Context: an optimization exercise on an open-source flow, tuned for small area. The choices shown serve that exercise and are no tape-out recipe. RTL that was checked went through simulation tests only; none was proved equivalent to the original. Not every run is shown, and edits may drop behaviour that the tests do not exercise. For run 2, only the layout was checked, not whether the RTL still works. Power is estimated from default activity; no workload was simulated.

===== design.v =====
 module Register
#(
	parameter WORD_LENGTH = 32
)
(
	input clk,
	input reset,
	input enable,
	input [WORD_LENGTH-1 : 0] Data_Input,
	output [WORD_LENGTH-1 : 0] Data_Output
);
reg  [WORD_LENGTH-1 : 0] Data_reg;
always@(posedge clk or negedge reset) begin
	if(reset == 1'b0) 
		Data_reg <= 32'd0;
	else begin
		if(enable ==1'b1)
			Data_reg <= Data_Input;
	end
end
assign Data_Output = Data_reg;
endmodule
module Mux32to1
#(
	parameter WORD_LENGTH = 32,
	parameter NBITS = CeilLog2(WORD_LENGTH)
)
(
	input [NBITS-1 : 0]Selector,
	input [WORD_LENGTH-1 : 0] Data_0,
	input [WORD_LENGTH-1 : 0] Data_1,
	input [WORD_LENGTH-1 : 0] Data_2,
	input [WORD_LENGTH-1 : 0] Data_3,
	input [WORD_LENGTH-1 : 0] Data_4,
	input [WORD_LENGTH-1 : 0] Data_5,
	input [WORD_LENGTH-1 : 0] Data_6,
	input [WORD_LENGTH-1 : 0] Data_7,
	input [WORD_LENGTH-1 : 0] Data_8,
	input [WORD_LENGTH-1 : 0] Data_9,
	input [WORD_LENGTH-1 : 0] Data_10,
	input [WORD_LENGTH-1 : 0] Data_11,
	input [WORD_LENGTH-1 : 0] Data_12,
	input [WORD_LENGTH-1 : 0] Data_13,
	input [WORD_LENGTH-1 : 0] Data_14,
	input [WORD_LENGTH-1 : 0] Data_15,
	input [WORD_LENGTH-1 : 0] Data_16,
	input [WORD_LENGTH-1 : 0] Data_17,
	input [WORD_LENGTH-1 : 0] Data_18,
	input [WORD_LENGTH-1 : 0] Data_19,
	input [WORD_LENGTH-1 : 0] Data_20,
	input [WORD_LENGTH-1 : 0] Data_21,
	input [WORD_LENGTH-1 : 0] Data_22,
	input [WORD_LENGTH-1 : 0] Data_23,
	input [WORD_LENGTH-1 : 0] Data_24,
	input [WORD_LENGTH-1 : 0] Data_25,
	input [WORD_LENGTH-1 : 0] Data_26,
	input [WORD_LENGTH-1 : 0] Data_27,
	input [WORD_LENGTH-1 : 0] Data_28,
	input [WORD_LENGTH-1 : 0] Data_29,
	input [WORD_LENGTH-1 : 0] Data_30,
	input [WORD_LENGTH-1 : 0] Data_31,
	output reg [WORD_LENGTH-1 : 0] Mux_Output
);
 always@(Selector, 
	 Data_0, 
	 Data_1, 
	 Data_2, 
	 Data_3, 
	 Data_4, 
	 Data_5,  
	 Data_6,
	 Data_7, 
	 Data_8,
	 Data_9, 
	 Data_10, 
	 Data_11, 
	 Data_12, 
	 Data_13, 
	 Data_14, 
	 Data_15,  
	 Data_16,
	 Data_17,
	 Data_18,
	 Data_19, 
	 Data_20, 
	 Data_21, 
	 Data_22, 
	 Data_23, 
	 Data_24, 
	 Data_25,  
	 Data_26,
	 Data_27,
	 Data_28,
	 Data_29, 
	 Data_30, 
	 Data_31 
 ) begin
	case(Selector)
		5'd0 : Mux_Output= Data_0;
		5'd1 : Mux_Output= Data_1;
		5'd2 : Mux_Output= Data_2;
		5'd3 : Mux_Output= Data_3;
		5'd4 : Mux_Output= Data_4;
		5'd5 : Mux_Output= Data_5;
		5'd6 : Mux_Output= Data_6;
		5'd7 : Mux_Output= Data_7;
		5'd8 : Mux_Output= Data_8;
		5'd9 : Mux_Output= Data_9;
		5'd10 : Mux_Output= Data_10;
		5'd11 : Mux_Output= Data_11;
		5'd12 : Mux_Output= Data_12;
		5'd13 : Mux_Output= Data_13;
		5'd14 : Mux_Output= Data_14;
		5'd15 : Mux_Output= Data_15;
		5'd16 : Mux_Output= Data_16;
		5'd17 : Mux_Output= Data_17;
		5'd18 : Mux_Output= Data_18;
		5'd19 : Mux_Output = Data_19;
		5'd20 : Mux_Output= Data_20;
		5'd21 : Mux_Output= Data_21;
		5'd22 : Mux_Output= Data_22;
		5'd23 : Mux_Output= Data_23;
		5'd24 : Mux_Output= Data_24;
		5'd25 : Mux_Output= Data_25;
		5'd26 : Mux_Output= Data_26;
		5'd27 : Mux_Output= Data_27;
		5'd28 : Mux_Output= Data_28;
		5'd29 : Mux_Output= Data_29;
		5'd30 : Mux_Output= Data_30;
		5'd31 : Mux_Output= Data_31;
	 default: Mux_Output= Data_0;
	endcase
 end
     function integer CeilLog2;
       input integer data;
       integer i,result;
       begin
          for(i=0; 2**i < data; i=i+1)
             result = i + 1;
          CeilLog2 = result;
       end
    endfunction
endmodule
module Register_File
#(
	parameter WORD_LENGTH =32,
	parameter NBITS = CeilLog2(WORD_LENGTH)
)
(
	input clk,
	input reset,
	input [NBITS-1 : 0]Read_Reg1,
	input [NBITS-1 : 0]Read_Reg2,
	input [NBITS-1 : 0]Write_Reg,
	input [WORD_LENGTH-1 : 0] Write_Data,
	input Write,
	output [WORD_LENGTH-1 : 0] Read_Data1,
	output [WORD_LENGTH-1 : 0] Read_Data2
);
wire [WORD_LENGTH-1 : 0]RegtoMux [WORD_LENGTH-1 : 0];
Mux32to1
#(
 .WORD_LENGTH(WORD_LENGTH)
)
Mux_Read_Register_Number1
(
 .Selector(Read_Reg1), 
 .Data_0(RegtoMux[0]),
 .Data_1(RegtoMux[1]),
 .Data_2(RegtoMux[2]),
 .Data_3(RegtoMux[3]),
 .Data_4(RegtoMux[4]),
 .Data_5(RegtoMux[5]),
 .Data_6(RegtoMux[6]),
 .Data_7(RegtoMux[7]),
 .Data_8(RegtoMux[8]),
 .Data_9(RegtoMux[9]),
 .Data_10(RegtoMux[10]),
 .Data_11(RegtoMux[11]),
 .Data_12(RegtoMux[12]),
 .Data_13(RegtoMux[13]),
 .Data_14(RegtoMux[14]),
 .Data_15(RegtoMux[15]),
 .Data_16(RegtoMux[16]),
 .Data_17(RegtoMux[17]),
 .Data_18(RegtoMux[18]),
 .Data_19(RegtoMux[19]),
 .Data_20(RegtoMux[20]),
 .Data_21(RegtoMux[21]),
 .Data_22(RegtoMux[22]),
 .Data_23(RegtoMux[23]),
 .Data_24(RegtoMux[24]),
 .Data_25(RegtoMux[25]),
 .Data_26(RegtoMux[26]),
 .Data_27(RegtoMux[27]),
 .Data_28(RegtoMux[28]),
 .Data_29(RegtoMux[29]),
 .Data_30(RegtoMux[30]),
 .Data_31(RegtoMux[31]),
 .Mux_Output(Read_Data1)
);
Mux32to1
#(
 .WORD_LENGTH(WORD_LENGTH)
)
Mux_Read_Register_Number2
(
 .Selector(Read_Reg2), 
 .Data_0(RegtoMux[0]),
 .Data_1(RegtoMux[1]),
 .Data_2(RegtoMux[2]),
 .Data_3(RegtoMux[3]),
 .Data_4(RegtoMux[4]),
 .Data_5(RegtoMux[5]),
 .Data_6(RegtoMux[6]),
 .Data_7(RegtoMux[7]),
 .Data_8(RegtoMux[8]),
 .Data_9(RegtoMux[9]),
 .Data_10(RegtoMux[10]),
 .Data_11(RegtoMux[11]),
 .Data_12(RegtoMux[12]),
 .Data_13(RegtoMux[13]),
 .Data_14(RegtoMux[14]),
 .Data_15(RegtoMux[15]),
 .Data_16(RegtoMux[16]),
 .Data_17(RegtoMux[17]),
 .Data_18(RegtoMux[18]),
 .Data_19(RegtoMux[19]),
 .Data_20(RegtoMux[20]),
 .Data_21(RegtoMux[21]),
 .Data_22(RegtoMux[22]),
 .Data_23(RegtoMux[23]),
 .Data_24(RegtoMux[24]),
 .Data_25(RegtoMux[25]),
 .Data_26(RegtoMux[26]),
 .Data_27(RegtoMux[27]),
 .Data_28(RegtoMux[28]),
 .Data_29(RegtoMux[29]),
 .Data_30(RegtoMux[30]),
 .Data_31(RegtoMux[31]),
 .Mux_Output(Read_Data2)
);
genvar i;  
generate
	for(i=0;i<=WORD_LENGTH-1; i = i + 1)begin:Register
		Register
		RegisterUnit
		(
			.clk(clk),
			.reset(reset),
			.enable(Write & (Write_Reg == i)),
			.Data_Input(Write_Data),
			.Data_Output(RegtoMux[i])
		);
	end
endgenerate
     function integer CeilLog2;
       input integer data;
       integer i,result;
       begin
          for(i=0; 2**i < data; i=i+1)
             result = i + 1;
          CeilLog2 = result;
       end
    endfunction
endmodule

===== run.sh =====
#!/bin/bash
# synth_recipe.tcl (not shown) runs the flow's synth.tcl, then flattens the netlist and writes it again
# the make line also repeats each setting of config.mk as NAME=value (left out here)
make -C /OpenROAD-flow-scripts/flow DESIGN_CONFIG=/design/flow/config.mk WORK_HOME=/design/flow/orfs CLKGATE_MAP_FILE= SYNTH_SCRIPT=/design/flow/synth_recipe.tcl finish

===== config.mk =====
export PLATFORM = sky130hd
export DESIGN_NAME = Register_File
export DESIGN_NICKNAME = Register_File
export VERILOG_FILES = /design/flow/design.v
export SDC_FILE = /design/flow/constraint.sdc
export NUM_CORES = 4
export LEC_CHECK = 0
export CAP_MARGIN = 20
export CORE_MARGIN = 2
export CORE_UTILIZATION = 40
export SETUP_SLACK_MARGIN = 0.4
export SLEW_MARGIN = 20

===== constraint.sdc =====
create_clock -name core_clock -period 6.0 [get_ports {clk}]
set_input_delay 1.2000 -clock core_clock [delete_from_list [all_inputs] [get_ports {clk}]]
set_output_delay 1.2000 -clock core_clock [all_outputs]
set_load 0.01 [all_outputs]

==> reports/summary.txt, run 1 <==
Cell Area, Synth: 52,100 sq um
Post-CTS Hold Fix Bufs: 0
M2 GR Usage: 56.7%
clock skew after layout: 0 ns
Worst R2R Setup Slack: 5.07 ns
# fillers: 11,700
post-synth top area share: 49.2%
Worst R2R Start: Register[6].RegisterUnit.Data_reg[0]
Avg Cell Area, Syn: 11.8 sq um
syn nets: 4,449
TNS Setup: 0 ns
RSZ-0062 raised after global routing: yes
synthesis-to-layout area growth: 17.9%
Fin. Hold Viols: 0
post-synthesis cell count: 4,399
Final WS setup: 0.255 ns
GRT busiest layer: met2
Setup CP Type: primary input to output port
Max-area cell class: flip-flops and latches
WHS: 0.409 ns
number of flops mapped to enable cells by yosys: 0
CP most frequent cell: buf_4
met3 Usage GRT: 17.4%
XOR/XNOR Fraction of Synth Area: 0%
r2r worst-path depth: 1
Hold Crit Class: primary input to async pin
core area: 129,000 sq um
fmax: 174 MHz
pre-CTS worst setup slack: 0.314 ns
multi-input gates: 2,939
placed wire-length estimate: 180,000 microns
Setup Buffers After CTS: 4
largest family of logic cells by synthesized area: multiplexers
slowest stage delay, CP: 0.73 ns
outcome: finished clean
I/O pin count: 114
total number of vias: 47,000
Rows: 132
Power Internal: 14,300 uW
Slew Limit Fails: 0
multi-input logic area: 24,900 sq um
first-pass GRT wire length: 383,000 microns
PwrDens: 333 nW/um^2
CTS tree: done
top routing layer in use: met5
Met3 Routed Length: 42,500 microns
Total Die Area: 133,000 sq um
1st-iter DRT viols: 8,349
initial antenna violation count: 24
Metal-1 WL: 105,000 microns
via/cell ratio: 7.34
#FFs+latches synth: 1,024
maxcap violations: 0
register share of the cell area: 41.7%
Initial Util: 40.3%
peak supply drop: 0.237 mV
WP depth: 10
Reg power frac: 47.6%
Clock Path Buffers: 3
setup violators final: 0
mux cell area share after synthesis: 23.7%
switch share: 30.1%
layout cells sized above 1: 37.0%
ys flop type: dfrtp_1
RR Endpoint: Register[6].RegisterUnit.Data_reg[0]
P_sw: 6150 uW
crit path from: Read_Reg1[0]
Worst-path clk slew: 0.05 ns
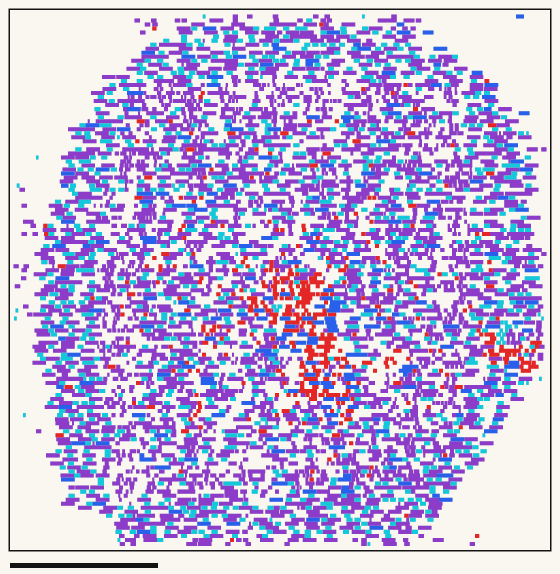
**Above:** run 1 (cells by drive strength).
Bar = 100 microns.
- purple: _0 and _1 cells (cells 2,935; share 63%; most used dfrtp_1)
- cyan: _2 cells (cells 1,074; share 23%; most used mux2_2)
- blue: _6 and larger (cells 234; share 5.0%; most used clkbuf_16)
- red: _3 and _4 cells (cells 415; share 8.9%; most used buf_4)

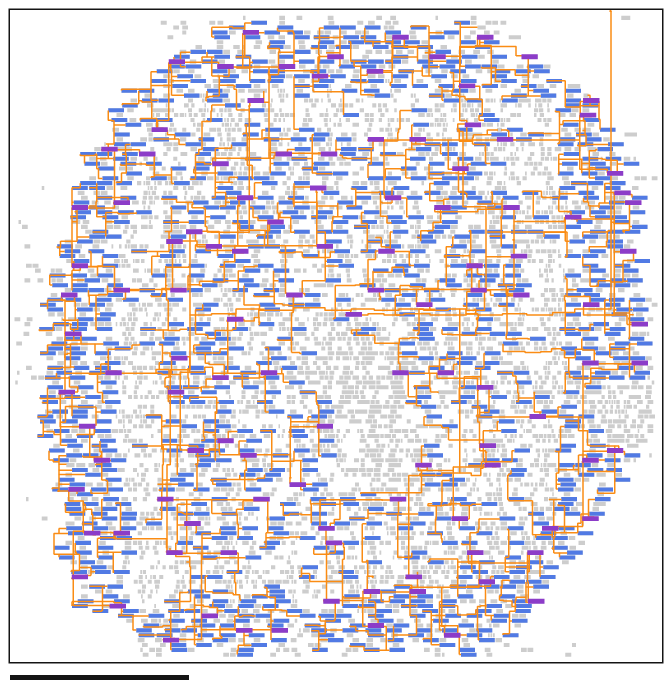
**Above:** run 1 (clock wires, drivers and flops).
Bar = 100 microns.
- purple: clock drivers (count 115)
- blue: flip-flops (count 1,024)
- orange: clock wires (length 14,100 microns)
- routed clock nets: 116
- flops lie: spread over the die

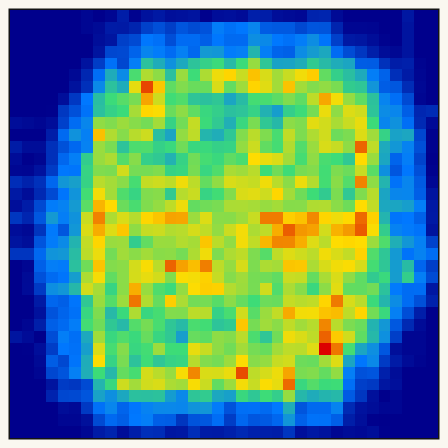
**Above:** run 1 (signal metal coverage by tile).
36 x 36 tiles, from dark blue (low) to red (high), scaled to the fullest tile. Values are wire area over tile area, all layers added.
- fullest tile: 1.0
- nearly empty tiles: 14%
- densest ninth of the die: center
- tiles over half the peak: 42%
- emptiest ninth of the die: north-west
drt wl/cell: 44.2 microns
final wirelength: 283,000 microns
gr usage total: 41.9%

==> run 2: changes to the inputs <==
==> design.v (replaced) <==
module Register
#(
	parameter WORD_LENGTH = 32
)
(
	input enable,
	input enable_n,
	input [WORD_LENGTH-1 : 0] Data_Input,
	input [WORD_LENGTH-1 : 0] Data_Current,
	output [WORD_LENGTH-1 : 0] Data_Next
);
assign Data_Next = (Data_Input & {WORD_LENGTH{enable}}) | (Data_Current & {WORD_LENGTH{enable_n}});
endmodule
module Mux32to1
#(
	parameter WORD_LENGTH = 32
)
(
	input [31:0] Select_n,
	input [32*WORD_LENGTH-1 : 0] Data_n,
	output [WORD_LENGTH-1 : 0] Mux_Output
);
genvar b, j;
generate
	for (b = 0; b < WORD_LENGTH; b = b + 1) begin : Bit
		wire [15:0] pair_n;
		wire [3:0] group;
		for (j = 0; j < 16; j = j + 1) begin : Pair
			OAI22 Gate (
				.A1(Data_n[(2*j)*WORD_LENGTH + b]), .A2(Select_n[2*j]),
				.B1(Data_n[(2*j+1)*WORD_LENGTH + b]), .B2(Select_n[2*j+1]),
				.Y(pair_n[j])
			);
		end
		for (j = 0; j < 4; j = j + 1) begin : Group
			NOR4 Gate (.A(pair_n[4*j]), .B(pair_n[4*j+1]), .C(pair_n[4*j+2]), .D(pair_n[4*j+3]), .Y(group[j]));
		end
		NAND4 Out (.A(group[0]), .B(group[1]), .C(group[2]), .D(group[3]), .Y(Mux_Output[b]));
	end
endgenerate
endmodule
module OAI22 (input A1, input A2, input B1, input B2, output Y);
assign Y = ~((A1 | A2) & (B1 | B2));
endmodule
module NOR4 (input A, input B, input C, input D, output Y);
assign Y = ~(A | B | C | D);
endmodule
module NAND4 (input A, input B, input C, input D, output Y);
assign Y = ~(A & B & C & D);
endmodule
module Register_File
#(
	parameter WORD_LENGTH = 32,
	parameter NBITS = 5
)
(
	input clk,
	input reset,
	input [NBITS-1 : 0] Read_Reg1,
	input [NBITS-1 : 0] Read_Reg2,
	input [NBITS-1 : 0] Write_Reg,
	input [WORD_LENGTH-1 : 0] Write_Data,
	input Write,
	output [WORD_LENGTH-1 : 0] Read_Data1,
	output [WORD_LENGTH-1 : 0] Read_Data2
);
wire [WORD_LENGTH-1 : 0] Write_Data_n = ~Write_Data;
wire [32*WORD_LENGTH-1 : 0] Words_n;
wire [31:0] Write_Enable;
wire [31:0] Write_Enable_n;
wire [31:0] Select1_n;
wire [31:0] Select2_n;
reg  [31:0] Valid;
genvar i;
generate
	for (i = 0; i < 32; i = i + 1) begin : Register
		reg  [WORD_LENGTH-1 : 0] Data_reg_n;
		wire [WORD_LENGTH-1 : 0] Data_next_n;
		assign Write_Enable[i]   = Write & (Write_Reg == i);
		assign Write_Enable_n[i] = ~Write_Enable[i];
		assign Select1_n[i] = ~(Valid[i] & (Read_Reg1 == i));
		assign Select2_n[i] = ~(Valid[i] & (Read_Reg2 == i));
		Register #(.WORD_LENGTH(WORD_LENGTH)) RegisterUnit (
			.enable(Write_Enable[i]),
			.enable_n(Write_Enable_n[i]),
			.Data_Input(Write_Data_n),
			.Data_Current(Data_reg_n),
			.Data_Next(Data_next_n)
		);
		always @(posedge clk)
			Data_reg_n <= Data_next_n;
		assign Words_n[i*WORD_LENGTH +: WORD_LENGTH] = Data_reg_n;
	end
endgenerate
always @(posedge clk or negedge reset) begin
	if (reset == 1'b0)
		Valid <= 32'd0;
	else
		Valid <= Valid | Write_Enable;
end
Mux32to1 #(.WORD_LENGTH(WORD_LENGTH)) Mux_Read_Register_Number1 (
	.Select_n(Select1_n),
	.Data_n(Words_n),
	.Mux_Output(Read_Data1)
);
Mux32to1 #(.WORD_LENGTH(WORD_LENGTH)) Mux_Read_Register_Number2 (
	.Select_n(Select2_n),
	.Data_n(Words_n),
	.Mux_Output(Read_Data2)
);
endmodule
--- a/config.mk
+++ b/config.mk
@@ -12 +12,2 @@
 export SLEW_MARGIN = 20
+export SYNTH_HIERARCHICAL = 1
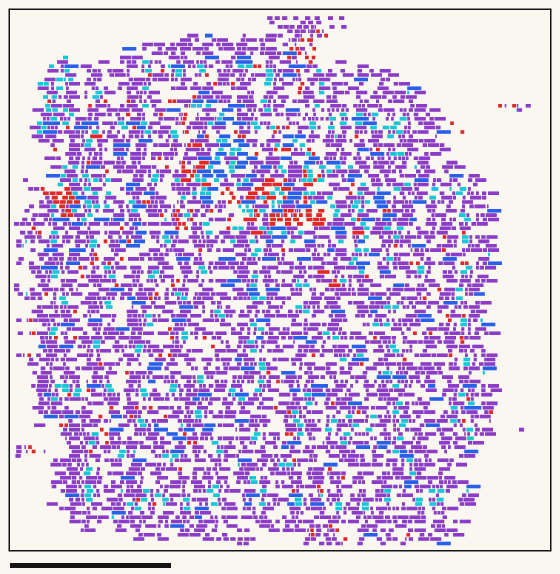
**Above:** run 2 (cells by drive strength).
Bar = 100 microns.
- blue: _6 and larger (cells 221; share 5.2%; most used clkbuf_16)
- purple: _0 and _1 cells (cells 3,366; share 79%)
- red: _3 and _4 cells (cells 267; share 6.3%; most used buf_4)
- cyan: _2 cells (cells 400; share 9.4%; most used nor4_2)
Final WS setup: 0.253 ns
bufs w/o clock: 380
fin area: 52,100 sq um

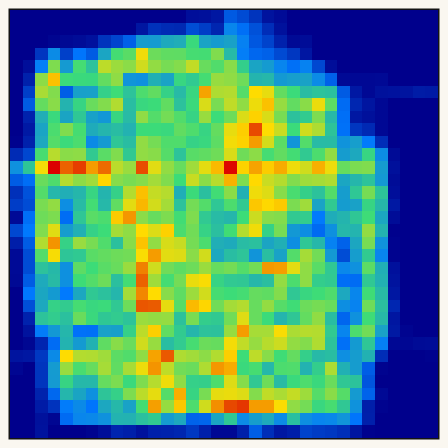
**Above:** run 2 (signal metal coverage by tile).
34 x 34 tiles, from dark blue (low) to red (high), scaled to the fullest tile. Values are wire area over tile area, all layers added.
- tiles over half the peak: 38%
- emptiest ninth of the die: north-east
- fullest tile: 0.87
drt wl/cell: 35.4 microns
final wirelength: 201,000 microns
gr usage total: 34.1%

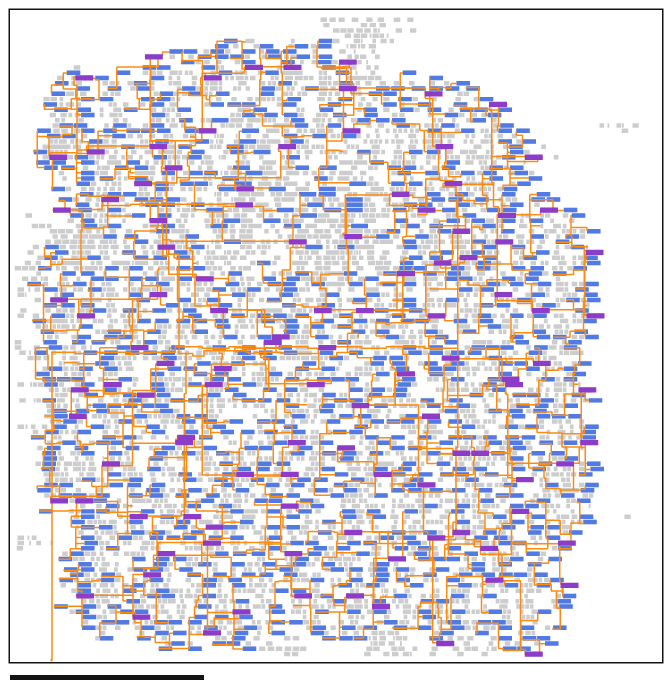
**Above:** run 2 (clock wires, drivers and flops).
Bar = 100 microns.
- blue: flip-flops (count 1,056)
- orange: clock wires (length 13,300 microns)
- purple: clock drivers (count 111)
- routed clock nets: 112

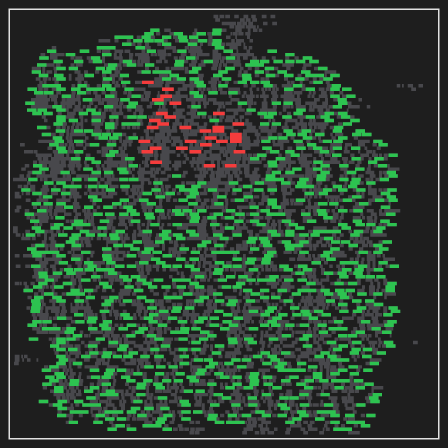
**Above:** run 2 (sequential cells grouped by signal name).
Other cells in gray.
- red: Valid (placed flops 32)
- green: Register.Data_reg_n (placed flops 1,024; where spread over the die)
register share of the cell area: 40.9%
register area: 21,300 sq um
Post-Route Utilization: 47.8%

==> run 2 against run 1 <==
Critical endpoint is now Read_Data2[12]. Clock skew unchanged. Via count is 12% lower. Non-clock buffer count fell by 97. Highest routed layer unchanged. Synthesized cell count shrank 12%. Still clean. Critical path depth unchanged. First-iteration DRC count decreased by 27%.
==> reports/summary.txt, run 2 <==
Max-area cell class: flip-flops and latches
Setup Buffers After CTS: 0
RSZ-0062 raised after global routing: yes
placed wire-length estimate: 121,000 microns
initial antenna violation count: 17
clock skew after layout: 0 ns
Setup crit end: Read_Data2[12]
pre-CTS worst setup slack: 0.0641 ns
post-synthesis cell count: 3,883
worst-margin pin slew: 1.23 ns
multi-input logic portion of the cell area: 40.3%
WP depth: 10
TNS Setup: 0 ns
Worst R2R Setup Slack: 5.25 ns
Tapcells: 1,414
number of buffers created by CTS: 111
setup violators final: 0
layout cells sized above 1: 20.9%
PwrDens: 385 nW/um^2
core area: 109,000 sq um
1st-iter DRT viols: 6,099
CTS tree: done
simple-gate share of the synthesized area: 10.4%
syn nets: 3,933
mux cell area share after synthesis: 0%
fmax: 174 MHz
ys flop type: dfxtp_1
switch share: 28.2%
Slew Limit Fails: 0
M2 GR Usage: 48.9%
crit path from: Read_Reg2[0]
Initial Util: 40.3%
via/cell ratio: 7.33
XOR/XNOR Fraction of Synth Area: 0%
slowest stage delay, CP: 0.60 ns
logic gate share of total power: 15.0%
Avg Cell Area, Syn: 11.3 sq um
# clk buffers: 158
multi-input logic area: 21,000 sq um
final cell count without fillers: 5,672
Distinct cells, synth: 32
crit-path cells: clkdlybuf4s50_1 -> nor2b_1 -> buf_4 -> nand3_2 -> buf_4 -> buf_4 -> o22ai_1 -> nor4_2 -> nand4_1 -> clkdlybuf4s50_1
first-pass GRT wire length: 284,000 microns
RR Endpoint: Valid[5]
I/O pin count: 114
top routing layer in use: met5
slew margin rel.: 17.7%
vias in the first global route: 38,800
multi-input gates: 2,576
Cell Area, Synth: 44,000 sq um
ys async rst share: 3.03%
Setup CP Type: primary input to output port
placed cells: 5,450
outcome: finished clean
Post-CTS Hold Fix Bufs: 0
Reg power frac: 47.8%
kind of end point of the critical path: output port
P_sw: 5660 uW
WHS: 0.498 ns
slowest CP cell: clkdlybuf4s50_1
Hold Crit Class: register to register
Rows: 121
Power Internal: 14,400 uW
Num Clock Sinks: 1,056
synthesis-to-layout area growth: 18.5%
post-synth top area share: 46.6%
# fillers: 9,819
largest family of logic cells by synthesized area: compound AO/OA/AOI/OAI gates
Metal-1 WL: 77,700 microns
total number of vias: 41,600
met3 Usage GRT: 11.9%
Top Consumer: sequential cells
number of flops mapped to enable cells by yosys: 0
WHS Endpoint: Register[24].Data_reg_n[21]
Total Die Area: 113,000 sq um
H-tree depth: 3
CP most frequent cell: buf_4
Worst R2R Start: Valid[5]
Clock Path Buffers: 3
r2r worst-path depth: 1
Worst-path clk slew: 0.06 ns
gpl congestion: 0.949
maxcap violations: 0
GRT busiest layer: met2
Fin. Hold Viols: 0
Met3 Routed Length: 27,200 microns
#FFs+latches synth: 1,056
Clock Root Buffer: clkbuf_16
peak supply drop: 0.265 mV
==> run 3: changes to the inputs <==
--- a/design.v
+++ b/design.v
@@ -25,4 +25,3 @@
 	for (b = 0; b < WORD_LENGTH; b = b + 1) begin : Bit
-		wire [15:0] pair_n;
-		wire [3:0] group;
+		wire [15:0] pair;
 		for (j = 0; j < 16; j = j + 1) begin : Pair
@@ -31,9 +30,6 @@
 				.B1(Data_n[(2*j+1)*WORD_LENGTH + b]), .B2(Select_n[2*j+1]),
-				.Y(pair_n[j])
+				.Y(pair[j])
 			);
 		end
-		for (j = 0; j < 4; j = j + 1) begin : Group
-			NOR4 Gate (.A(pair_n[4*j]), .B(pair_n[4*j+1]), .C(pair_n[4*j+2]), .D(pair_n[4*j+3]), .Y(group[j]));
-		end
-		NAND4 Out (.A(group[0]), .B(group[1]), .C(group[2]), .D(group[3]), .Y(Mux_Output[b]));
+		OR16 Out (.A(pair), .Y(Mux_Output[b]));
 	end
@@ -44,7 +40,4 @@
 endmodule
-module NOR4 (input A, input B, input C, input D, output Y);
-assign Y = ~(A | B | C | D);
-endmodule
-module NAND4 (input A, input B, input C, input D, output Y);
-assign Y = ~(A & B & C & D);
+module OR16 (input [15:0] A, output Y);
+assign Y = |A;
 endmodule
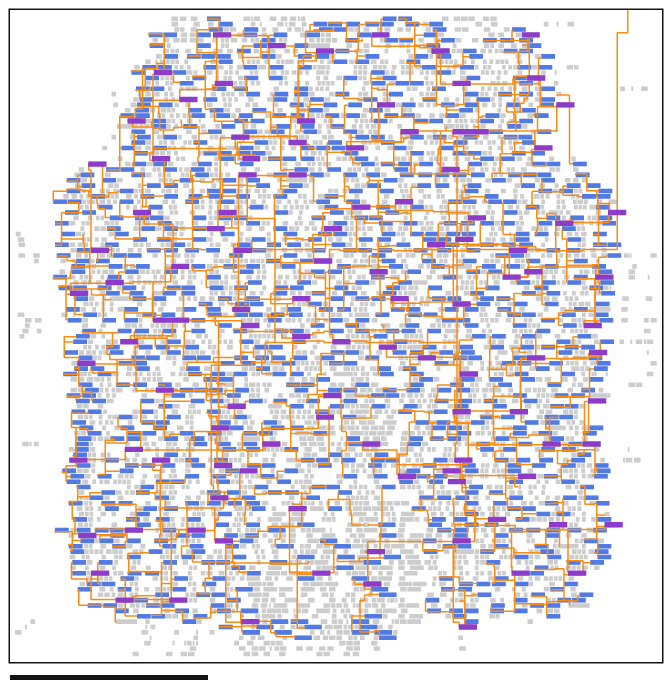
**Above:** run 3 (clock wires, drivers and flops).
Bar = 100 microns.
- orange: clock wires (length 13,000 microns)
- purple: clock drivers (count 109)
- blue: flip-flops (count 1,056)
- routed clock nets: 110
clock skew after layout: 0 ns
clock latency (worst-skew pair): 0.71 ns
Clk. pwr: 7260 uW

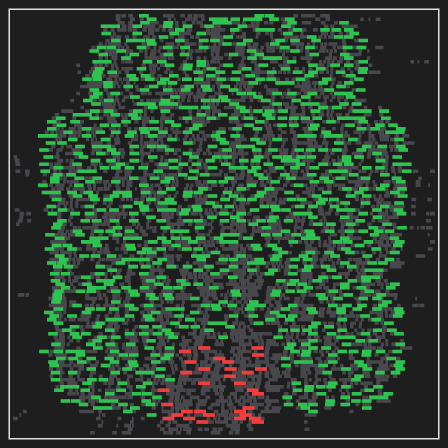
**Above:** run 3 (sequential cells grouped by signal name).
Other cells in gray.
- green: Register.Data_reg_n (placed flops 1,024; where spread over the die)
- red: Valid (placed flops 32; where south)

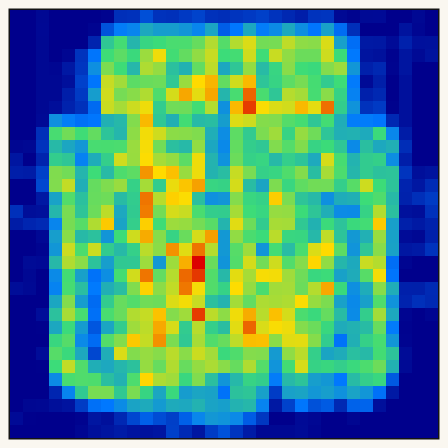
**Above:** run 3 (signal metal coverage by tile).
33 x 33 tiles, from dark blue (low) to red (high), scaled to the fullest tile. Values are wire area over tile area, all layers added.
- nearly empty tiles: 17%
- densest ninth of the die: center
- fullest tile: 0.88
- mean over tiles: 0.32
- tiles over half the peak: 37%

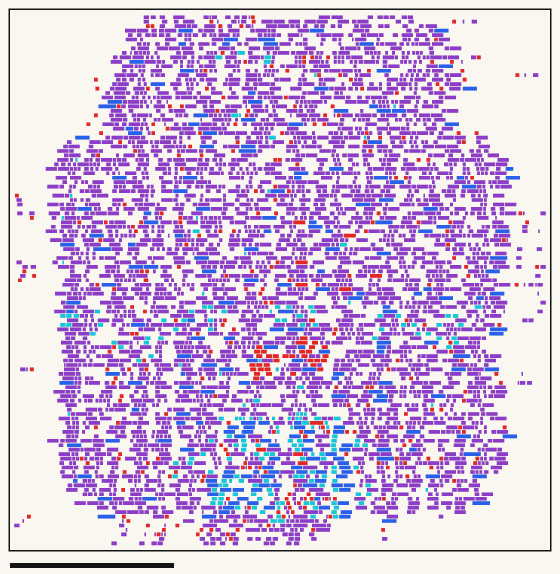
**Above:** run 3 (cells by drive strength).
Bar = 100 microns.
- red: _3 and _4 cells (cells 326; share 7.5%; most used buf_4)
- purple: _0 and _1 cells (cells 3,583; share 83%)
- blue: _6 and larger (cells 223; share 5.2%; most used clkbuf_16)
- cyan: _2 cells (cells 189; share 4.4%; most used a22o_2)

==> run 3 against run 2 <==
Worst setup slack improved by 0.080 ns. Final area fell by 2.1%. Sequential cell count did not move. Critical endpoint is now Read_Data1[31].
==> reports/summary.txt, run 3 <==
vias in the first global route: 39,000
Post-Route Utilization: 48.5%
core area: 105,000 sq um
slew margin rel.: 16.6%
ys flop type: dfxtp_1
Worst-path clk slew: 0.06 ns
CP most frequent cell: clkdlybuf4s50_1
fmax: 176 MHz
H-tree depth: 3
Initial Util: 40.3%
largest family of logic cells by synthesized area: compound AO/OA/AOI/OAI gates
CTS tree: done
post-synthesis cell count: 3,883
bufs w/o clock: 454
Total Die Area: 109,000 sq um
worst-margin pin slew: 1.25 ns
switch share: 28.1%
Clock Root Buffer: clkbuf_16
top routing layer in use: met5
crit-path cells: clkdlybuf4s50_1 -> and3b_1 -> nand3_2 -> buf_12 -> o22ai_1 -> nor4_1 -> nand4_1 -> buf_4 -> clkdlybuf4s50_1
multi-input logic area: 19,500 sq um
GRT busiest layer: met2
maxcap violations: 0
Clock Path Buffers: 3
Worst R2R Start: Valid[23]
outcome: finished clean
syn nets: 3,933
Setup Buffers After CTS: 0
gpl congestion: 0.914
M2 GR Usage: 49.9%
# fillers: 9,546
synthesis-to-layout area growth: 20.4%
pre-CTS worst setup slack: 0.116 ns
Worst R2R Setup Slack: 5.25 ns
Top Consumer: sequential cells
Tapcells: 1,391
peak supply drop: 0.256 mV
first-pass GRT wire length: 278,000 microns
Met3 Routed Length: 28,400 microns
WHS: 0.495 ns
RR Endpoint: Valid[23]
final wirelength: 195,000 microns
RSZ-0062 raised after global routing: yes
Reg power frac: 48.1%
slowest stage delay, CP: 0.62 ns
TNS Setup: 0 ns
number of buffers created by CTS: 109
kind of end point of the critical path: output port
fin area: 51,000 sq um
slowest CP cell: clkdlybuf4s50_1
Distinct cells, synth: 32
Rows: 119
PwrDens: 390 nW/um^2
Max-area cell class: flip-flops and latches
crit path from: Read_Reg1[4]
register share of the cell area: 41.8%
placed wire-length estimate: 113,000 microns
Fin. Hold Viols: 0
Hold Crit Class: register to register
P_sw: 5590 uW
XOR/XNOR Fraction of Synth Area: 0%
#FFs+latches synth: 1,056
multi-input gates: 2,576
simple-gate share of the synthesized area: 6.99%
register area: 21,300 sq um
Cell Area, Synth: 42,400 sq um
1st-iter DRT viols: 6,459
Post-CTS Hold Fix Bufs: 0
Setup CP Type: primary input to output port
total number of vias: 41,900
Avg Cell Area, Syn: 10.9 sq um
Final WS setup: 0.334 ns
Metal-1 WL: 74,300 microns
ys async rst share: 3.03%
mux cell area share after synthesis: 0%
number of flops mapped to enable cells by yosys: 0
initial antenna violation count: 11
drt wl/cell: 34.1 microns
==> run 4: changes to the inputs <==
==> flow/run.sh (new file) <==
#!/bin/bash
# Own layout flow: the standard ORFS flow (standard.sh, unchanged synthesis,
# floorplan, power grid and tap cells) with these changes:
#  - ports are buffered with the smallest buffer (buf_1) instead of the
#    default choice;
#  - clock tree synthesis without dummy loads;
#  - power recovery (downsizing of gates with positive slack) after global
#    routing's timing repair.
# make's full output goes to flow.log in the work folder; each ORFS step also
# writes its own log under orfs/logs/.
set -euo pipefail
bash standard.sh \
  "BUFFER_PORTS_ARGS=-buffer_cell sky130_fd_sc_hd__buf_1" \
  "CTS_ARGS=-sink_clustering_enable -repair_clock_nets -root_buf sky130_fd_sc_hd__clkbuf_16 -buf_list {sky130_fd_sc_hd__clkbuf_8} -sink_clustering_size 16 -sink_clustering_max_diameter 45 -dont_use_dummy_load" \
  "RECOVER_POWER=100" \
  finish > flow.log 2>&1
==> standard.sh (new file) <==
#!/bin/bash
# synth_recipe.tcl (not shown) runs the flow's synth.tcl, then flattens the netlist and writes it again
# the make line also repeats each setting of config.mk as NAME=value (left out here)
make -C /OpenROAD-flow-scripts/flow DESIGN_CONFIG=/design/flow/config.mk WORK_HOME=/design/flow/orfs CLKGATE_MAP_FILE= SYNTH_SCRIPT=/design/flow/synth_recipe.tcl "${@:-finish}"
--- a/config.mk
+++ b/config.mk
@@ -9,4 +9,7 @@
 export CORE_MARGIN = 2
-export CORE_UTILIZATION = 40
-export SETUP_SLACK_MARGIN = 0.4
+export CORE_UTILIZATION = 55
+export CTS_BUF_LIST = sky130_fd_sc_hd__clkbuf_4 sky130_fd_sc_hd__clkbuf_8
+export CTS_CLUSTER_DIAMETER = 60
+export CTS_CLUSTER_SIZE = 30
+export SETUP_SLACK_MARGIN = 0.2
 export SLEW_MARGIN = 20
removed: run.sh
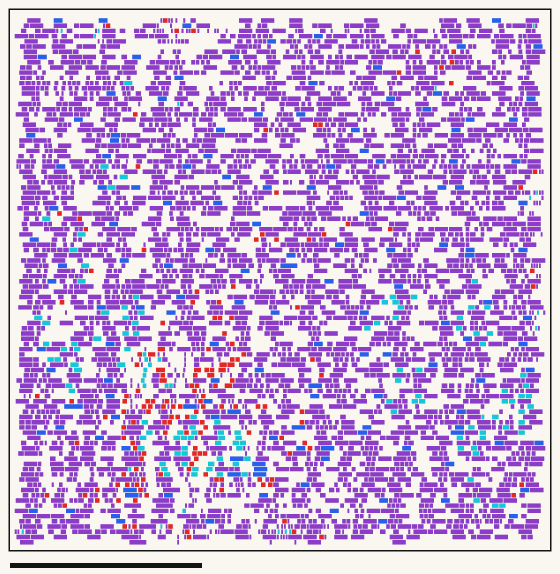
**Above:** run 4 (cells by drive strength).
Bar = 100 microns.
- cyan: _2 cells (cells 144; share 3.5%; most used a22o_2)
- red: _3 and _4 cells (cells 161; share 3.9%; most used buf_4)
- blue: _6 and larger (cells 146; share 3.5%; most used clkbuf_8)
- purple: _0 and _1 cells (cells 3,677; share 89%)

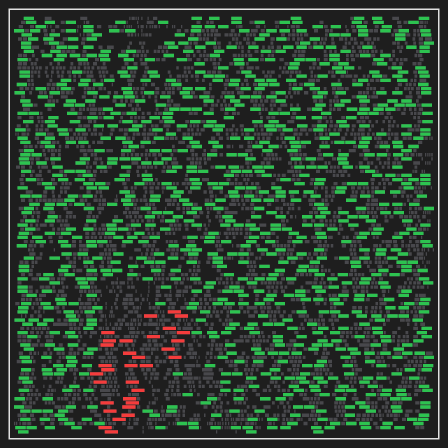
**Above:** run 4 (sequential cells grouped by signal name).
Other cells in gray.
- green: Register.Data_reg_n (placed flops 1,024; where spread over the die)
- red: Valid (placed flops 32; where south-west)
Seq power: 9590 uW
register share of the cell area: 46.7%
Post-Route Utilization: 60.0%

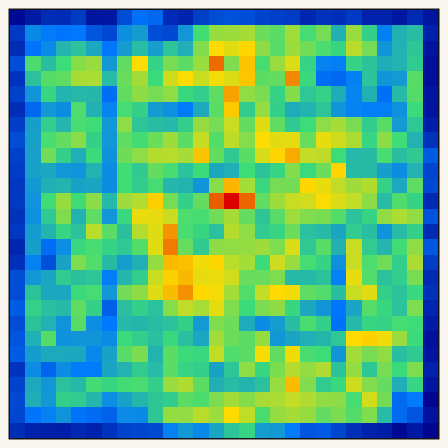
**Above:** run 4 (signal metal coverage by tile).
28 x 28 tiles, from dark blue (low) to red (high), scaled to the fullest tile. Values are wire area over tile area, all layers added.
- fullest tile: 1.1
- tiles over half the peak: 42%
- nearly empty tiles: 0.50%
- densest ninth of the die: center
drt wl/cell: 40.0 microns
final wirelength: 207,000 microns
total number of vias: 43,800
gr usage total: 50.6%

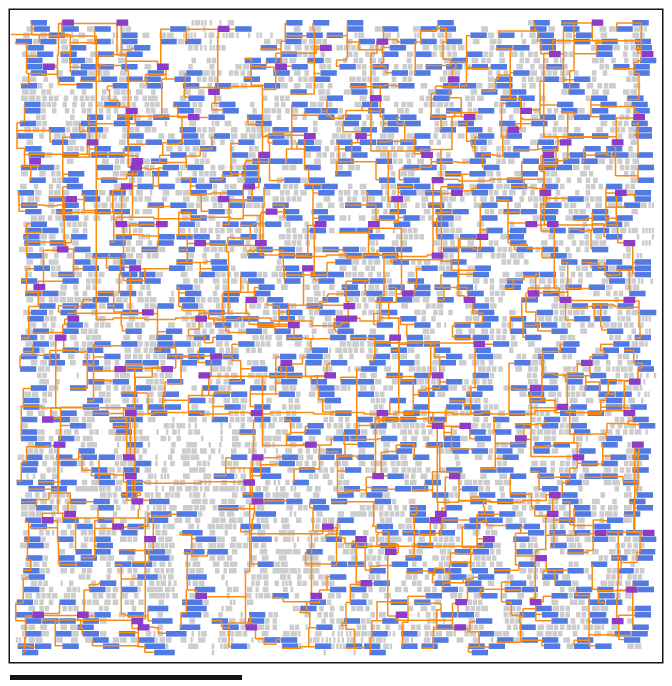
**Above:** run 4 (clock wires, drivers and flops).
Bar = 100 microns.
- purple: clock drivers (count 131)
- orange: clock wires (length 12,500 microns)
- blue: flip-flops (count 1,056)
- routed clock nets: 132

==> run 4 against run 3 <==
Now fails the layout checks on capacitance limit, slew limit. Final cell count down 9.6%. Fmax down 0.63%. Synthesized cell count unchanged. Clock skew unchanged. Utilization up 11 points. Worst setup slack worse by 0.036 ns. Count of clock-buffer cells in the layout down 21. Critical path depth down 1. Die area down 27%. Highest routed layer unchanged.
==> reports/summary.txt, run 4 <==
clock latency (worst-skew pair): 0.65 ns
CTS tree: done
WP depth: 8
outcome: complete, but fails checks
Met3 Routed Length: 36,100 microns
Fin. Hold Viols: 0
syn nets: 3,933
placed cells: 5,027
setup violators final: 0
multi-input logic area: 19,000 sq um
number of flops mapped to enable cells by yosys: 0
initial antenna violation count: 10
ys async rst share: 3.03%
crit-path cells: clkbuf_1 -> and2_1 -> nand3_2 -> clkbuf_2 -> o22ai_1 -> nor4_1 -> nand4_1 -> buf_1
RSZ-0062 raised after global routing: no
vias in the first global route: 41,600
met3 Usage GRT: 25.2%
# clk buffers: 131
Die Width: 282 microns
post-route ant nets: 0
first-pass GRT wire length: 292,000 microns
# fillers: 6,504
Num Clock Sinks: 1,056
ys flop type: dfxtp_1
logic gate share of total power: 15.6%
slowest stage delay, CP: 0.81 ns
largest family of logic cells by synthesized area: compound AO/OA/AOI/OAI gates
bufs w/o clock: 333
slew margin rel.: -114%
Avg Cell Area, Syn: 10.9 sq um
Setup Buffers After CTS: 0
mux cell area share after synthesis: 0%
synthesis-to-layout area growth: 7.66%
FF+latch count: 1,056
top routing layer in use: met5
RR Endpoint: Valid[20]
Clock Path Buffers: 3
final cell count without fillers: 5,165
post-synth top area share: 48.4%
Metal-1 WL: 72,700 microns
TNS Setup: 0 ns
SO Viols: capacitance limit, slew limit
#FFs+latches synth: 1,056
peak supply drop: 0.244 mV
post-synthesis cell count: 3,883
worst-margin pin slew: 3.21 ns
Worst R2R Start: Valid[20]
multi-input gates: 2,576
inverter count: 32
clock skew after layout: 0 ns
Post-CTS Hold Fix Bufs: 0
Hold Crit Class: register to register
Tapcells: 1,030
pre-CTS worst setup slack: 0.850 ns
WHS: 0.479 ns
maxcap violations: 46
Reg power frac: 57.4%
Total Die Area: 79,300 sq um
fin area: 45,600 sq um
kind of end point of the critical path: output port
crit path from: Read_Reg2[1]
1st-iter DRT viols: 7,850
P_sw: 5030 uW
Cell Area, Synth: 42,400 sq um
fmax: 175 MHz
Worst R2R Setup Slack: 5.24 ns
Distinct cells, synth: 32
via/cell ratio: 8.48
XOR/XNOR Fraction of Synth Area: 0%
Clock Root Buffer: clkbuf_16
Logic power comb: 2600 uW
Slew Limit Fails: 1,058
slowest CP cell: nor4_1
register area: 21,300 sq um
core area: 76,100 sq um
Setup CP Type: primary input to output port
Worst-path clk slew: 0.05 ns
Initial Util: 55.7%
H-tree depth: 4
Rows: 101
Top Consumer: sequential cells
I/O pin count: 114
r2r worst-path depth: 1
PwrDens: 366 nW/um^2
number of buffers created by CTS: 131
simple-gate share of the synthesized area: 6.99%
layout cells sized above 1: 10.9%
Post-Synth Adder-Cell Area: 0%
Clk. pwr: 4510 uW
Max-area cell class: flip-flops and latches
multi-input logic portion of the cell area: 41.7%
Final WS setup: 0.298 ns
GRT busiest layer: met2
M2 GR Usage: 69.3%
Setup crit end: Read_Data2[22]
Power Internal: 11,700 uW
==> run 5: changes to the inputs <==
--- a/flow/run.sh
+++ b/flow/run.sh
@@ -6,4 +6,4 @@
 #  - clock tree synthesis without dummy loads;
-#  - power recovery (downsizing of gates with positive slack) after global
-#    routing's timing repair.
+
+
 # make's full output goes to flow.log in the work folder; each ORFS step also
@@ -14,3 +14,2 @@
   "CTS_ARGS=-sink_clustering_enable -repair_clock_nets -root_buf sky130_fd_sc_hd__clkbuf_16 -buf_list {sky130_fd_sc_hd__clkbuf_8} -sink_clustering_size 16 -sink_clustering_max_diameter 45 -dont_use_dummy_load" \
-  "RECOVER_POWER=100" \
   finish > flow.log 2>&1
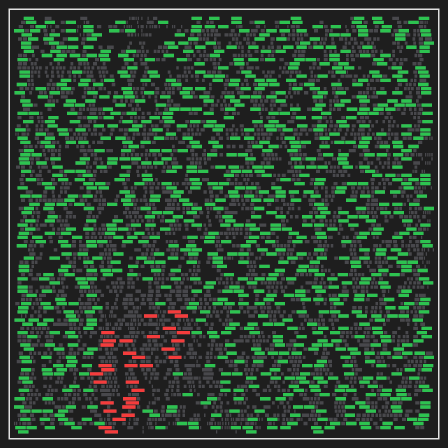
**Above:** run 5 (sequential cells grouped by signal name).
Other cells in gray.
- red: Valid (placed flops 32; where south-west)
- green: Register.Data_reg_n (placed flops 1,024; where spread over the die)
Post-Route Utilization: 60.4%
register share of the cell area: 46.4%

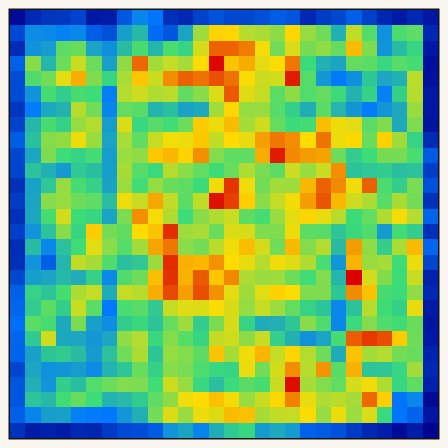
**Above:** run 5 (signal metal coverage by tile).
28 x 28 tiles, from dark blue (low) to red (high), scaled to the fullest tile. Values are wire area over tile area, all layers added.
- densest ninth of the die: center
- mean over tiles: 0.49
- nearly empty tiles: 0.10%
total number of vias: 43,500
drt wl/cell: 40.0 microns

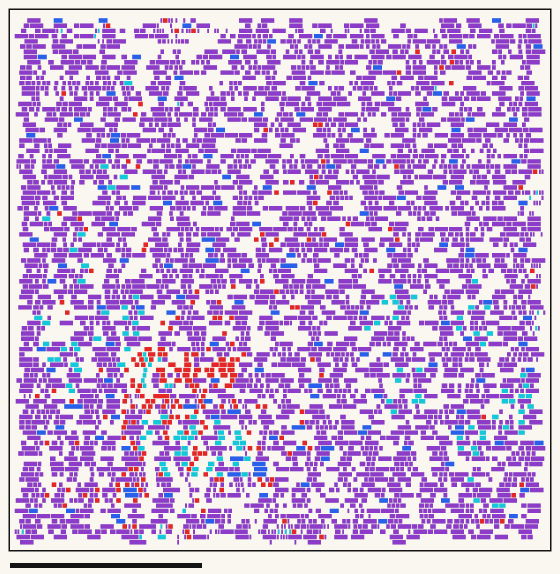
**Above:** run 5 (cells by drive strength).
Bar = 100 microns.
- red: _3 and _4 cells (cells 228; share 5.5%; most used buf_4)
- purple: _0 and _1 cells (cells 3,606; share 87%)
- blue: _6 and larger (cells 148; share 3.6%; most used clkbuf_8)
- cyan: _2 cells (cells 146; share 3.5%; most used a22o_2)

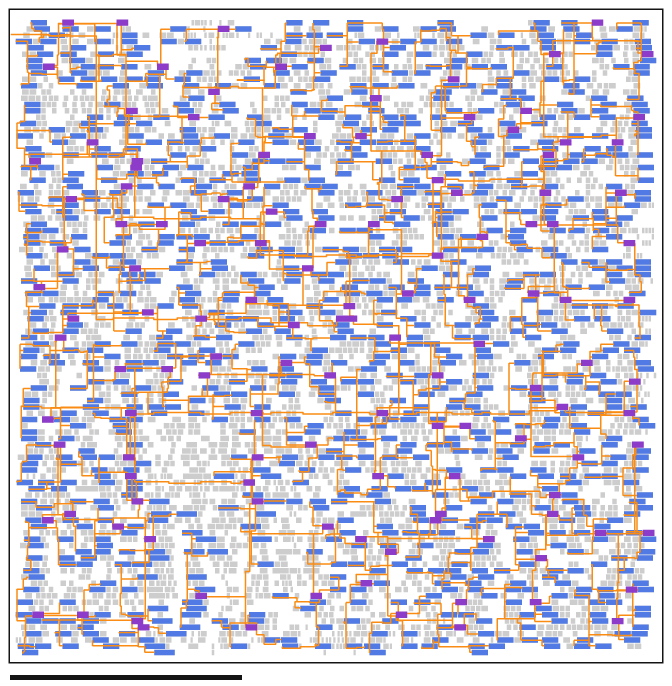
**Above:** run 5 (clock wires, drivers and flops).
Bar = 100 microns.
- blue: flip-flops (count 1,056)
- purple: clock drivers (count 131)
- orange: clock wires (length 12,400 microns)
- routed clock nets: 132

==> run 5 against run 4 <==
The run now finishes clean. Combinational power hardly changed. Critical endpoint is now Read_Data2[23]. Largest cell class unchanged. Critical path depth unchanged. Utilization grew 0.45 points.
==> reports/summary.txt, run 5 <==
outcome: finished clean
fin area: 46,000 sq um
Distinct cells, synth: 32
clock latency (worst-skew pair): 0.65 ns
r2r worst-path depth: 1
WHS Endpoint: Valid[10]
multi-input gates: 2,576
RSZ-0062 raised after global routing: no
Die Width: 282 microns
GRT Residual Overflow: 0
Avg Cell Area, Syn: 10.9 sq um
largest family of logic cells by synthesized area: compound AO/OA/AOI/OAI gates
Seq power: 9590 uW
mux cell area share after synthesis: 0%
TNS Setup: 0 ns
largest net degree at the start of global routing: 33
Post-Synth Adder-Cell Area: 0%
ys async rst share: 3.03%
Reg power frac: 57.4%
Clock Root Buffer: clkbuf_16
final cell count without fillers: 5,162
final wirelength: 206,000 microns
Clock Path Buffers: 3
crit-path cells: buf_1 -> and2_1 -> nand3_2 -> buf_4 -> o22ai_1 -> nor4_1 -> nand4_1 -> buf_1
initial antenna violation count: 11
slew margin rel.: 13.6%
simple-gate share of the synthesized area: 6.99%
WHS: 0.479 ns
Rows: 101
vias in the first global route: 41,600
switch share: 30.1%
RR Endpoint: Valid[20]
placed cells: 5,027
CTS tree: done
Fin. Hold Viols: 0
inverter count: 32
Total Die Area: 79,300 sq um
Met3 Routed Length: 36,800 microns
peak supply drop: 0.242 mV
placed wire-length estimate: 119,000 microns
#FFs+latches synth: 1,056
kind of end point of the critical path: output port
Hold Crit Class: register to register
Num Clock Sinks: 1,056
post-route ant nets: 0
top routing layer in use: met5
I/O pin count: 114
Final WS setup: 0.387 ns
first-pass GRT wire length: 292,000 microns
Worst R2R Start: Valid[20]
Worst R2R Setup Slack: 5.24 ns
Setup CP Type: primary input to output port
via/cell ratio: 8.44
logic gate share of total power: 15.7%
multi-input logic portion of the cell area: 41.6%
register area: 21,300 sq um
met3 Usage GRT: 25.2%
ys flop type: dfxtp_1
Max-area cell class: flip-flops and latches
bufs w/o clock: 333
Initial Util: 55.7%
1st-iter DRT viols: 7,810
Top Consumer: sequential cells
number of buffers created by CTS: 131
PwrDens: 363 nW/um^2
CP most frequent cell: buf_1
# fillers: 6,427
number of flops mapped to enable cells by yosys: 0
Post-CTS Hold Fix Bufs: 0
post-cts resize count: 0
worst-margin pin slew: 1.28 ns
post-synthesis cell count: 3,883
fmax: 178 MHz
post-synth top area share: 48.4%
synthesis-to-layout area growth: 8.46%
Setup Buffers After CTS: 0
slowest CP cell: nor4_1
layout cells sized above 1: 12.6%
Clk. pwr: 4500 uW
Tapcells: 1,030
H-tree depth: 4
core area: 76,100 sq um
crit path from: Read_Reg2[1]
multi-input logic area: 19,100 sq um
P_sw: 5020 uW
WP depth: 8
M2 GR Usage: 69.3%
GRT busiest layer: met2
syn nets: 3,933
Setup crit end: Read_Data2[23]
==> run 6: changes to the inputs <==
--- a/flow/run.sh
+++ b/flow/run.sh
@@ -13,3 +13,3 @@
   "BUFFER_PORTS_ARGS=-buffer_cell sky130_fd_sc_hd__buf_1" \
-  "CTS_ARGS=-sink_clustering_enable -repair_clock_nets -root_buf sky130_fd_sc_hd__clkbuf_16 -buf_list {sky130_fd_sc_hd__clkbuf_8} -sink_clustering_size 16 -sink_clustering_max_diameter 45 -dont_use_dummy_load" \
+  "CTS_ARGS=-sink_clustering_enable -repair_clock_nets -buf_list {sky130_fd_sc_hd__clkbuf_16} -sink_clustering_size 30 -sink_clustering_max_diameter 60 -dont_use_dummy_load" \
   finish > flow.log 2>&1
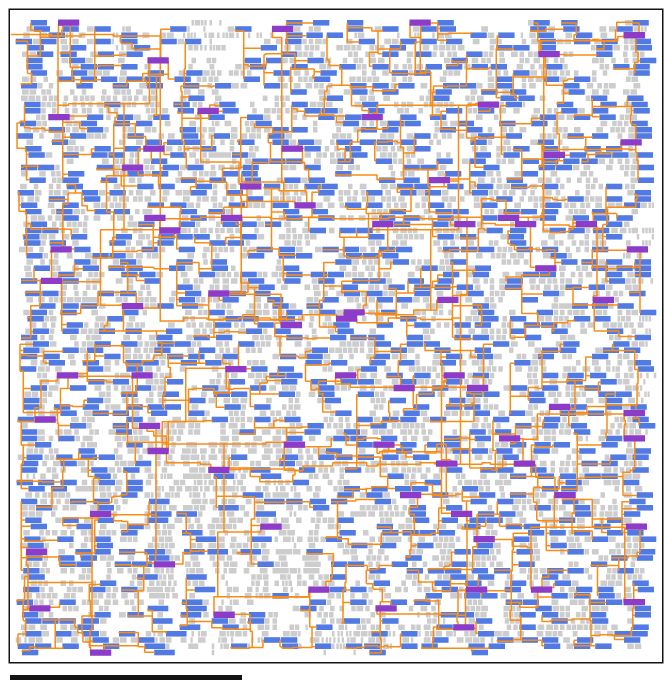
**Above:** run 6 (clock wires, drivers and flops).
Bar = 100 microns.
- blue: flip-flops (count 1,056)
- orange: clock wires (length 11,700 microns)
- purple: clock drivers (count 74)
- flops lie: spread over the die
clock latency (worst-skew pair): 0.65 ns
clock power share: 27.7%

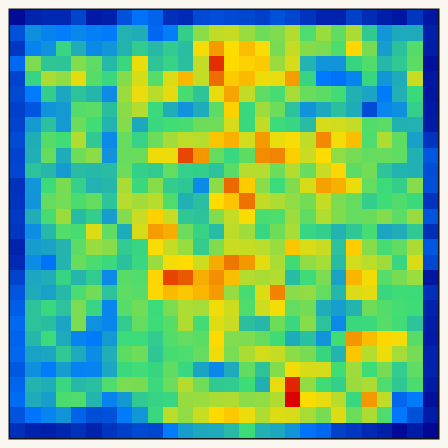
**Above:** run 6 (signal metal coverage by tile).
28 x 28 tiles, from dark blue (low) to red (high), scaled to the fullest tile. Values are wire area over tile area, all layers added.
- densest ninth of the die: center
- nearly empty tiles: 0.10%
- tiles over half the peak: 51%
- mean over tiles: 0.49
- fullest tile: 1.0
final wirelength: 205,000 microns
total number of vias: 43,300

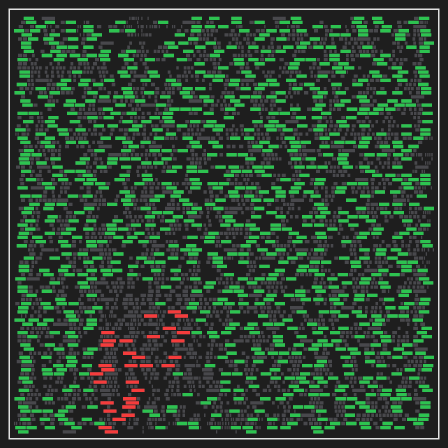
**Above:** run 6 (sequential cells grouped by signal name).
Other cells in gray.
- red: Valid (placed flops 32; where south-west)
- green: Register.Data_reg_n (placed flops 1,024; where spread over the die)
Post-Route Utilization: 60.5%
Seq power: 9580 uW
register share of the cell area: 46.3%

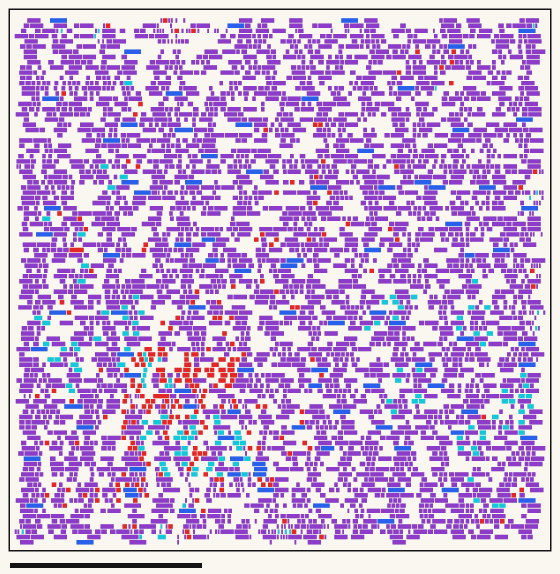
**Above:** run 6 (cells by drive strength).
Bar = 100 microns.
- cyan: _2 cells (cells 145; share 3.6%; most used a22o_2)
- blue: _6 and larger (cells 92; share 2.3%; most used clkbuf_16)
- red: _3 and _4 cells (cells 228; share 5.6%; most used buf_4)
- purple: _0 and _1 cells (cells 3,607; share 89%)

==> run 6 against run 5 <==
Wire length decreased by 0.45%. Area after synthesis is the same. Clock power rose by 4%. Non-clock buffer count up 1. First-iteration DRC count about the same. Sequential share of layout area shrank 0.072 points. Still clean. Utilization increased by 0.094 points. Global-route usage decreased by 0.41 points. Sequential power is essentially flat.
==> reports/summary.txt, run 6 <==
logic gate share of total power: 15.5%
placed cells: 5,027
WHS: 0.484 ns
register area: 21,300 sq um
GRT busiest layer: met2
mux cell area share after synthesis: 0%
synthesis-to-layout area growth: 8.63%
Die Width: 282 microns
slowest stage delay, CP: 0.78 ns
via/cell ratio: 8.48
inverter count: 32
Clock Path Buffers: 3
multi-input gates: 2,576
crit path from: Read_Reg2[1]
pre-CTS worst setup slack: 0.850 ns
Hold Crit Class: register to register
CP most frequent cell: buf_1
Distinct cells, synth: 32
fin area: 46,000 sq um
RR Endpoint: Valid[20]
ys flop type: dfxtp_1
vias in the first global route: 41,200
met3 Usage GRT: 24.9%
Logic power comb: 2620 uW
syn nets: 3,933
# clk buffers: 74
fmax: 179 MHz
1st-iter DRT viols: 7,803
Fin. Hold Viols: 0
Final WS setup: 0.425 ns
Num Clock Sinks: 1,056
I/O pin count: 114
Met3 Routed Length: 36,800 microns
Power Internal: 11,900 uW
number of buffers created by CTS: 74
r2r worst-path depth: 1
setup violators final: 0
outcome: finished clean
Avg Cell Area, Syn: 10.9 sq um
post-synth top area share: 48.4%
simple-gate share of the synthesized area: 6.99%
core area: 76,100 sq um
Setup CP Type: primary input to output port
==> run 7: changes to the inputs <==
--- a/flow/run.sh
+++ b/flow/run.sh
@@ -13,3 +13,3 @@
   "BUFFER_PORTS_ARGS=-buffer_cell sky130_fd_sc_hd__buf_1" \
-  "CTS_ARGS=-sink_clustering_enable -repair_clock_nets -buf_list {sky130_fd_sc_hd__clkbuf_16} -sink_clustering_size 30 -sink_clustering_max_diameter 60 -dont_use_dummy_load" \
+  "CTS_ARGS=-sink_clustering_enable -repair_clock_nets -buf_list {sky130_fd_sc_hd__clkbuf_16} -sink_clustering_size 24 -sink_clustering_max_diameter 90 -dont_use_dummy_load" \
   finish > flow.log 2>&1
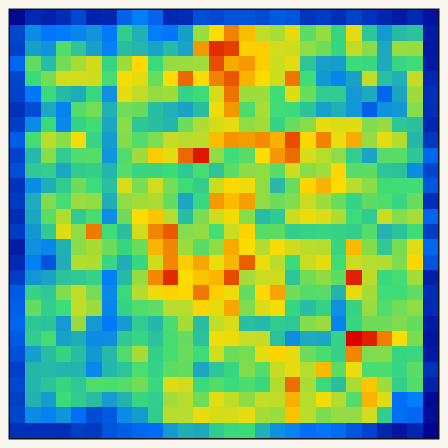
**Above:** run 7 (signal metal coverage by tile).
28 x 28 tiles, from dark blue (low) to red (high), scaled to the fullest tile. Values are wire area over tile area, all layers added.
- mean over tiles: 0.49
- nearly empty tiles: 0.30%
- tiles over half the peak: 53%
drt wl/cell: 40.2 microns
gr usage total: 49.8%
total number of vias: 43,000
final wirelength: 204,000 microns

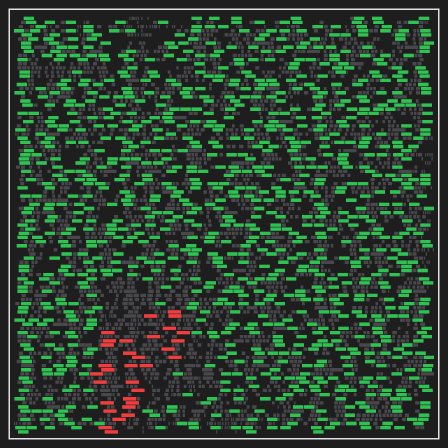
**Above:** run 7 (sequential cells grouped by signal name).
Other cells in gray.
- red: Valid (placed flops 32; where south-west)
- green: Register.Data_reg_n (placed flops 1,024; where spread over the die)

==> run 7 against run 6 <==
Sequential share of layout area up 0.64 points. Power down 5.3%. Hold slack better by 0.0050 ns.
==> reports/summary.txt, run 7 <==
outcome: finished clean
switch share: 29.9%
Distinct cells, synth: 32
multi-input logic area: 19,100 sq um
multi-input logic portion of the cell area: 42.1%
slowest stage delay, CP: 0.75 ns
Hold Crit Class: register to register
fin area: 45,400 sq um
first-pass GRT wire length: 289,000 microns
WHS: 0.489 ns
largest net degree at the start of global routing: 33
clock power share: 23.8%
peak supply drop: 0.259 mV
slew margin rel.: 14.6%
WHS Endpoint: Valid[10]
Slew Limit Fails: 0
Avg Cell Area, Syn: 10.9 sq um
Metal-1 WL: 71,400 microns
clock skew after layout: 0 ns
bufs w/o clock: 333
simple-gate share of the synthesized area: 6.99%
Total Die Area: 79,300 sq um
XOR/XNOR Fraction of Synth Area: 0%
Met3 Routed Length: 36,300 microns
Worst-path clk slew: 0.10 ns
crit path from: Read_Reg2[1]
core area: 76,100 sq um
Power Internal: 11,200 uW
FF+latch count: 1,056
post-cts resize count: 0
register area: 21,300 sq um
worst-margin pin slew: 1.27 ns
pre-CTS worst setup slack: 0.850 ns
H-tree depth: 2
ys flop type: dfxtp_1
Post-Synth Adder-Cell Area: 0%
Clk. pwr: 3800 uW
post-route ant nets: 0
register share of the cell area: 46.9%
Post-CTS Hold Fix Bufs: 0
layout cells sized above 1: 10.9%
post-synthesis cell count: 3,883
PwrDens: 352 nW/um^2
Setup CP Type: primary input to output port
number of flops mapped to enable cells by yosys: 0
Top Consumer: sequential cells
inverter count: 32
clock latency (worst-skew pair): 0.65 ns
#FFs+latches synth: 1,056
mux cell area share after synthesis: 0%
Worst R2R Start: Valid[20]
syn nets: 3,933
Initial Util: 55.7%
Clock Path Buffers: 3
crit-path cells: buf_1 -> and2_1 -> nand3_2 -> buf_4 -> o22ai_1 -> nor4_1 -> nand4_1 -> buf_1
synthesis-to-layout area growth: 7.16%
Reg power frac: 59.9%
post-synth top area share: 48.4%
CP most frequent cell: buf_1
via/cell ratio: 8.47
slowest CP cell: nand3_2
maxcap violations: 0
Logic power comb: 2610 uW
P_sw: 4780 uW
RSZ-0062 raised after global routing: no
placed cells: 5,027
placed wire-length estimate: 119,000 microns
GRT busiest layer: met2
vias in the first global route: 41,000
Fin. Hold Viols: 0
Seq power: 9570 uW
number of buffers created by CTS: 50
gpl congestion: 0.991
ys async rst share: 3.03%
Setup Buffers After CTS: 0
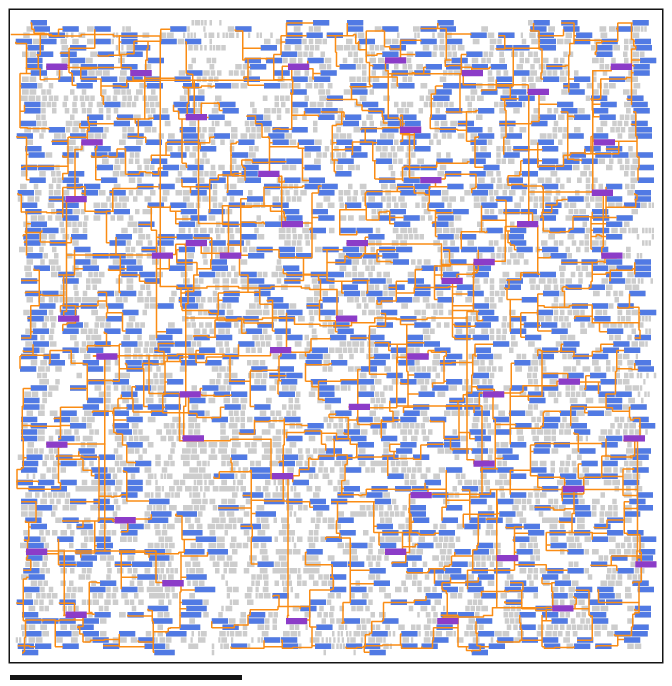
**Above:** run 7 (clock wires, drivers and flops).
Bar = 100 microns.
- orange: clock wires (length 11,100 microns)
- blue: flip-flops (count 1,056)
- purple: clock drivers (count 50)
- flops lie: spread over the die
- routed clock nets: 51

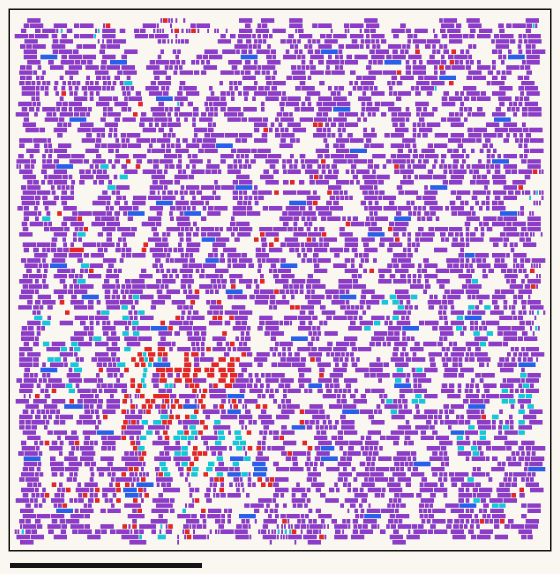
**Above:** run 7 (cells by drive strength).
Bar = 100 microns.
- blue: _6 and larger (cells 67; share 1.7%; most used clkbuf_16)
- purple: _0 and _1 cells (cells 3,606; share 89%)
- red: _3 and _4 cells (cells 229; share 5.7%; most used buf_4)
- cyan: _2 cells (cells 145; share 3.6%; most used a22o_2)

==> run 8: changes to the inputs <==
--- a/config.mk
+++ b/config.mk
@@ -10,5 +10,2 @@
 export CORE_UTILIZATION = 55
-export CTS_BUF_LIST = sky130_fd_sc_hd__clkbuf_4 sky130_fd_sc_hd__clkbuf_8
-export CTS_CLUSTER_DIAMETER = 60
-export CTS_CLUSTER_SIZE = 30
 export SETUP_SLACK_MARGIN = 0.2
==> run 8 against run 7 <==
Still clean. Clock skew stayed put. Hold slack stayed put. Non-clock buffer count is the same. Area after synthesis is the same. Sequential power is essentially flat. Sequential cell count unchanged. Final area is the same. Worst setup slack is the same. Final cell count did not move. Synthesized cell count unchanged. Utilization stayed put. Critical path depth unchanged.
==> reports/summary.txt, run 8 <==
Initial Util: 55.7%
crit path from: Read_Reg2[1]
r2r worst-path depth: 1
Total Die Area: 79,300 sq um
post-route ant nets: 0
FF+latch count: 1,056
register share of the cell area: 46.9%
# clk buffers: 50
Met3 Routed Length: 36,300 microns
top routing layer in use: met5
initial antenna violation count: 12
Clock Path Buffers: 3
synthesis-to-layout area growth: 7.16%
logic gate share of total power: 16.3%
multi-input gates: 2,576
H-tree depth: 2
Fin. Hold Viols: 0
number of buffers created by CTS: 50
pre-CTS worst setup slack: 0.850 ns
switch share: 29.9%
Setup Buffers After CTS: 0
Avg Cell Area, Syn: 10.9 sq um
Seq power: 9570 uW
first-pass GRT wire length: 289,000 microns
number of flops mapped to enable cells by yosys: 0
Hold Crit Class: register to register
clock latency (worst-skew pair): 0.65 ns
bufs w/o clock: 333
ys flop type: dfxtp_1
# fillers: 6,463
Post-Synth Adder-Cell Area: 0%
met3 Usage GRT: 24.0%
slew margin rel.: 14.6%
Power Internal: 11,200 uW
setup violators final: 0
peak supply drop: 0.259 mV
inverter count: 32
post-cts resize count: 0
Post-Route Utilization: 59.7%
Max-area cell class: flip-flops and latches
Worst-path clk slew: 0.10 ns
Slew Limit Fails: 0
placed wire-length estimate: 119,000 microns
final wirelength: 204,000 microns
multi-input logic portion of the cell area: 42.1%
1st-iter DRT viols: 7,864
maxcap violations: 0
Final WS setup: 0.509 ns
Rows: 101
RR Endpoint: Valid[20]
via/cell ratio: 8.47
largest net degree at the start of global routing: 33
CP most frequent cell: buf_1
M2 GR Usage: 68.7%
crit-path cells: buf_1 -> and2_1 -> nand3_2 -> buf_4 -> o22ai_1 -> nor4_1 -> nand4_1 -> buf_1
Worst R2R Setup Slack: 5.23 ns
Tapcells: 1,030
outcome: finished clean
total number of vias: 43,000
Metal-1 WL: 71,400 microns
placed cells: 5,027
largest family of logic cells by synthesized area: compound AO/OA/AOI/OAI gates
WHS Endpoint: Valid[10]
drt wl/cell: 40.2 microns
RSZ-0062 raised after global routing: no
final cell count without fillers: 5,082
Cell Area, Synth: 42,400 sq um
gpl congestion: 0.991
Worst R2R Start: Valid[20]
Clk. pwr: 3800 uW
GRT Residual Overflow: 0
WHS: 0.489 ns
XOR/XNOR Fraction of Synth Area: 0%
syn nets: 3,933
worst-margin pin slew: 1.27 ns
vias in the first global route: 41,000
register area: 21,300 sq um
Setup CP Type: primary input to output port
Reg power frac: 59.9%
Post-CTS Hold Fix Bufs: 0
Distinct cells, synth: 32
Num Clock Sinks: 1,056
WP depth: 8
==> run 9: changes to the inputs <==
--- a/config.mk
+++ b/config.mk
@@ -7,7 +7,7 @@
 export LEC_CHECK = 0
-export CAP_MARGIN = 20
+export CAP_MARGIN = 5
 export CORE_MARGIN = 2
-export CORE_UTILIZATION = 55
+export CORE_UTILIZATION = 60
 export SETUP_SLACK_MARGIN = 0.2
-export SLEW_MARGIN = 20
+export SLEW_MARGIN = 5
 export SYNTH_HIERARCHICAL = 1
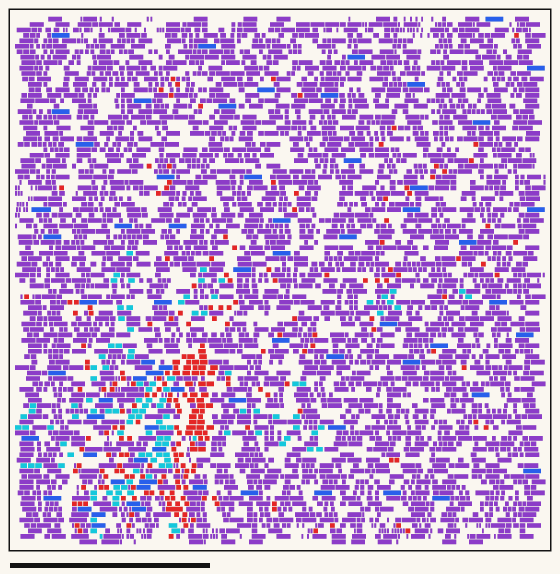
**Above:** run 9 (cells by drive strength).
Bar = 100 microns.
- blue: _6 and larger (cells 68; share 1.7%; most used clkbuf_16)
- red: _3 and _4 cells (cells 235; share 5.8%; most used buf_4)
- purple: _0 and _1 cells (cells 3,626; share 90%)
- cyan: _2 cells (cells 117; share 2.9%; most used a22o_2)
Final WS setup: 0.275 ns
synthesis-to-layout area growth: 6.94%
bufs w/o clock: 332
fin area: 45,300 sq um

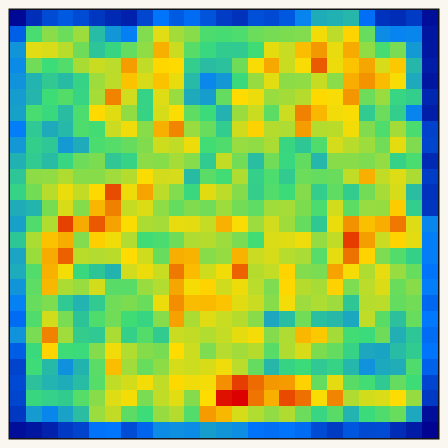
**Above:** run 9 (signal metal coverage by tile).
27 x 27 tiles, from dark blue (low) to red (high), scaled to the fullest tile. Values are wire area over tile area, all layers added.
- nearly empty tiles: 0.30%
- tiles over half the peak: 68%
- fullest tile: 1.1
drt wl/cell: 43.5 microns
total number of vias: 44,800

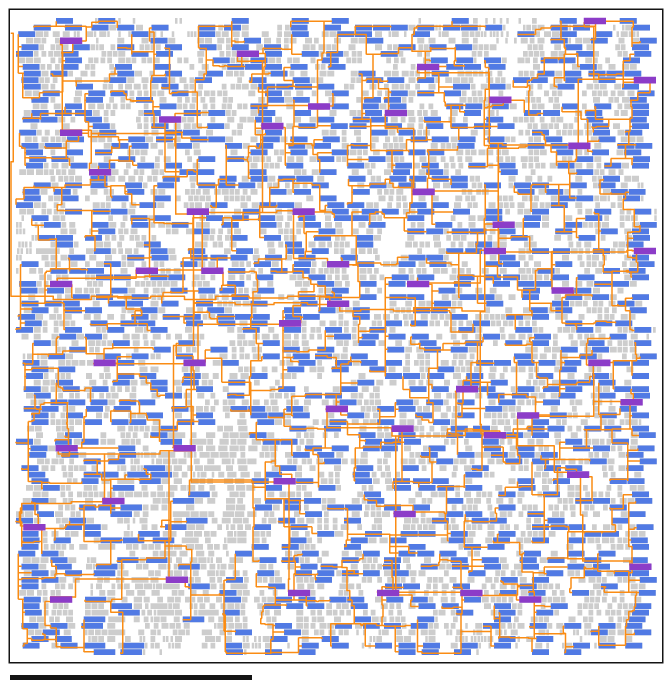
**Above:** run 9 (clock wires, drivers and flops).
Bar = 100 microns.
- purple: clock drivers (count 50)
- blue: flip-flops (count 1,056)
- orange: clock wires (length 10,700 microns)
- routed clock nets: 51
- flops lie: spread over the die
clock latency (worst-skew pair): 0.66 ns
Clk. pwr: 3810 uW
clock power share: 23.8%

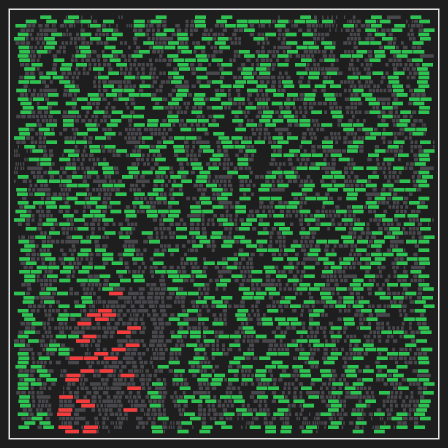
**Above:** run 9 (sequential cells grouped by signal name).
Other cells in gray.
- red: Valid (placed flops 32; where south-west)
- green: Register.Data_reg_n (placed flops 1,024; where spread over the die)
Seq power: 9610 uW
Post-Route Utilization: 64.7%
register share of the cell area: 47.0%

==> run 9 against run 8 <==
Count of clock-buffer cells in the layout unchanged. Synthesized cell count unchanged. Sequential share of layout area increased by 0.095 points. Hold slack improved by 0.012 ns. Largest power group unchanged. Non-clock buffer count decreased by 1. Final cell count decreased by 1.7%. Still clean on timing, DRC and antenna.
==> reports/summary.txt, run 9 <==
PwrDens: 353 nW/um^2
FF+latch count: 1,056
outcome: finished clean
XOR/XNOR Fraction of Synth Area: 0%
Avg Cell Area, Syn: 10.9 sq um
largest net degree at the start of global routing: 33
peak supply drop: 0.291 mV
Post-CTS Hold Fix Bufs: 0
1st-iter DRT viols: 9,280
initial antenna violation count: 8
number of flops mapped to enable cells by yosys: 0
Cell Area, Synth: 42,400 sq um
met1 global-route usage: 67.4%
post-synth top area share: 48.4%
fmax: 175 MHz
via/cell ratio: 8.97
Tapcells: 940
r2r worst-path depth: 1
register area: 21,300 sq um
inverter count: 32
Worst R2R Start: Register[31].Data_reg_n[0]
slew margin rel.: 4.08%
post-route ant nets: 0
WHS: 0.501 ns
simple-gate share of the synthesized area: 6.99%
syn nets: 3,933
number of buffers created by CTS: 50
Setup crit end: Read_Data1[5]
Hold Crit Class: register to register
I/O pin count: 114
Tmin final: 5.73 ns
placed wire-length estimate: 122,000 microns
slowest stage delay, CP: 1.01 ns
multi-input logic portion of the cell area: 42.2%
final cell count without fillers: 4,998
Slew Limit Fails: 0
Worst R2R Setup Slack: 5.23 ns
top routing layer in use: met5
Fin. Hold Viols: 0
CP most frequent cell: buf_1
post-synthesis cell count: 3,883
first-pass GRT wire length: 305,000 microns
switch share: 30.0%
Distinct cells, synth: 32
Logic power comb: 2580 uW
Clock Root Buffer: clkbuf_16
logic gate share of total power: 16.1%
Setup Buffers After CTS: 0
multi-input logic area: 19,100 sq um
crit-path cells: buf_1 -> nor3b_1 -> nand3_2 -> buf_4 -> o22ai_1 -> nor4_1 -> nand4_1 -> buf_1
Rows: 97
GRT busiest layer: met2
ys flop type: dfxtp_1
gr usage total: 57.3%
Reg power frac: 60.1%
Die Width: 270 microns
Clock Path Buffers: 3
kind of end point of the critical path: output port
Max-area cell class: flip-flops and latches
post-cts resize count: 0
RSZ-0062 raised after global routing: no
slowest CP cell: nand3_2
CTS tree: done
setup violators final: 0
core area: 70,000 sq um
placed cells: 4,935
WHS Endpoint: Valid[0]
Num Clock Sinks: 1,056
crit path from: Read_Reg1[2]
GRT Residual Overflow: 0
Met3 Routed Length: 42,000 microns
H-tree depth: 2
# clk buffers: 50
worst-margin pin slew: 1.44 ns
# fillers: 5,630
Total Die Area: 72,800 sq um
vias in the first global route: 42,600
final wirelength: 218,000 microns
area leader, netlist: dfxtp_1
chip height: 270 microns
Worst-path clk slew: 0.10 ns
layout cells sized above 1: 10.4%
Top Consumer: sequential cells
met3 Usage GRT: 31.7%
Metal-1 WL: 69,800 microns
Worst Path Required: 4.80 ns
maxcap violations: 0
Initial Util: 60.5%
==> run 10: changes to the inputs <==
--- a/flow/run.sh
+++ b/flow/run.sh
@@ -6,4 +6,4 @@
 #  - clock tree synthesis without dummy loads;
-
-
+#  - power recovery (downsizing of gates with positive slack) after global
+#    routing's timing repair.
 # make's full output goes to flow.log in the work folder; each ORFS step also
@@ -13,3 +13,4 @@
   "BUFFER_PORTS_ARGS=-buffer_cell sky130_fd_sc_hd__buf_1" \
-  "CTS_ARGS=-sink_clustering_enable -repair_clock_nets -buf_list {sky130_fd_sc_hd__clkbuf_16} -sink_clustering_size 24 -sink_clustering_max_diameter 90 -dont_use_dummy_load" \
+  "CTS_ARGS=-sink_clustering_enable -repair_clock_nets -buf_list {sky130_fd_sc_hd__clkbuf_16} -sink_clustering_size 24 -sink_clustering_max_diameter 60 -dont_use_dummy_load" \
+  "RECOVER_POWER=100" \
   finish > flow.log 2>&1
--- a/config.mk
+++ b/config.mk
@@ -7,7 +7,10 @@
 export LEC_CHECK = 0
-export CAP_MARGIN = 5
+export CAP_MARGIN = 20
 export CORE_MARGIN = 2
-export CORE_UTILIZATION = 60
+export CORE_UTILIZATION = 55
+export CTS_BUF_LIST = sky130_fd_sc_hd__clkbuf_4 sky130_fd_sc_hd__clkbuf_8
+export CTS_CLUSTER_DIAMETER = 60
+export CTS_CLUSTER_SIZE = 30
 export SETUP_SLACK_MARGIN = 0.2
-export SLEW_MARGIN = 5
+export SLEW_MARGIN = 20
 export SYNTH_HIERARCHICAL = 1
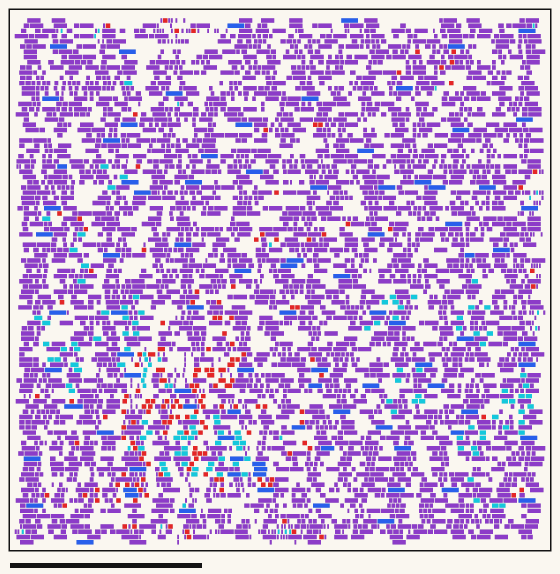
**Above:** run 10 (cells by drive strength).
Bar = 100 microns.
- red: _3 and _4 cells (cells 162; share 4.0%; most used buf_4)
- blue: _6 and larger (cells 90; share 2.2%; most used clkbuf_16)
- purple: _0 and _1 cells (cells 3,675; share 90%)
- cyan: _2 cells (cells 145; share 3.6%; most used a22o_2)
fin area: 45,700 sq um
bufs w/o clock: 334

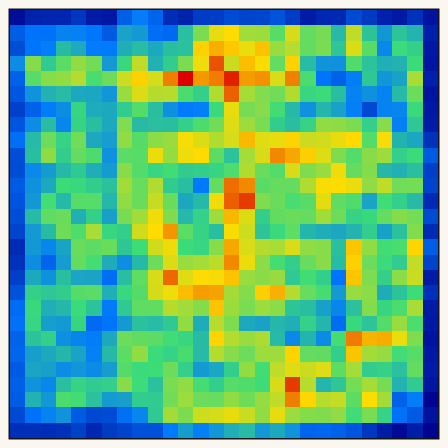
**Above:** run 10 (signal metal coverage by tile).
28 x 28 tiles, from dark blue (low) to red (high), scaled to the fullest tile. Values are wire area over tile area, all layers added.
- densest ninth of the die: center
- nearly empty tiles: 0.30%
- fullest tile: 1.0
- tiles over half the peak: 47%
- mean over tiles: 0.49
total number of vias: 43,400
gr usage total: 50.2%
drt wl/cell: 40.2 microns
final wirelength: 205,000 microns

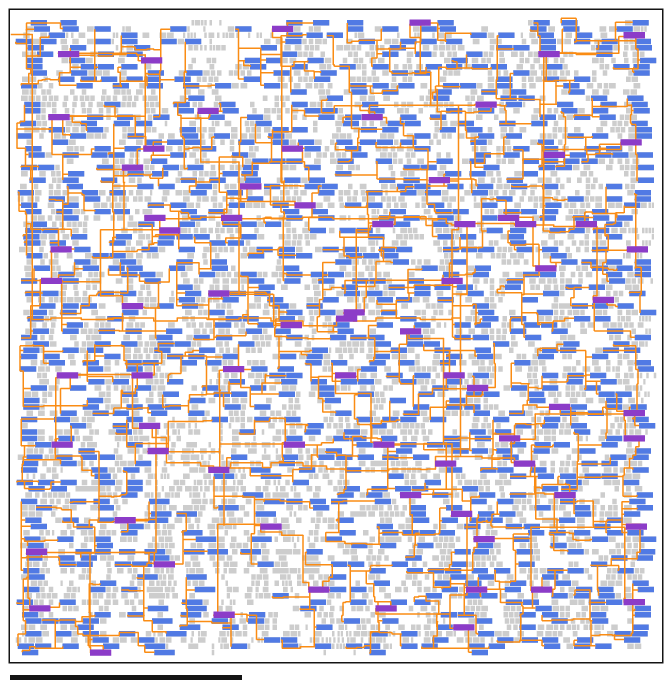
**Above:** run 10 (clock wires, drivers and flops).
Bar = 100 microns.
- orange: clock wires (length 11,700 microns)
- blue: flip-flops (count 1,056)
- purple: clock drivers (count 74)
- routed clock nets: 75
- flops lie: spread over the die

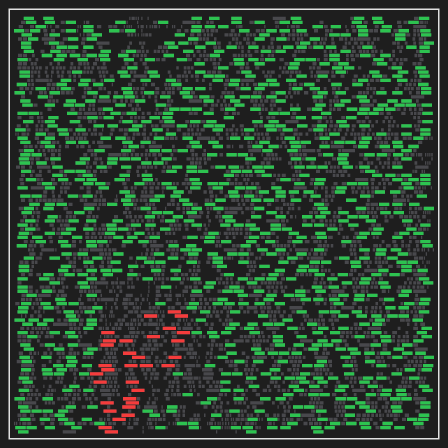
**Above:** run 10 (sequential cells grouped by signal name).
Other cells in gray.
- red: Valid (placed flops 32; where south-west)
- green: Register.Data_reg_n (placed flops 1,024; where spread over the die)

==> run 10 against run 9 <==
Now fails the layout checks on capacitance limit, slew limit. Clock power grew 23%. Combinational power is essentially flat. Via count shrank 3.2%. Fmax shrank 1.5%. Sequential power is essentially flat. Sequential cell count is the same. Power grew 5.4%. Largest power group unchanged.
==> reports/summary.txt, run 10 <==
switch share: 29.4%
largest net degree at the start of global routing: 33
Post-Synth Adder-Cell Area: 0%
slew margin rel.: -114%
layout cells sized above 1: 9.75%
Die Width: 282 microns
# clk buffers: 74
clock skew after layout: 0 ns
H-tree depth: 3
clock latency (worst-skew pair): 0.65 ns
Power Internal: 11,900 uW
slowest stage delay, CP: 0.73 ns
kind of end point of the critical path: output port
inverter count: 32
P_sw: 4960 uW
Worst R2R Start: Valid[20]
Num Clock Sinks: 1,056
GRT busiest layer: met2
post-route ant nets: 0
Slew Limit Fails: 1,048
crit-path max FO: 17
r2r worst-path depth: 1
Initial Util: 55.7%
Cell Area, Synth: 42,400 sq um
Avg Cell Area, Syn: 10.9 sq um
gpl congestion: 0.991
top routing layer in use: met5
multi-input logic area: 19,000 sq um
logic gate share of total power: 15.4%
syn nets: 3,933
largest family of logic cells by synthesized area: compound AO/OA/AOI/OAI gates
maxcap violations: 44
Hold Crit Class: register to register
WP depth: 8
M2 GR Usage: 68.8%
Metal-1 WL: 72,200 microns
Rows: 101
Worst R2R Setup Slack: 5.22 ns
TNS Setup: 0 ns
post-synthesis cell count: 3,883
GRT Residual Overflow: 0
Setup Buffers After CTS: 0
post-synth top area share: 48.4%
simple-gate share of the synthesized area: 6.99%
number of buffers created by CTS: 74
area leader, netlist: dfxtp_1
Clock Root Buffer: clkbuf_16
# fillers: 6,485
first-pass GRT wire length: 290,000 microns
final cell count without fillers: 5,106
register share of the cell area: 46.6%
Logic power comb: 2600 uW
Max-area cell class: flip-flops and latches
Clk. pwr: 4670 uW
ys flop type: dfxtp_1
I/O pin count: 114
core area: 76,100 sq um
Met3 Routed Length: 36,300 microns
peak supply drop: 0.224 mV
crit-path cells: clkbuf_1 -> and2_0 -> nand3_2 -> clkbuf_2 -> o22ai_1 -> nor4_1 -> nand4_1 -> buf_1
crit path from: Read_Reg2[1]
slowest CP cell: nor4_1
XOR/XNOR Fraction of Synth Area: 0%
Worst-path clk slew: 0.07 ns
Fin. Hold Viols: 0
synthesis-to-layout area growth: 7.78%
multi-input logic portion of the cell area: 41.6%
1st-iter DRT viols: 7,706
Top Consumer: sequential cells
Setup crit end: Read_Data2[11]
Post-CTS Hold Fix Bufs: 0
placed wire-length estimate: 119,000 microns
clock power share: 27.7%
PwrDens: 369 nW/um^2
register area: 21,300 sq um
number of flops mapped to enable cells by yosys: 0
ys async rst share: 3.03%
FF+latch count: 1,056
initial antenna violation count: 15
Seq power: 9590 uW
Clock Path Buffers: 3
chip height: 282 microns
WHS: 0.485 ns
CTS tree: done
Setup CP Type: primary input to output port
SO Viols: capacitance limit, slew limit
Reg power frac: 56.9%
fmax: 172 MHz
Post-Route Utilization: 60.0%
setup violators final: 0
met3 Usage GRT: 24.4%
worst-margin pin slew: 3.20 ns
RSZ-0062 raised after global routing: no
Final WS setup: 0.188 ns
Worst Path Required: 4.80 ns
vias in the first global route: 41,300
Distinct cells, synth: 32
placed cells: 5,027
met1 global-route usage: 62.5%
pre-CTS worst setup slack: 0.850 ns
post-cts resize count: 0
WHS Endpoint: Valid[10]
mux cell area share after synthesis: 0%
via/cell ratio: 8.49
RR Endpoint: Valid[20]
outcome: complete, but fails checks
Tapcells: 1,030
Tmin final: 5.81 ns
multi-input gates: 2,576
==> run 11: changes to the inputs <==
--- a/design.v
+++ b/design.v
@@ -1,5 +1,2 @@
 module Register
-#(
-	parameter WORD_LENGTH = 32
-)
 (
@@ -7,7 +4,7 @@
 	input enable_n,
-	input [WORD_LENGTH-1 : 0] Data_Input,
-	input [WORD_LENGTH-1 : 0] Data_Current,
-	output [WORD_LENGTH-1 : 0] Data_Next
+	input Data_Input,
+	input Data_Current,
+	output Data_Next
 );
-assign Data_Next = (Data_Input & {WORD_LENGTH{enable}}) | (Data_Current & {WORD_LENGTH{enable_n}});
+assign Data_Next = (Data_Input & enable) | (Data_Current & enable_n);
 endmodule
@@ -66,3 +63,3 @@
 reg  [31:0] Valid;
-genvar i;
+genvar i, b;
 generate
@@ -75,9 +72,11 @@
 		assign Select2_n[i] = ~(Valid[i] & (Read_Reg2 == i));
-		Register #(.WORD_LENGTH(WORD_LENGTH)) RegisterUnit (
-			.enable(Write_Enable[i]),
-			.enable_n(Write_Enable_n[i]),
-			.Data_Input(Write_Data_n),
-			.Data_Current(Data_reg_n),
-			.Data_Next(Data_next_n)
-		);
+		for (b = 0; b < WORD_LENGTH; b = b + 1) begin : Bit
+			Register RegisterUnit (
+				.enable(Write_Enable[i]),
+				.enable_n(Write_Enable_n[i]),
+				.Data_Input(Write_Data_n[b]),
+				.Data_Current(Data_reg_n[b]),
+				.Data_Next(Data_next_n[b])
+			);
+		end
 		always @(posedge clk)
==> flow/run.sh (replaced) <==
#!/bin/bash
# Own layout flow: the standard ORFS flow (standard.sh, unchanged synthesis,
# floorplan, power grid and tap cells) with these changes:
#  - ports are buffered with the smallest buffer (buf_1) instead of the
#    default choice;
#  - clock tree synthesis without dummy loads;


# make's full output goes to flow.log in the work folder; each ORFS step also
# writes its own log under orfs/logs/.
set -euo pipefail
bash standard.sh \
  "BUFFER_PORTS_ARGS=-buffer_cell sky130_fd_sc_hd__buf_1" \
  "CTS_ARGS=-sink_clustering_enable -repair_clock_nets -buf_list {sky130_fd_sc_hd__clkbuf_16} -sink_clustering_size 24 -sink_clustering_max_diameter 90 -dont_use_dummy_load" \
  finish > flow.log 2>&1
--- a/config.mk
+++ b/config.mk
@@ -10,5 +10,2 @@
 export CORE_UTILIZATION = 55
-export CTS_BUF_LIST = sky130_fd_sc_hd__clkbuf_4 sky130_fd_sc_hd__clkbuf_8
-export CTS_CLUSTER_DIAMETER = 60
-export CTS_CLUSTER_SIZE = 30
 export SETUP_SLACK_MARGIN = 0.2
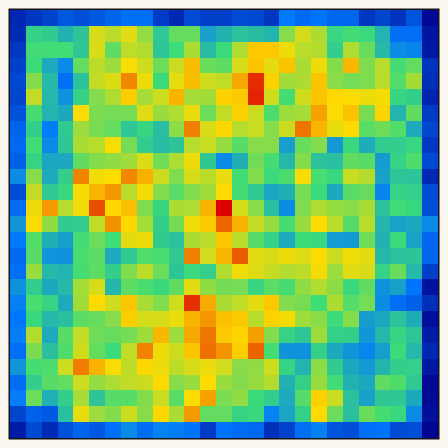
**Above:** run 11 (signal metal coverage by tile).
27 x 27 tiles, from dark blue (low) to red (high), scaled to the fullest tile. Values are wire area over tile area, all layers added.
- emptiest ninth of the die: south-east
- mean over tiles: 0.51
- nearly empty tiles: 0.40%
- fullest tile: 0.99
total number of vias: 43,800
drt wl/cell: 40.1 microns
gr usage total: 51.6%

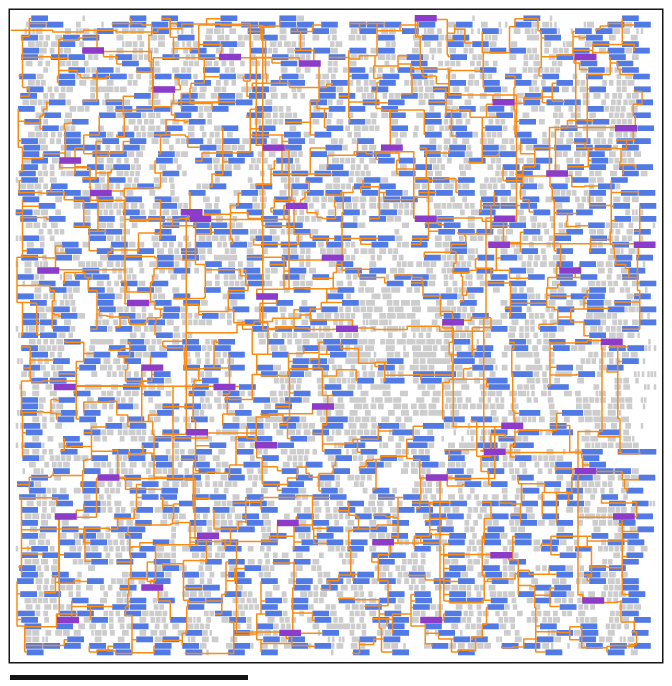
**Above:** run 11 (clock wires, drivers and flops).
Bar = 100 microns.
- blue: flip-flops (count 1,056)
- orange: clock wires (length 11,000 microns)
- purple: clock drivers (count 50)
- routed clock nets: 51
Clk. pwr: 3820 uW
clock power share: 23.7%
clock latency (worst-skew pair): 0.67 ns

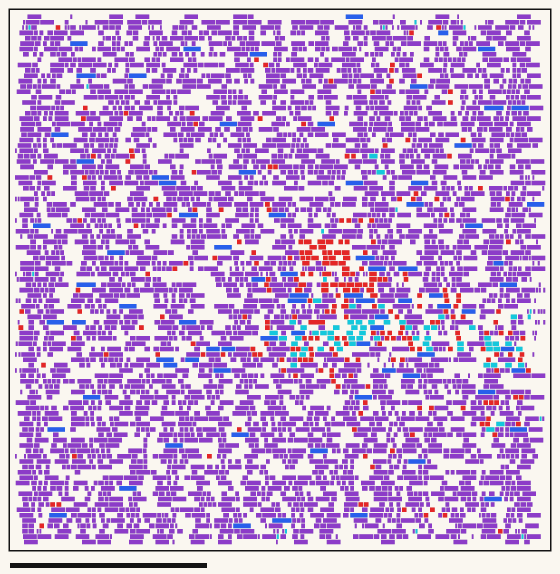
**Above:** run 11 (cells by drive strength).
Bar = 100 microns.
- purple: _0 and _1 cells (cells 3,667; share 90%)
- blue: _6 and larger (cells 80; share 2.0%; most used clkbuf_16)
- red: _3 and _4 cells (cells 260; share 6.4%; most used buf_4)
- cyan: _2 cells (cells 77; share 1.9%; most used nand3_2)
synthesis-to-layout area growth: 14.1%
bufs w/o clock: 370
Final WS setup: 0.480 ns

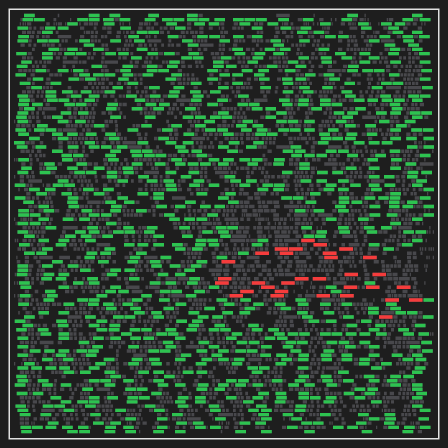
**Above:** run 11 (sequential cells grouped by signal name).
Other cells in gray.
- green: Register.Data_reg_n (placed flops 1,024; where spread over the die)
- red: Valid (placed flops 32)

==> run 11 against run 10 <==
The run now finishes clean. Clock skew stayed put. Combinational power is 3% higher. Worst setup slack better by 0.29 ns. Area after synthesis is 5.3% lower. Die area is 5.2% lower. Sequential share of layout area is 0.14 points lower. Global-route usage is 1.4 points higher. First-iteration DRC count is 6.7% higher. Final cell count is 1.1% lower. Fmax is 5.3% higher. Largest cell class unchanged. Critical endpoint is now Read_Data2[29]. Via count is 0.94% higher.
==> reports/summary.txt, run 11 <==
Rows: 99
slew margin rel.: 10.9%
ys flop type: dfxtp_1
chip height: 274 microns
Setup crit end: Read_Data2[29]
mux cell area share after synthesis: 0%
clock skew after layout: 0 ns
Distinct cells, synth: 31
CTS tree: done
WHS Endpoint: Valid[4]
P_sw: 4790 uW
multi-input gates: 2,576
Met3 Routed Length: 38,400 microns
#FFs+latches synth: 1,056
Logic power comb: 2670 uW
Max-area cell class: flip-flops and latches
crit path from: Read_Reg2[4]
I/O pin count: 114
PwrDens: 351 nW/um^2
1st-iter DRT viols: 8,224
number of flops mapped to enable cells by yosys: 0
setup violators final: 0
Setup Buffers After CTS: 0
r2r worst-path depth: 1
pre-CTS worst setup slack: 0.899 ns
syn nets: 3,741
RR Endpoint: Valid[2]
layout cells sized above 1: 10.2%
largest net degree at the start of global routing: 33
placed wire-length estimate: 124,000 microns
Cell Area, Synth: 40,100 sq um
area leader, netlist: dfxtp_1
Clock Root Buffer: clkbuf_16
slowest stage delay, CP: 0.97 ns
GRT Residual Overflow: 0
# clk buffers: 50
Clock Path Buffers: 3
gpl congestion: 1.07
Seq power: 9590 uW
number of buffers created by CTS: 50
XOR/XNOR Fraction of Synth Area: 0%
logic gate share of total power: 16.6%
Post-Route Utilization: 63.1%
outcome: finished clean
Num Clock Sinks: 1,056
Tapcells: 959
simple-gate share of the synthesized area: 7.38%
Metal-1 WL: 69,800 microns
TNS Setup: 0 ns
Slew Limit Fails: 0
Worst-path clk slew: 0.11 ns
fin area: 45,800 sq um
register area: 21,300 sq um
post-synthesis cell count: 3,691
multi-input logic portion of the cell area: 41.7%
Die Width: 274 microns
met3 Usage GRT: 27.4%
Tmin final: 5.52 ns
Avg Cell Area, Syn: 10.9 sq um
M2 GR Usage: 69.7%
post-route ant nets: 0
final wirelength: 202,000 microns
Top Consumer: sequential cells
Worst R2R Setup Slack: 5.28 ns
initial antenna violation count: 16
Worst Path Required: 4.80 ns
via/cell ratio: 8.67
worst-margin pin slew: 1.32 ns
==> run 12: changes to the inputs <==
--- a/config.mk
+++ b/config.mk
@@ -9,3 +9,3 @@
 export CORE_MARGIN = 2
-export CORE_UTILIZATION = 55
+export CORE_UTILIZATION = 65
 export SETUP_SLACK_MARGIN = 0.2
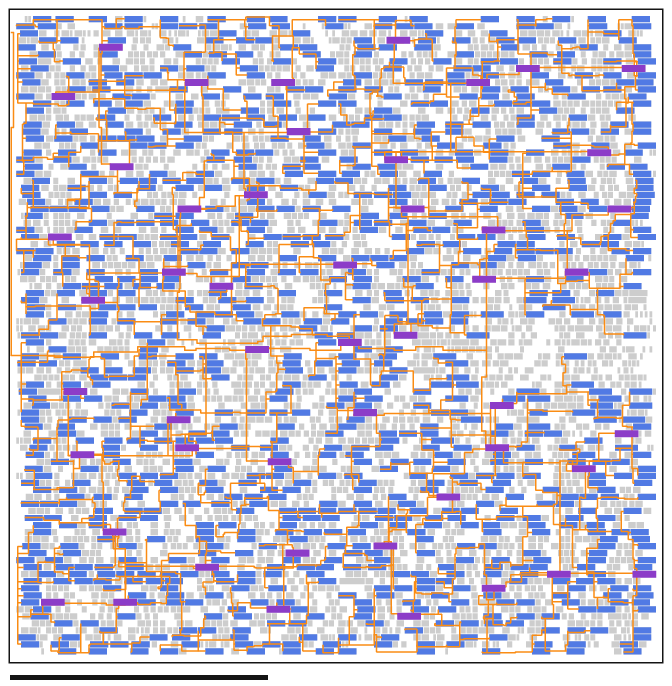
**Above:** run 12 (clock wires, drivers and flops).
Bar = 100 microns.
- orange: clock wires (length 10,400 microns)
- purple: clock drivers (count 49)
- blue: flip-flops (count 1,056)
- flops lie: spread over the die
- routed clock nets: 50
clock latency (worst-skew pair): 0.65 ns
clock power share: 23.6%
Clk. pwr: 3780 uW

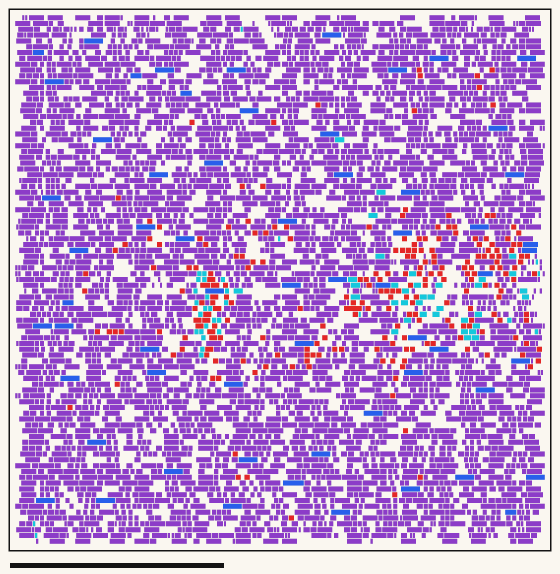
**Above:** run 12 (cells by drive strength).
Bar = 100 microns.
- purple: _0 and _1 cells (cells 3,697; share 91%)
- cyan: _2 cells (cells 67; share 1.7%; most used nand3_2)
- blue: _6 and larger (cells 61; share 1.5%; most used clkbuf_16)
- red: _3 and _4 cells (cells 233; share 5.7%; most used buf_4)

==> run 12 against run 11 <==
Still clean on timing, DRC and antenna. Power shrank 0.61%. Final area is 2.0% lower. Via count is 5.5% higher. Final cell count fell by 3.6%. Register-to-register slack got worse by 0.03 ns. First-iteration DRC count grew 26%. Global-route usage rose by 12 points. Sequential share of layout area is 0.96 points higher. Clock skew stayed put. Synthesized cell count did not move. Hold slack got worse by 0.0087 ns. Count of clock-buffer cells in the layout shrank 1. Critical path type unchanged. Critical endpoint is now Read_Data1[12]. Highest routed layer unchanged.
==> reports/summary.txt, run 12 <==
slowest stage delay, CP: 0.96 ns
clock skew after layout: 0 ns
syn nets: 3,741
Tapcells: 790
# clk buffers: 49
r2r worst-path depth: 1
Tmin final: 5.44 ns
layout cells sized above 1: 8.90%
post-route ant nets: 0
outcome: finished clean
initial antenna violation count: 26
simple-gate share of the synthesized area: 7.38%
Hold Crit Class: register to register
Setup CP Type: primary input to output port
Final WS setup: 0.561 ns
Num Clock Sinks: 1,056
first-pass GRT wire length: 296,000 microns
WP depth: 7
PwrDens: 356 nW/um^2
H-tree depth: 2
largest family of logic cells by synthesized area: compound AO/OA/AOI/OAI gates
Logic power comb: 2570 uW
FF+latch count: 1,056
top routing layer in use: met5
Rows: 91
CTS tree: done
mux cell area share after synthesis: 0%
via/cell ratio: 9.49
final wirelength: 211,000 microns
slowest CP cell: nor4_1
post-synthesis cell count: 3,691
#FFs+latches synth: 1,056
pre-CTS worst setup slack: 0.983 ns
synthesis-to-layout area growth: 11.8%
inverter count: 32
peak supply drop: 0.326 mV
setup violators final: 0
met3 Usage GRT: 43.7%
number of buffers created by CTS: 49
Post-Synth Adder-Cell Area: 0%
1st-iter DRT viols: 10,400
final cell count without fillers: 4,867
Cell Area, Synth: 40,100 sq um
crit path from: Read_Reg1[3]
gr usage total: 63.7%
worst-margin pin slew: 1.29 ns
M2 GR Usage: 79.2%
register area: 21,300 sq um
Die Width: 252 microns
Setup crit end: Read_Data1[12]
WHS: 0.493 ns
bufs w/o clock: 345
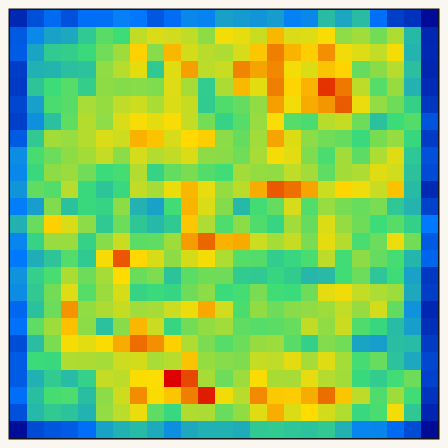
**Above:** run 12 (signal metal coverage by tile).
25 x 25 tiles, from dark blue (low) to red (high), scaled to the fullest tile. Values are wire area over tile area, all layers added.
- fullest tile: 1.3
- tiles over half the peak: 67%
- mean over tiles: 0.69

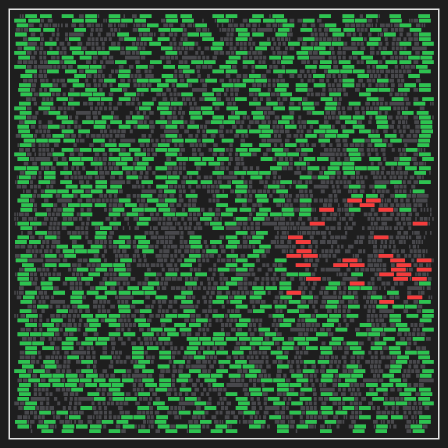
**Above:** run 12 (sequential cells grouped by signal name).
Other cells in gray.
- green: Register.Data_reg_n (placed flops 1,024; where spread over the die)
- red: Valid (placed flops 32; where east)
Seq power: 9630 uW
Post-Route Utilization: 73.1%
register share of the cell area: 47.5%

## port drivers added, routing unchanged
No port has a modelled driver above. Below, the same layouts with a new extraction and two added sets of constraints.
Step 1 (the two cells are an assumption about what drives the block):
set clk [get_ports {clk}]
set_driving_cell -lib_cell sky130_fd_sc_hd__clkbuf_16 $clk
set_driving_cell -lib_cell sky130_fd_sc_hd__buf_2 [delete_from_list [all_inputs] $clk]
Step 2, shift: input delay + t, output delay - t, t = (earliest + latest rising clock arrival at the registers) / 2. This alone moves slack from input paths to output paths.
Slacks: ideal / step 1 / step 2; pairs: ideal / step 1.
run	t (ns)	slack for setup (ns)	worst register clock-pin slew, ns	pins driven straight from the clock port
run 1	0.841	0.255 / 0.130 / 0.130	0.07 / 0.07	1
run 2	0.787	0.253 / 0.152 / 0.152	0.07 / 0.07	1
run 3	0.782	0.334 / 0.312 / 0.312	0.07 / 0.07	1
run 4	0.758	0.298 / 0.255 / -0.079	0.11 / 0.11	1
run 5	0.753	0.387 / 0.348 / 0.348	0.10 / 0.10	1
run 6	0.724	0.425 / 0.384 / 0.384	0.11 / 0.11	1
run 7	0.718	0.509 / 0.469 / 0.469	0.10 / 0.10	1
run 8	0.718	0.509 / 0.469 / 0.469	0.10 / 0.10	1
run 9	0.710	0.275 / 0.248 / 0.248	0.10 / 0.10	1
run 10	0.722	0.188 / 0.149 / -0.116	0.10 / 0.10	1
run 11	0.724	0.480 / 0.439 / 0.439	0.11 / 0.11	1
run 12	0.724	0.561 / 0.538 / 0.538	0.11 / 0.11	1
The setup slack of run 4, which loses most, moves by -0.043 ns with the drivers and by -0.377 ns with both steps.
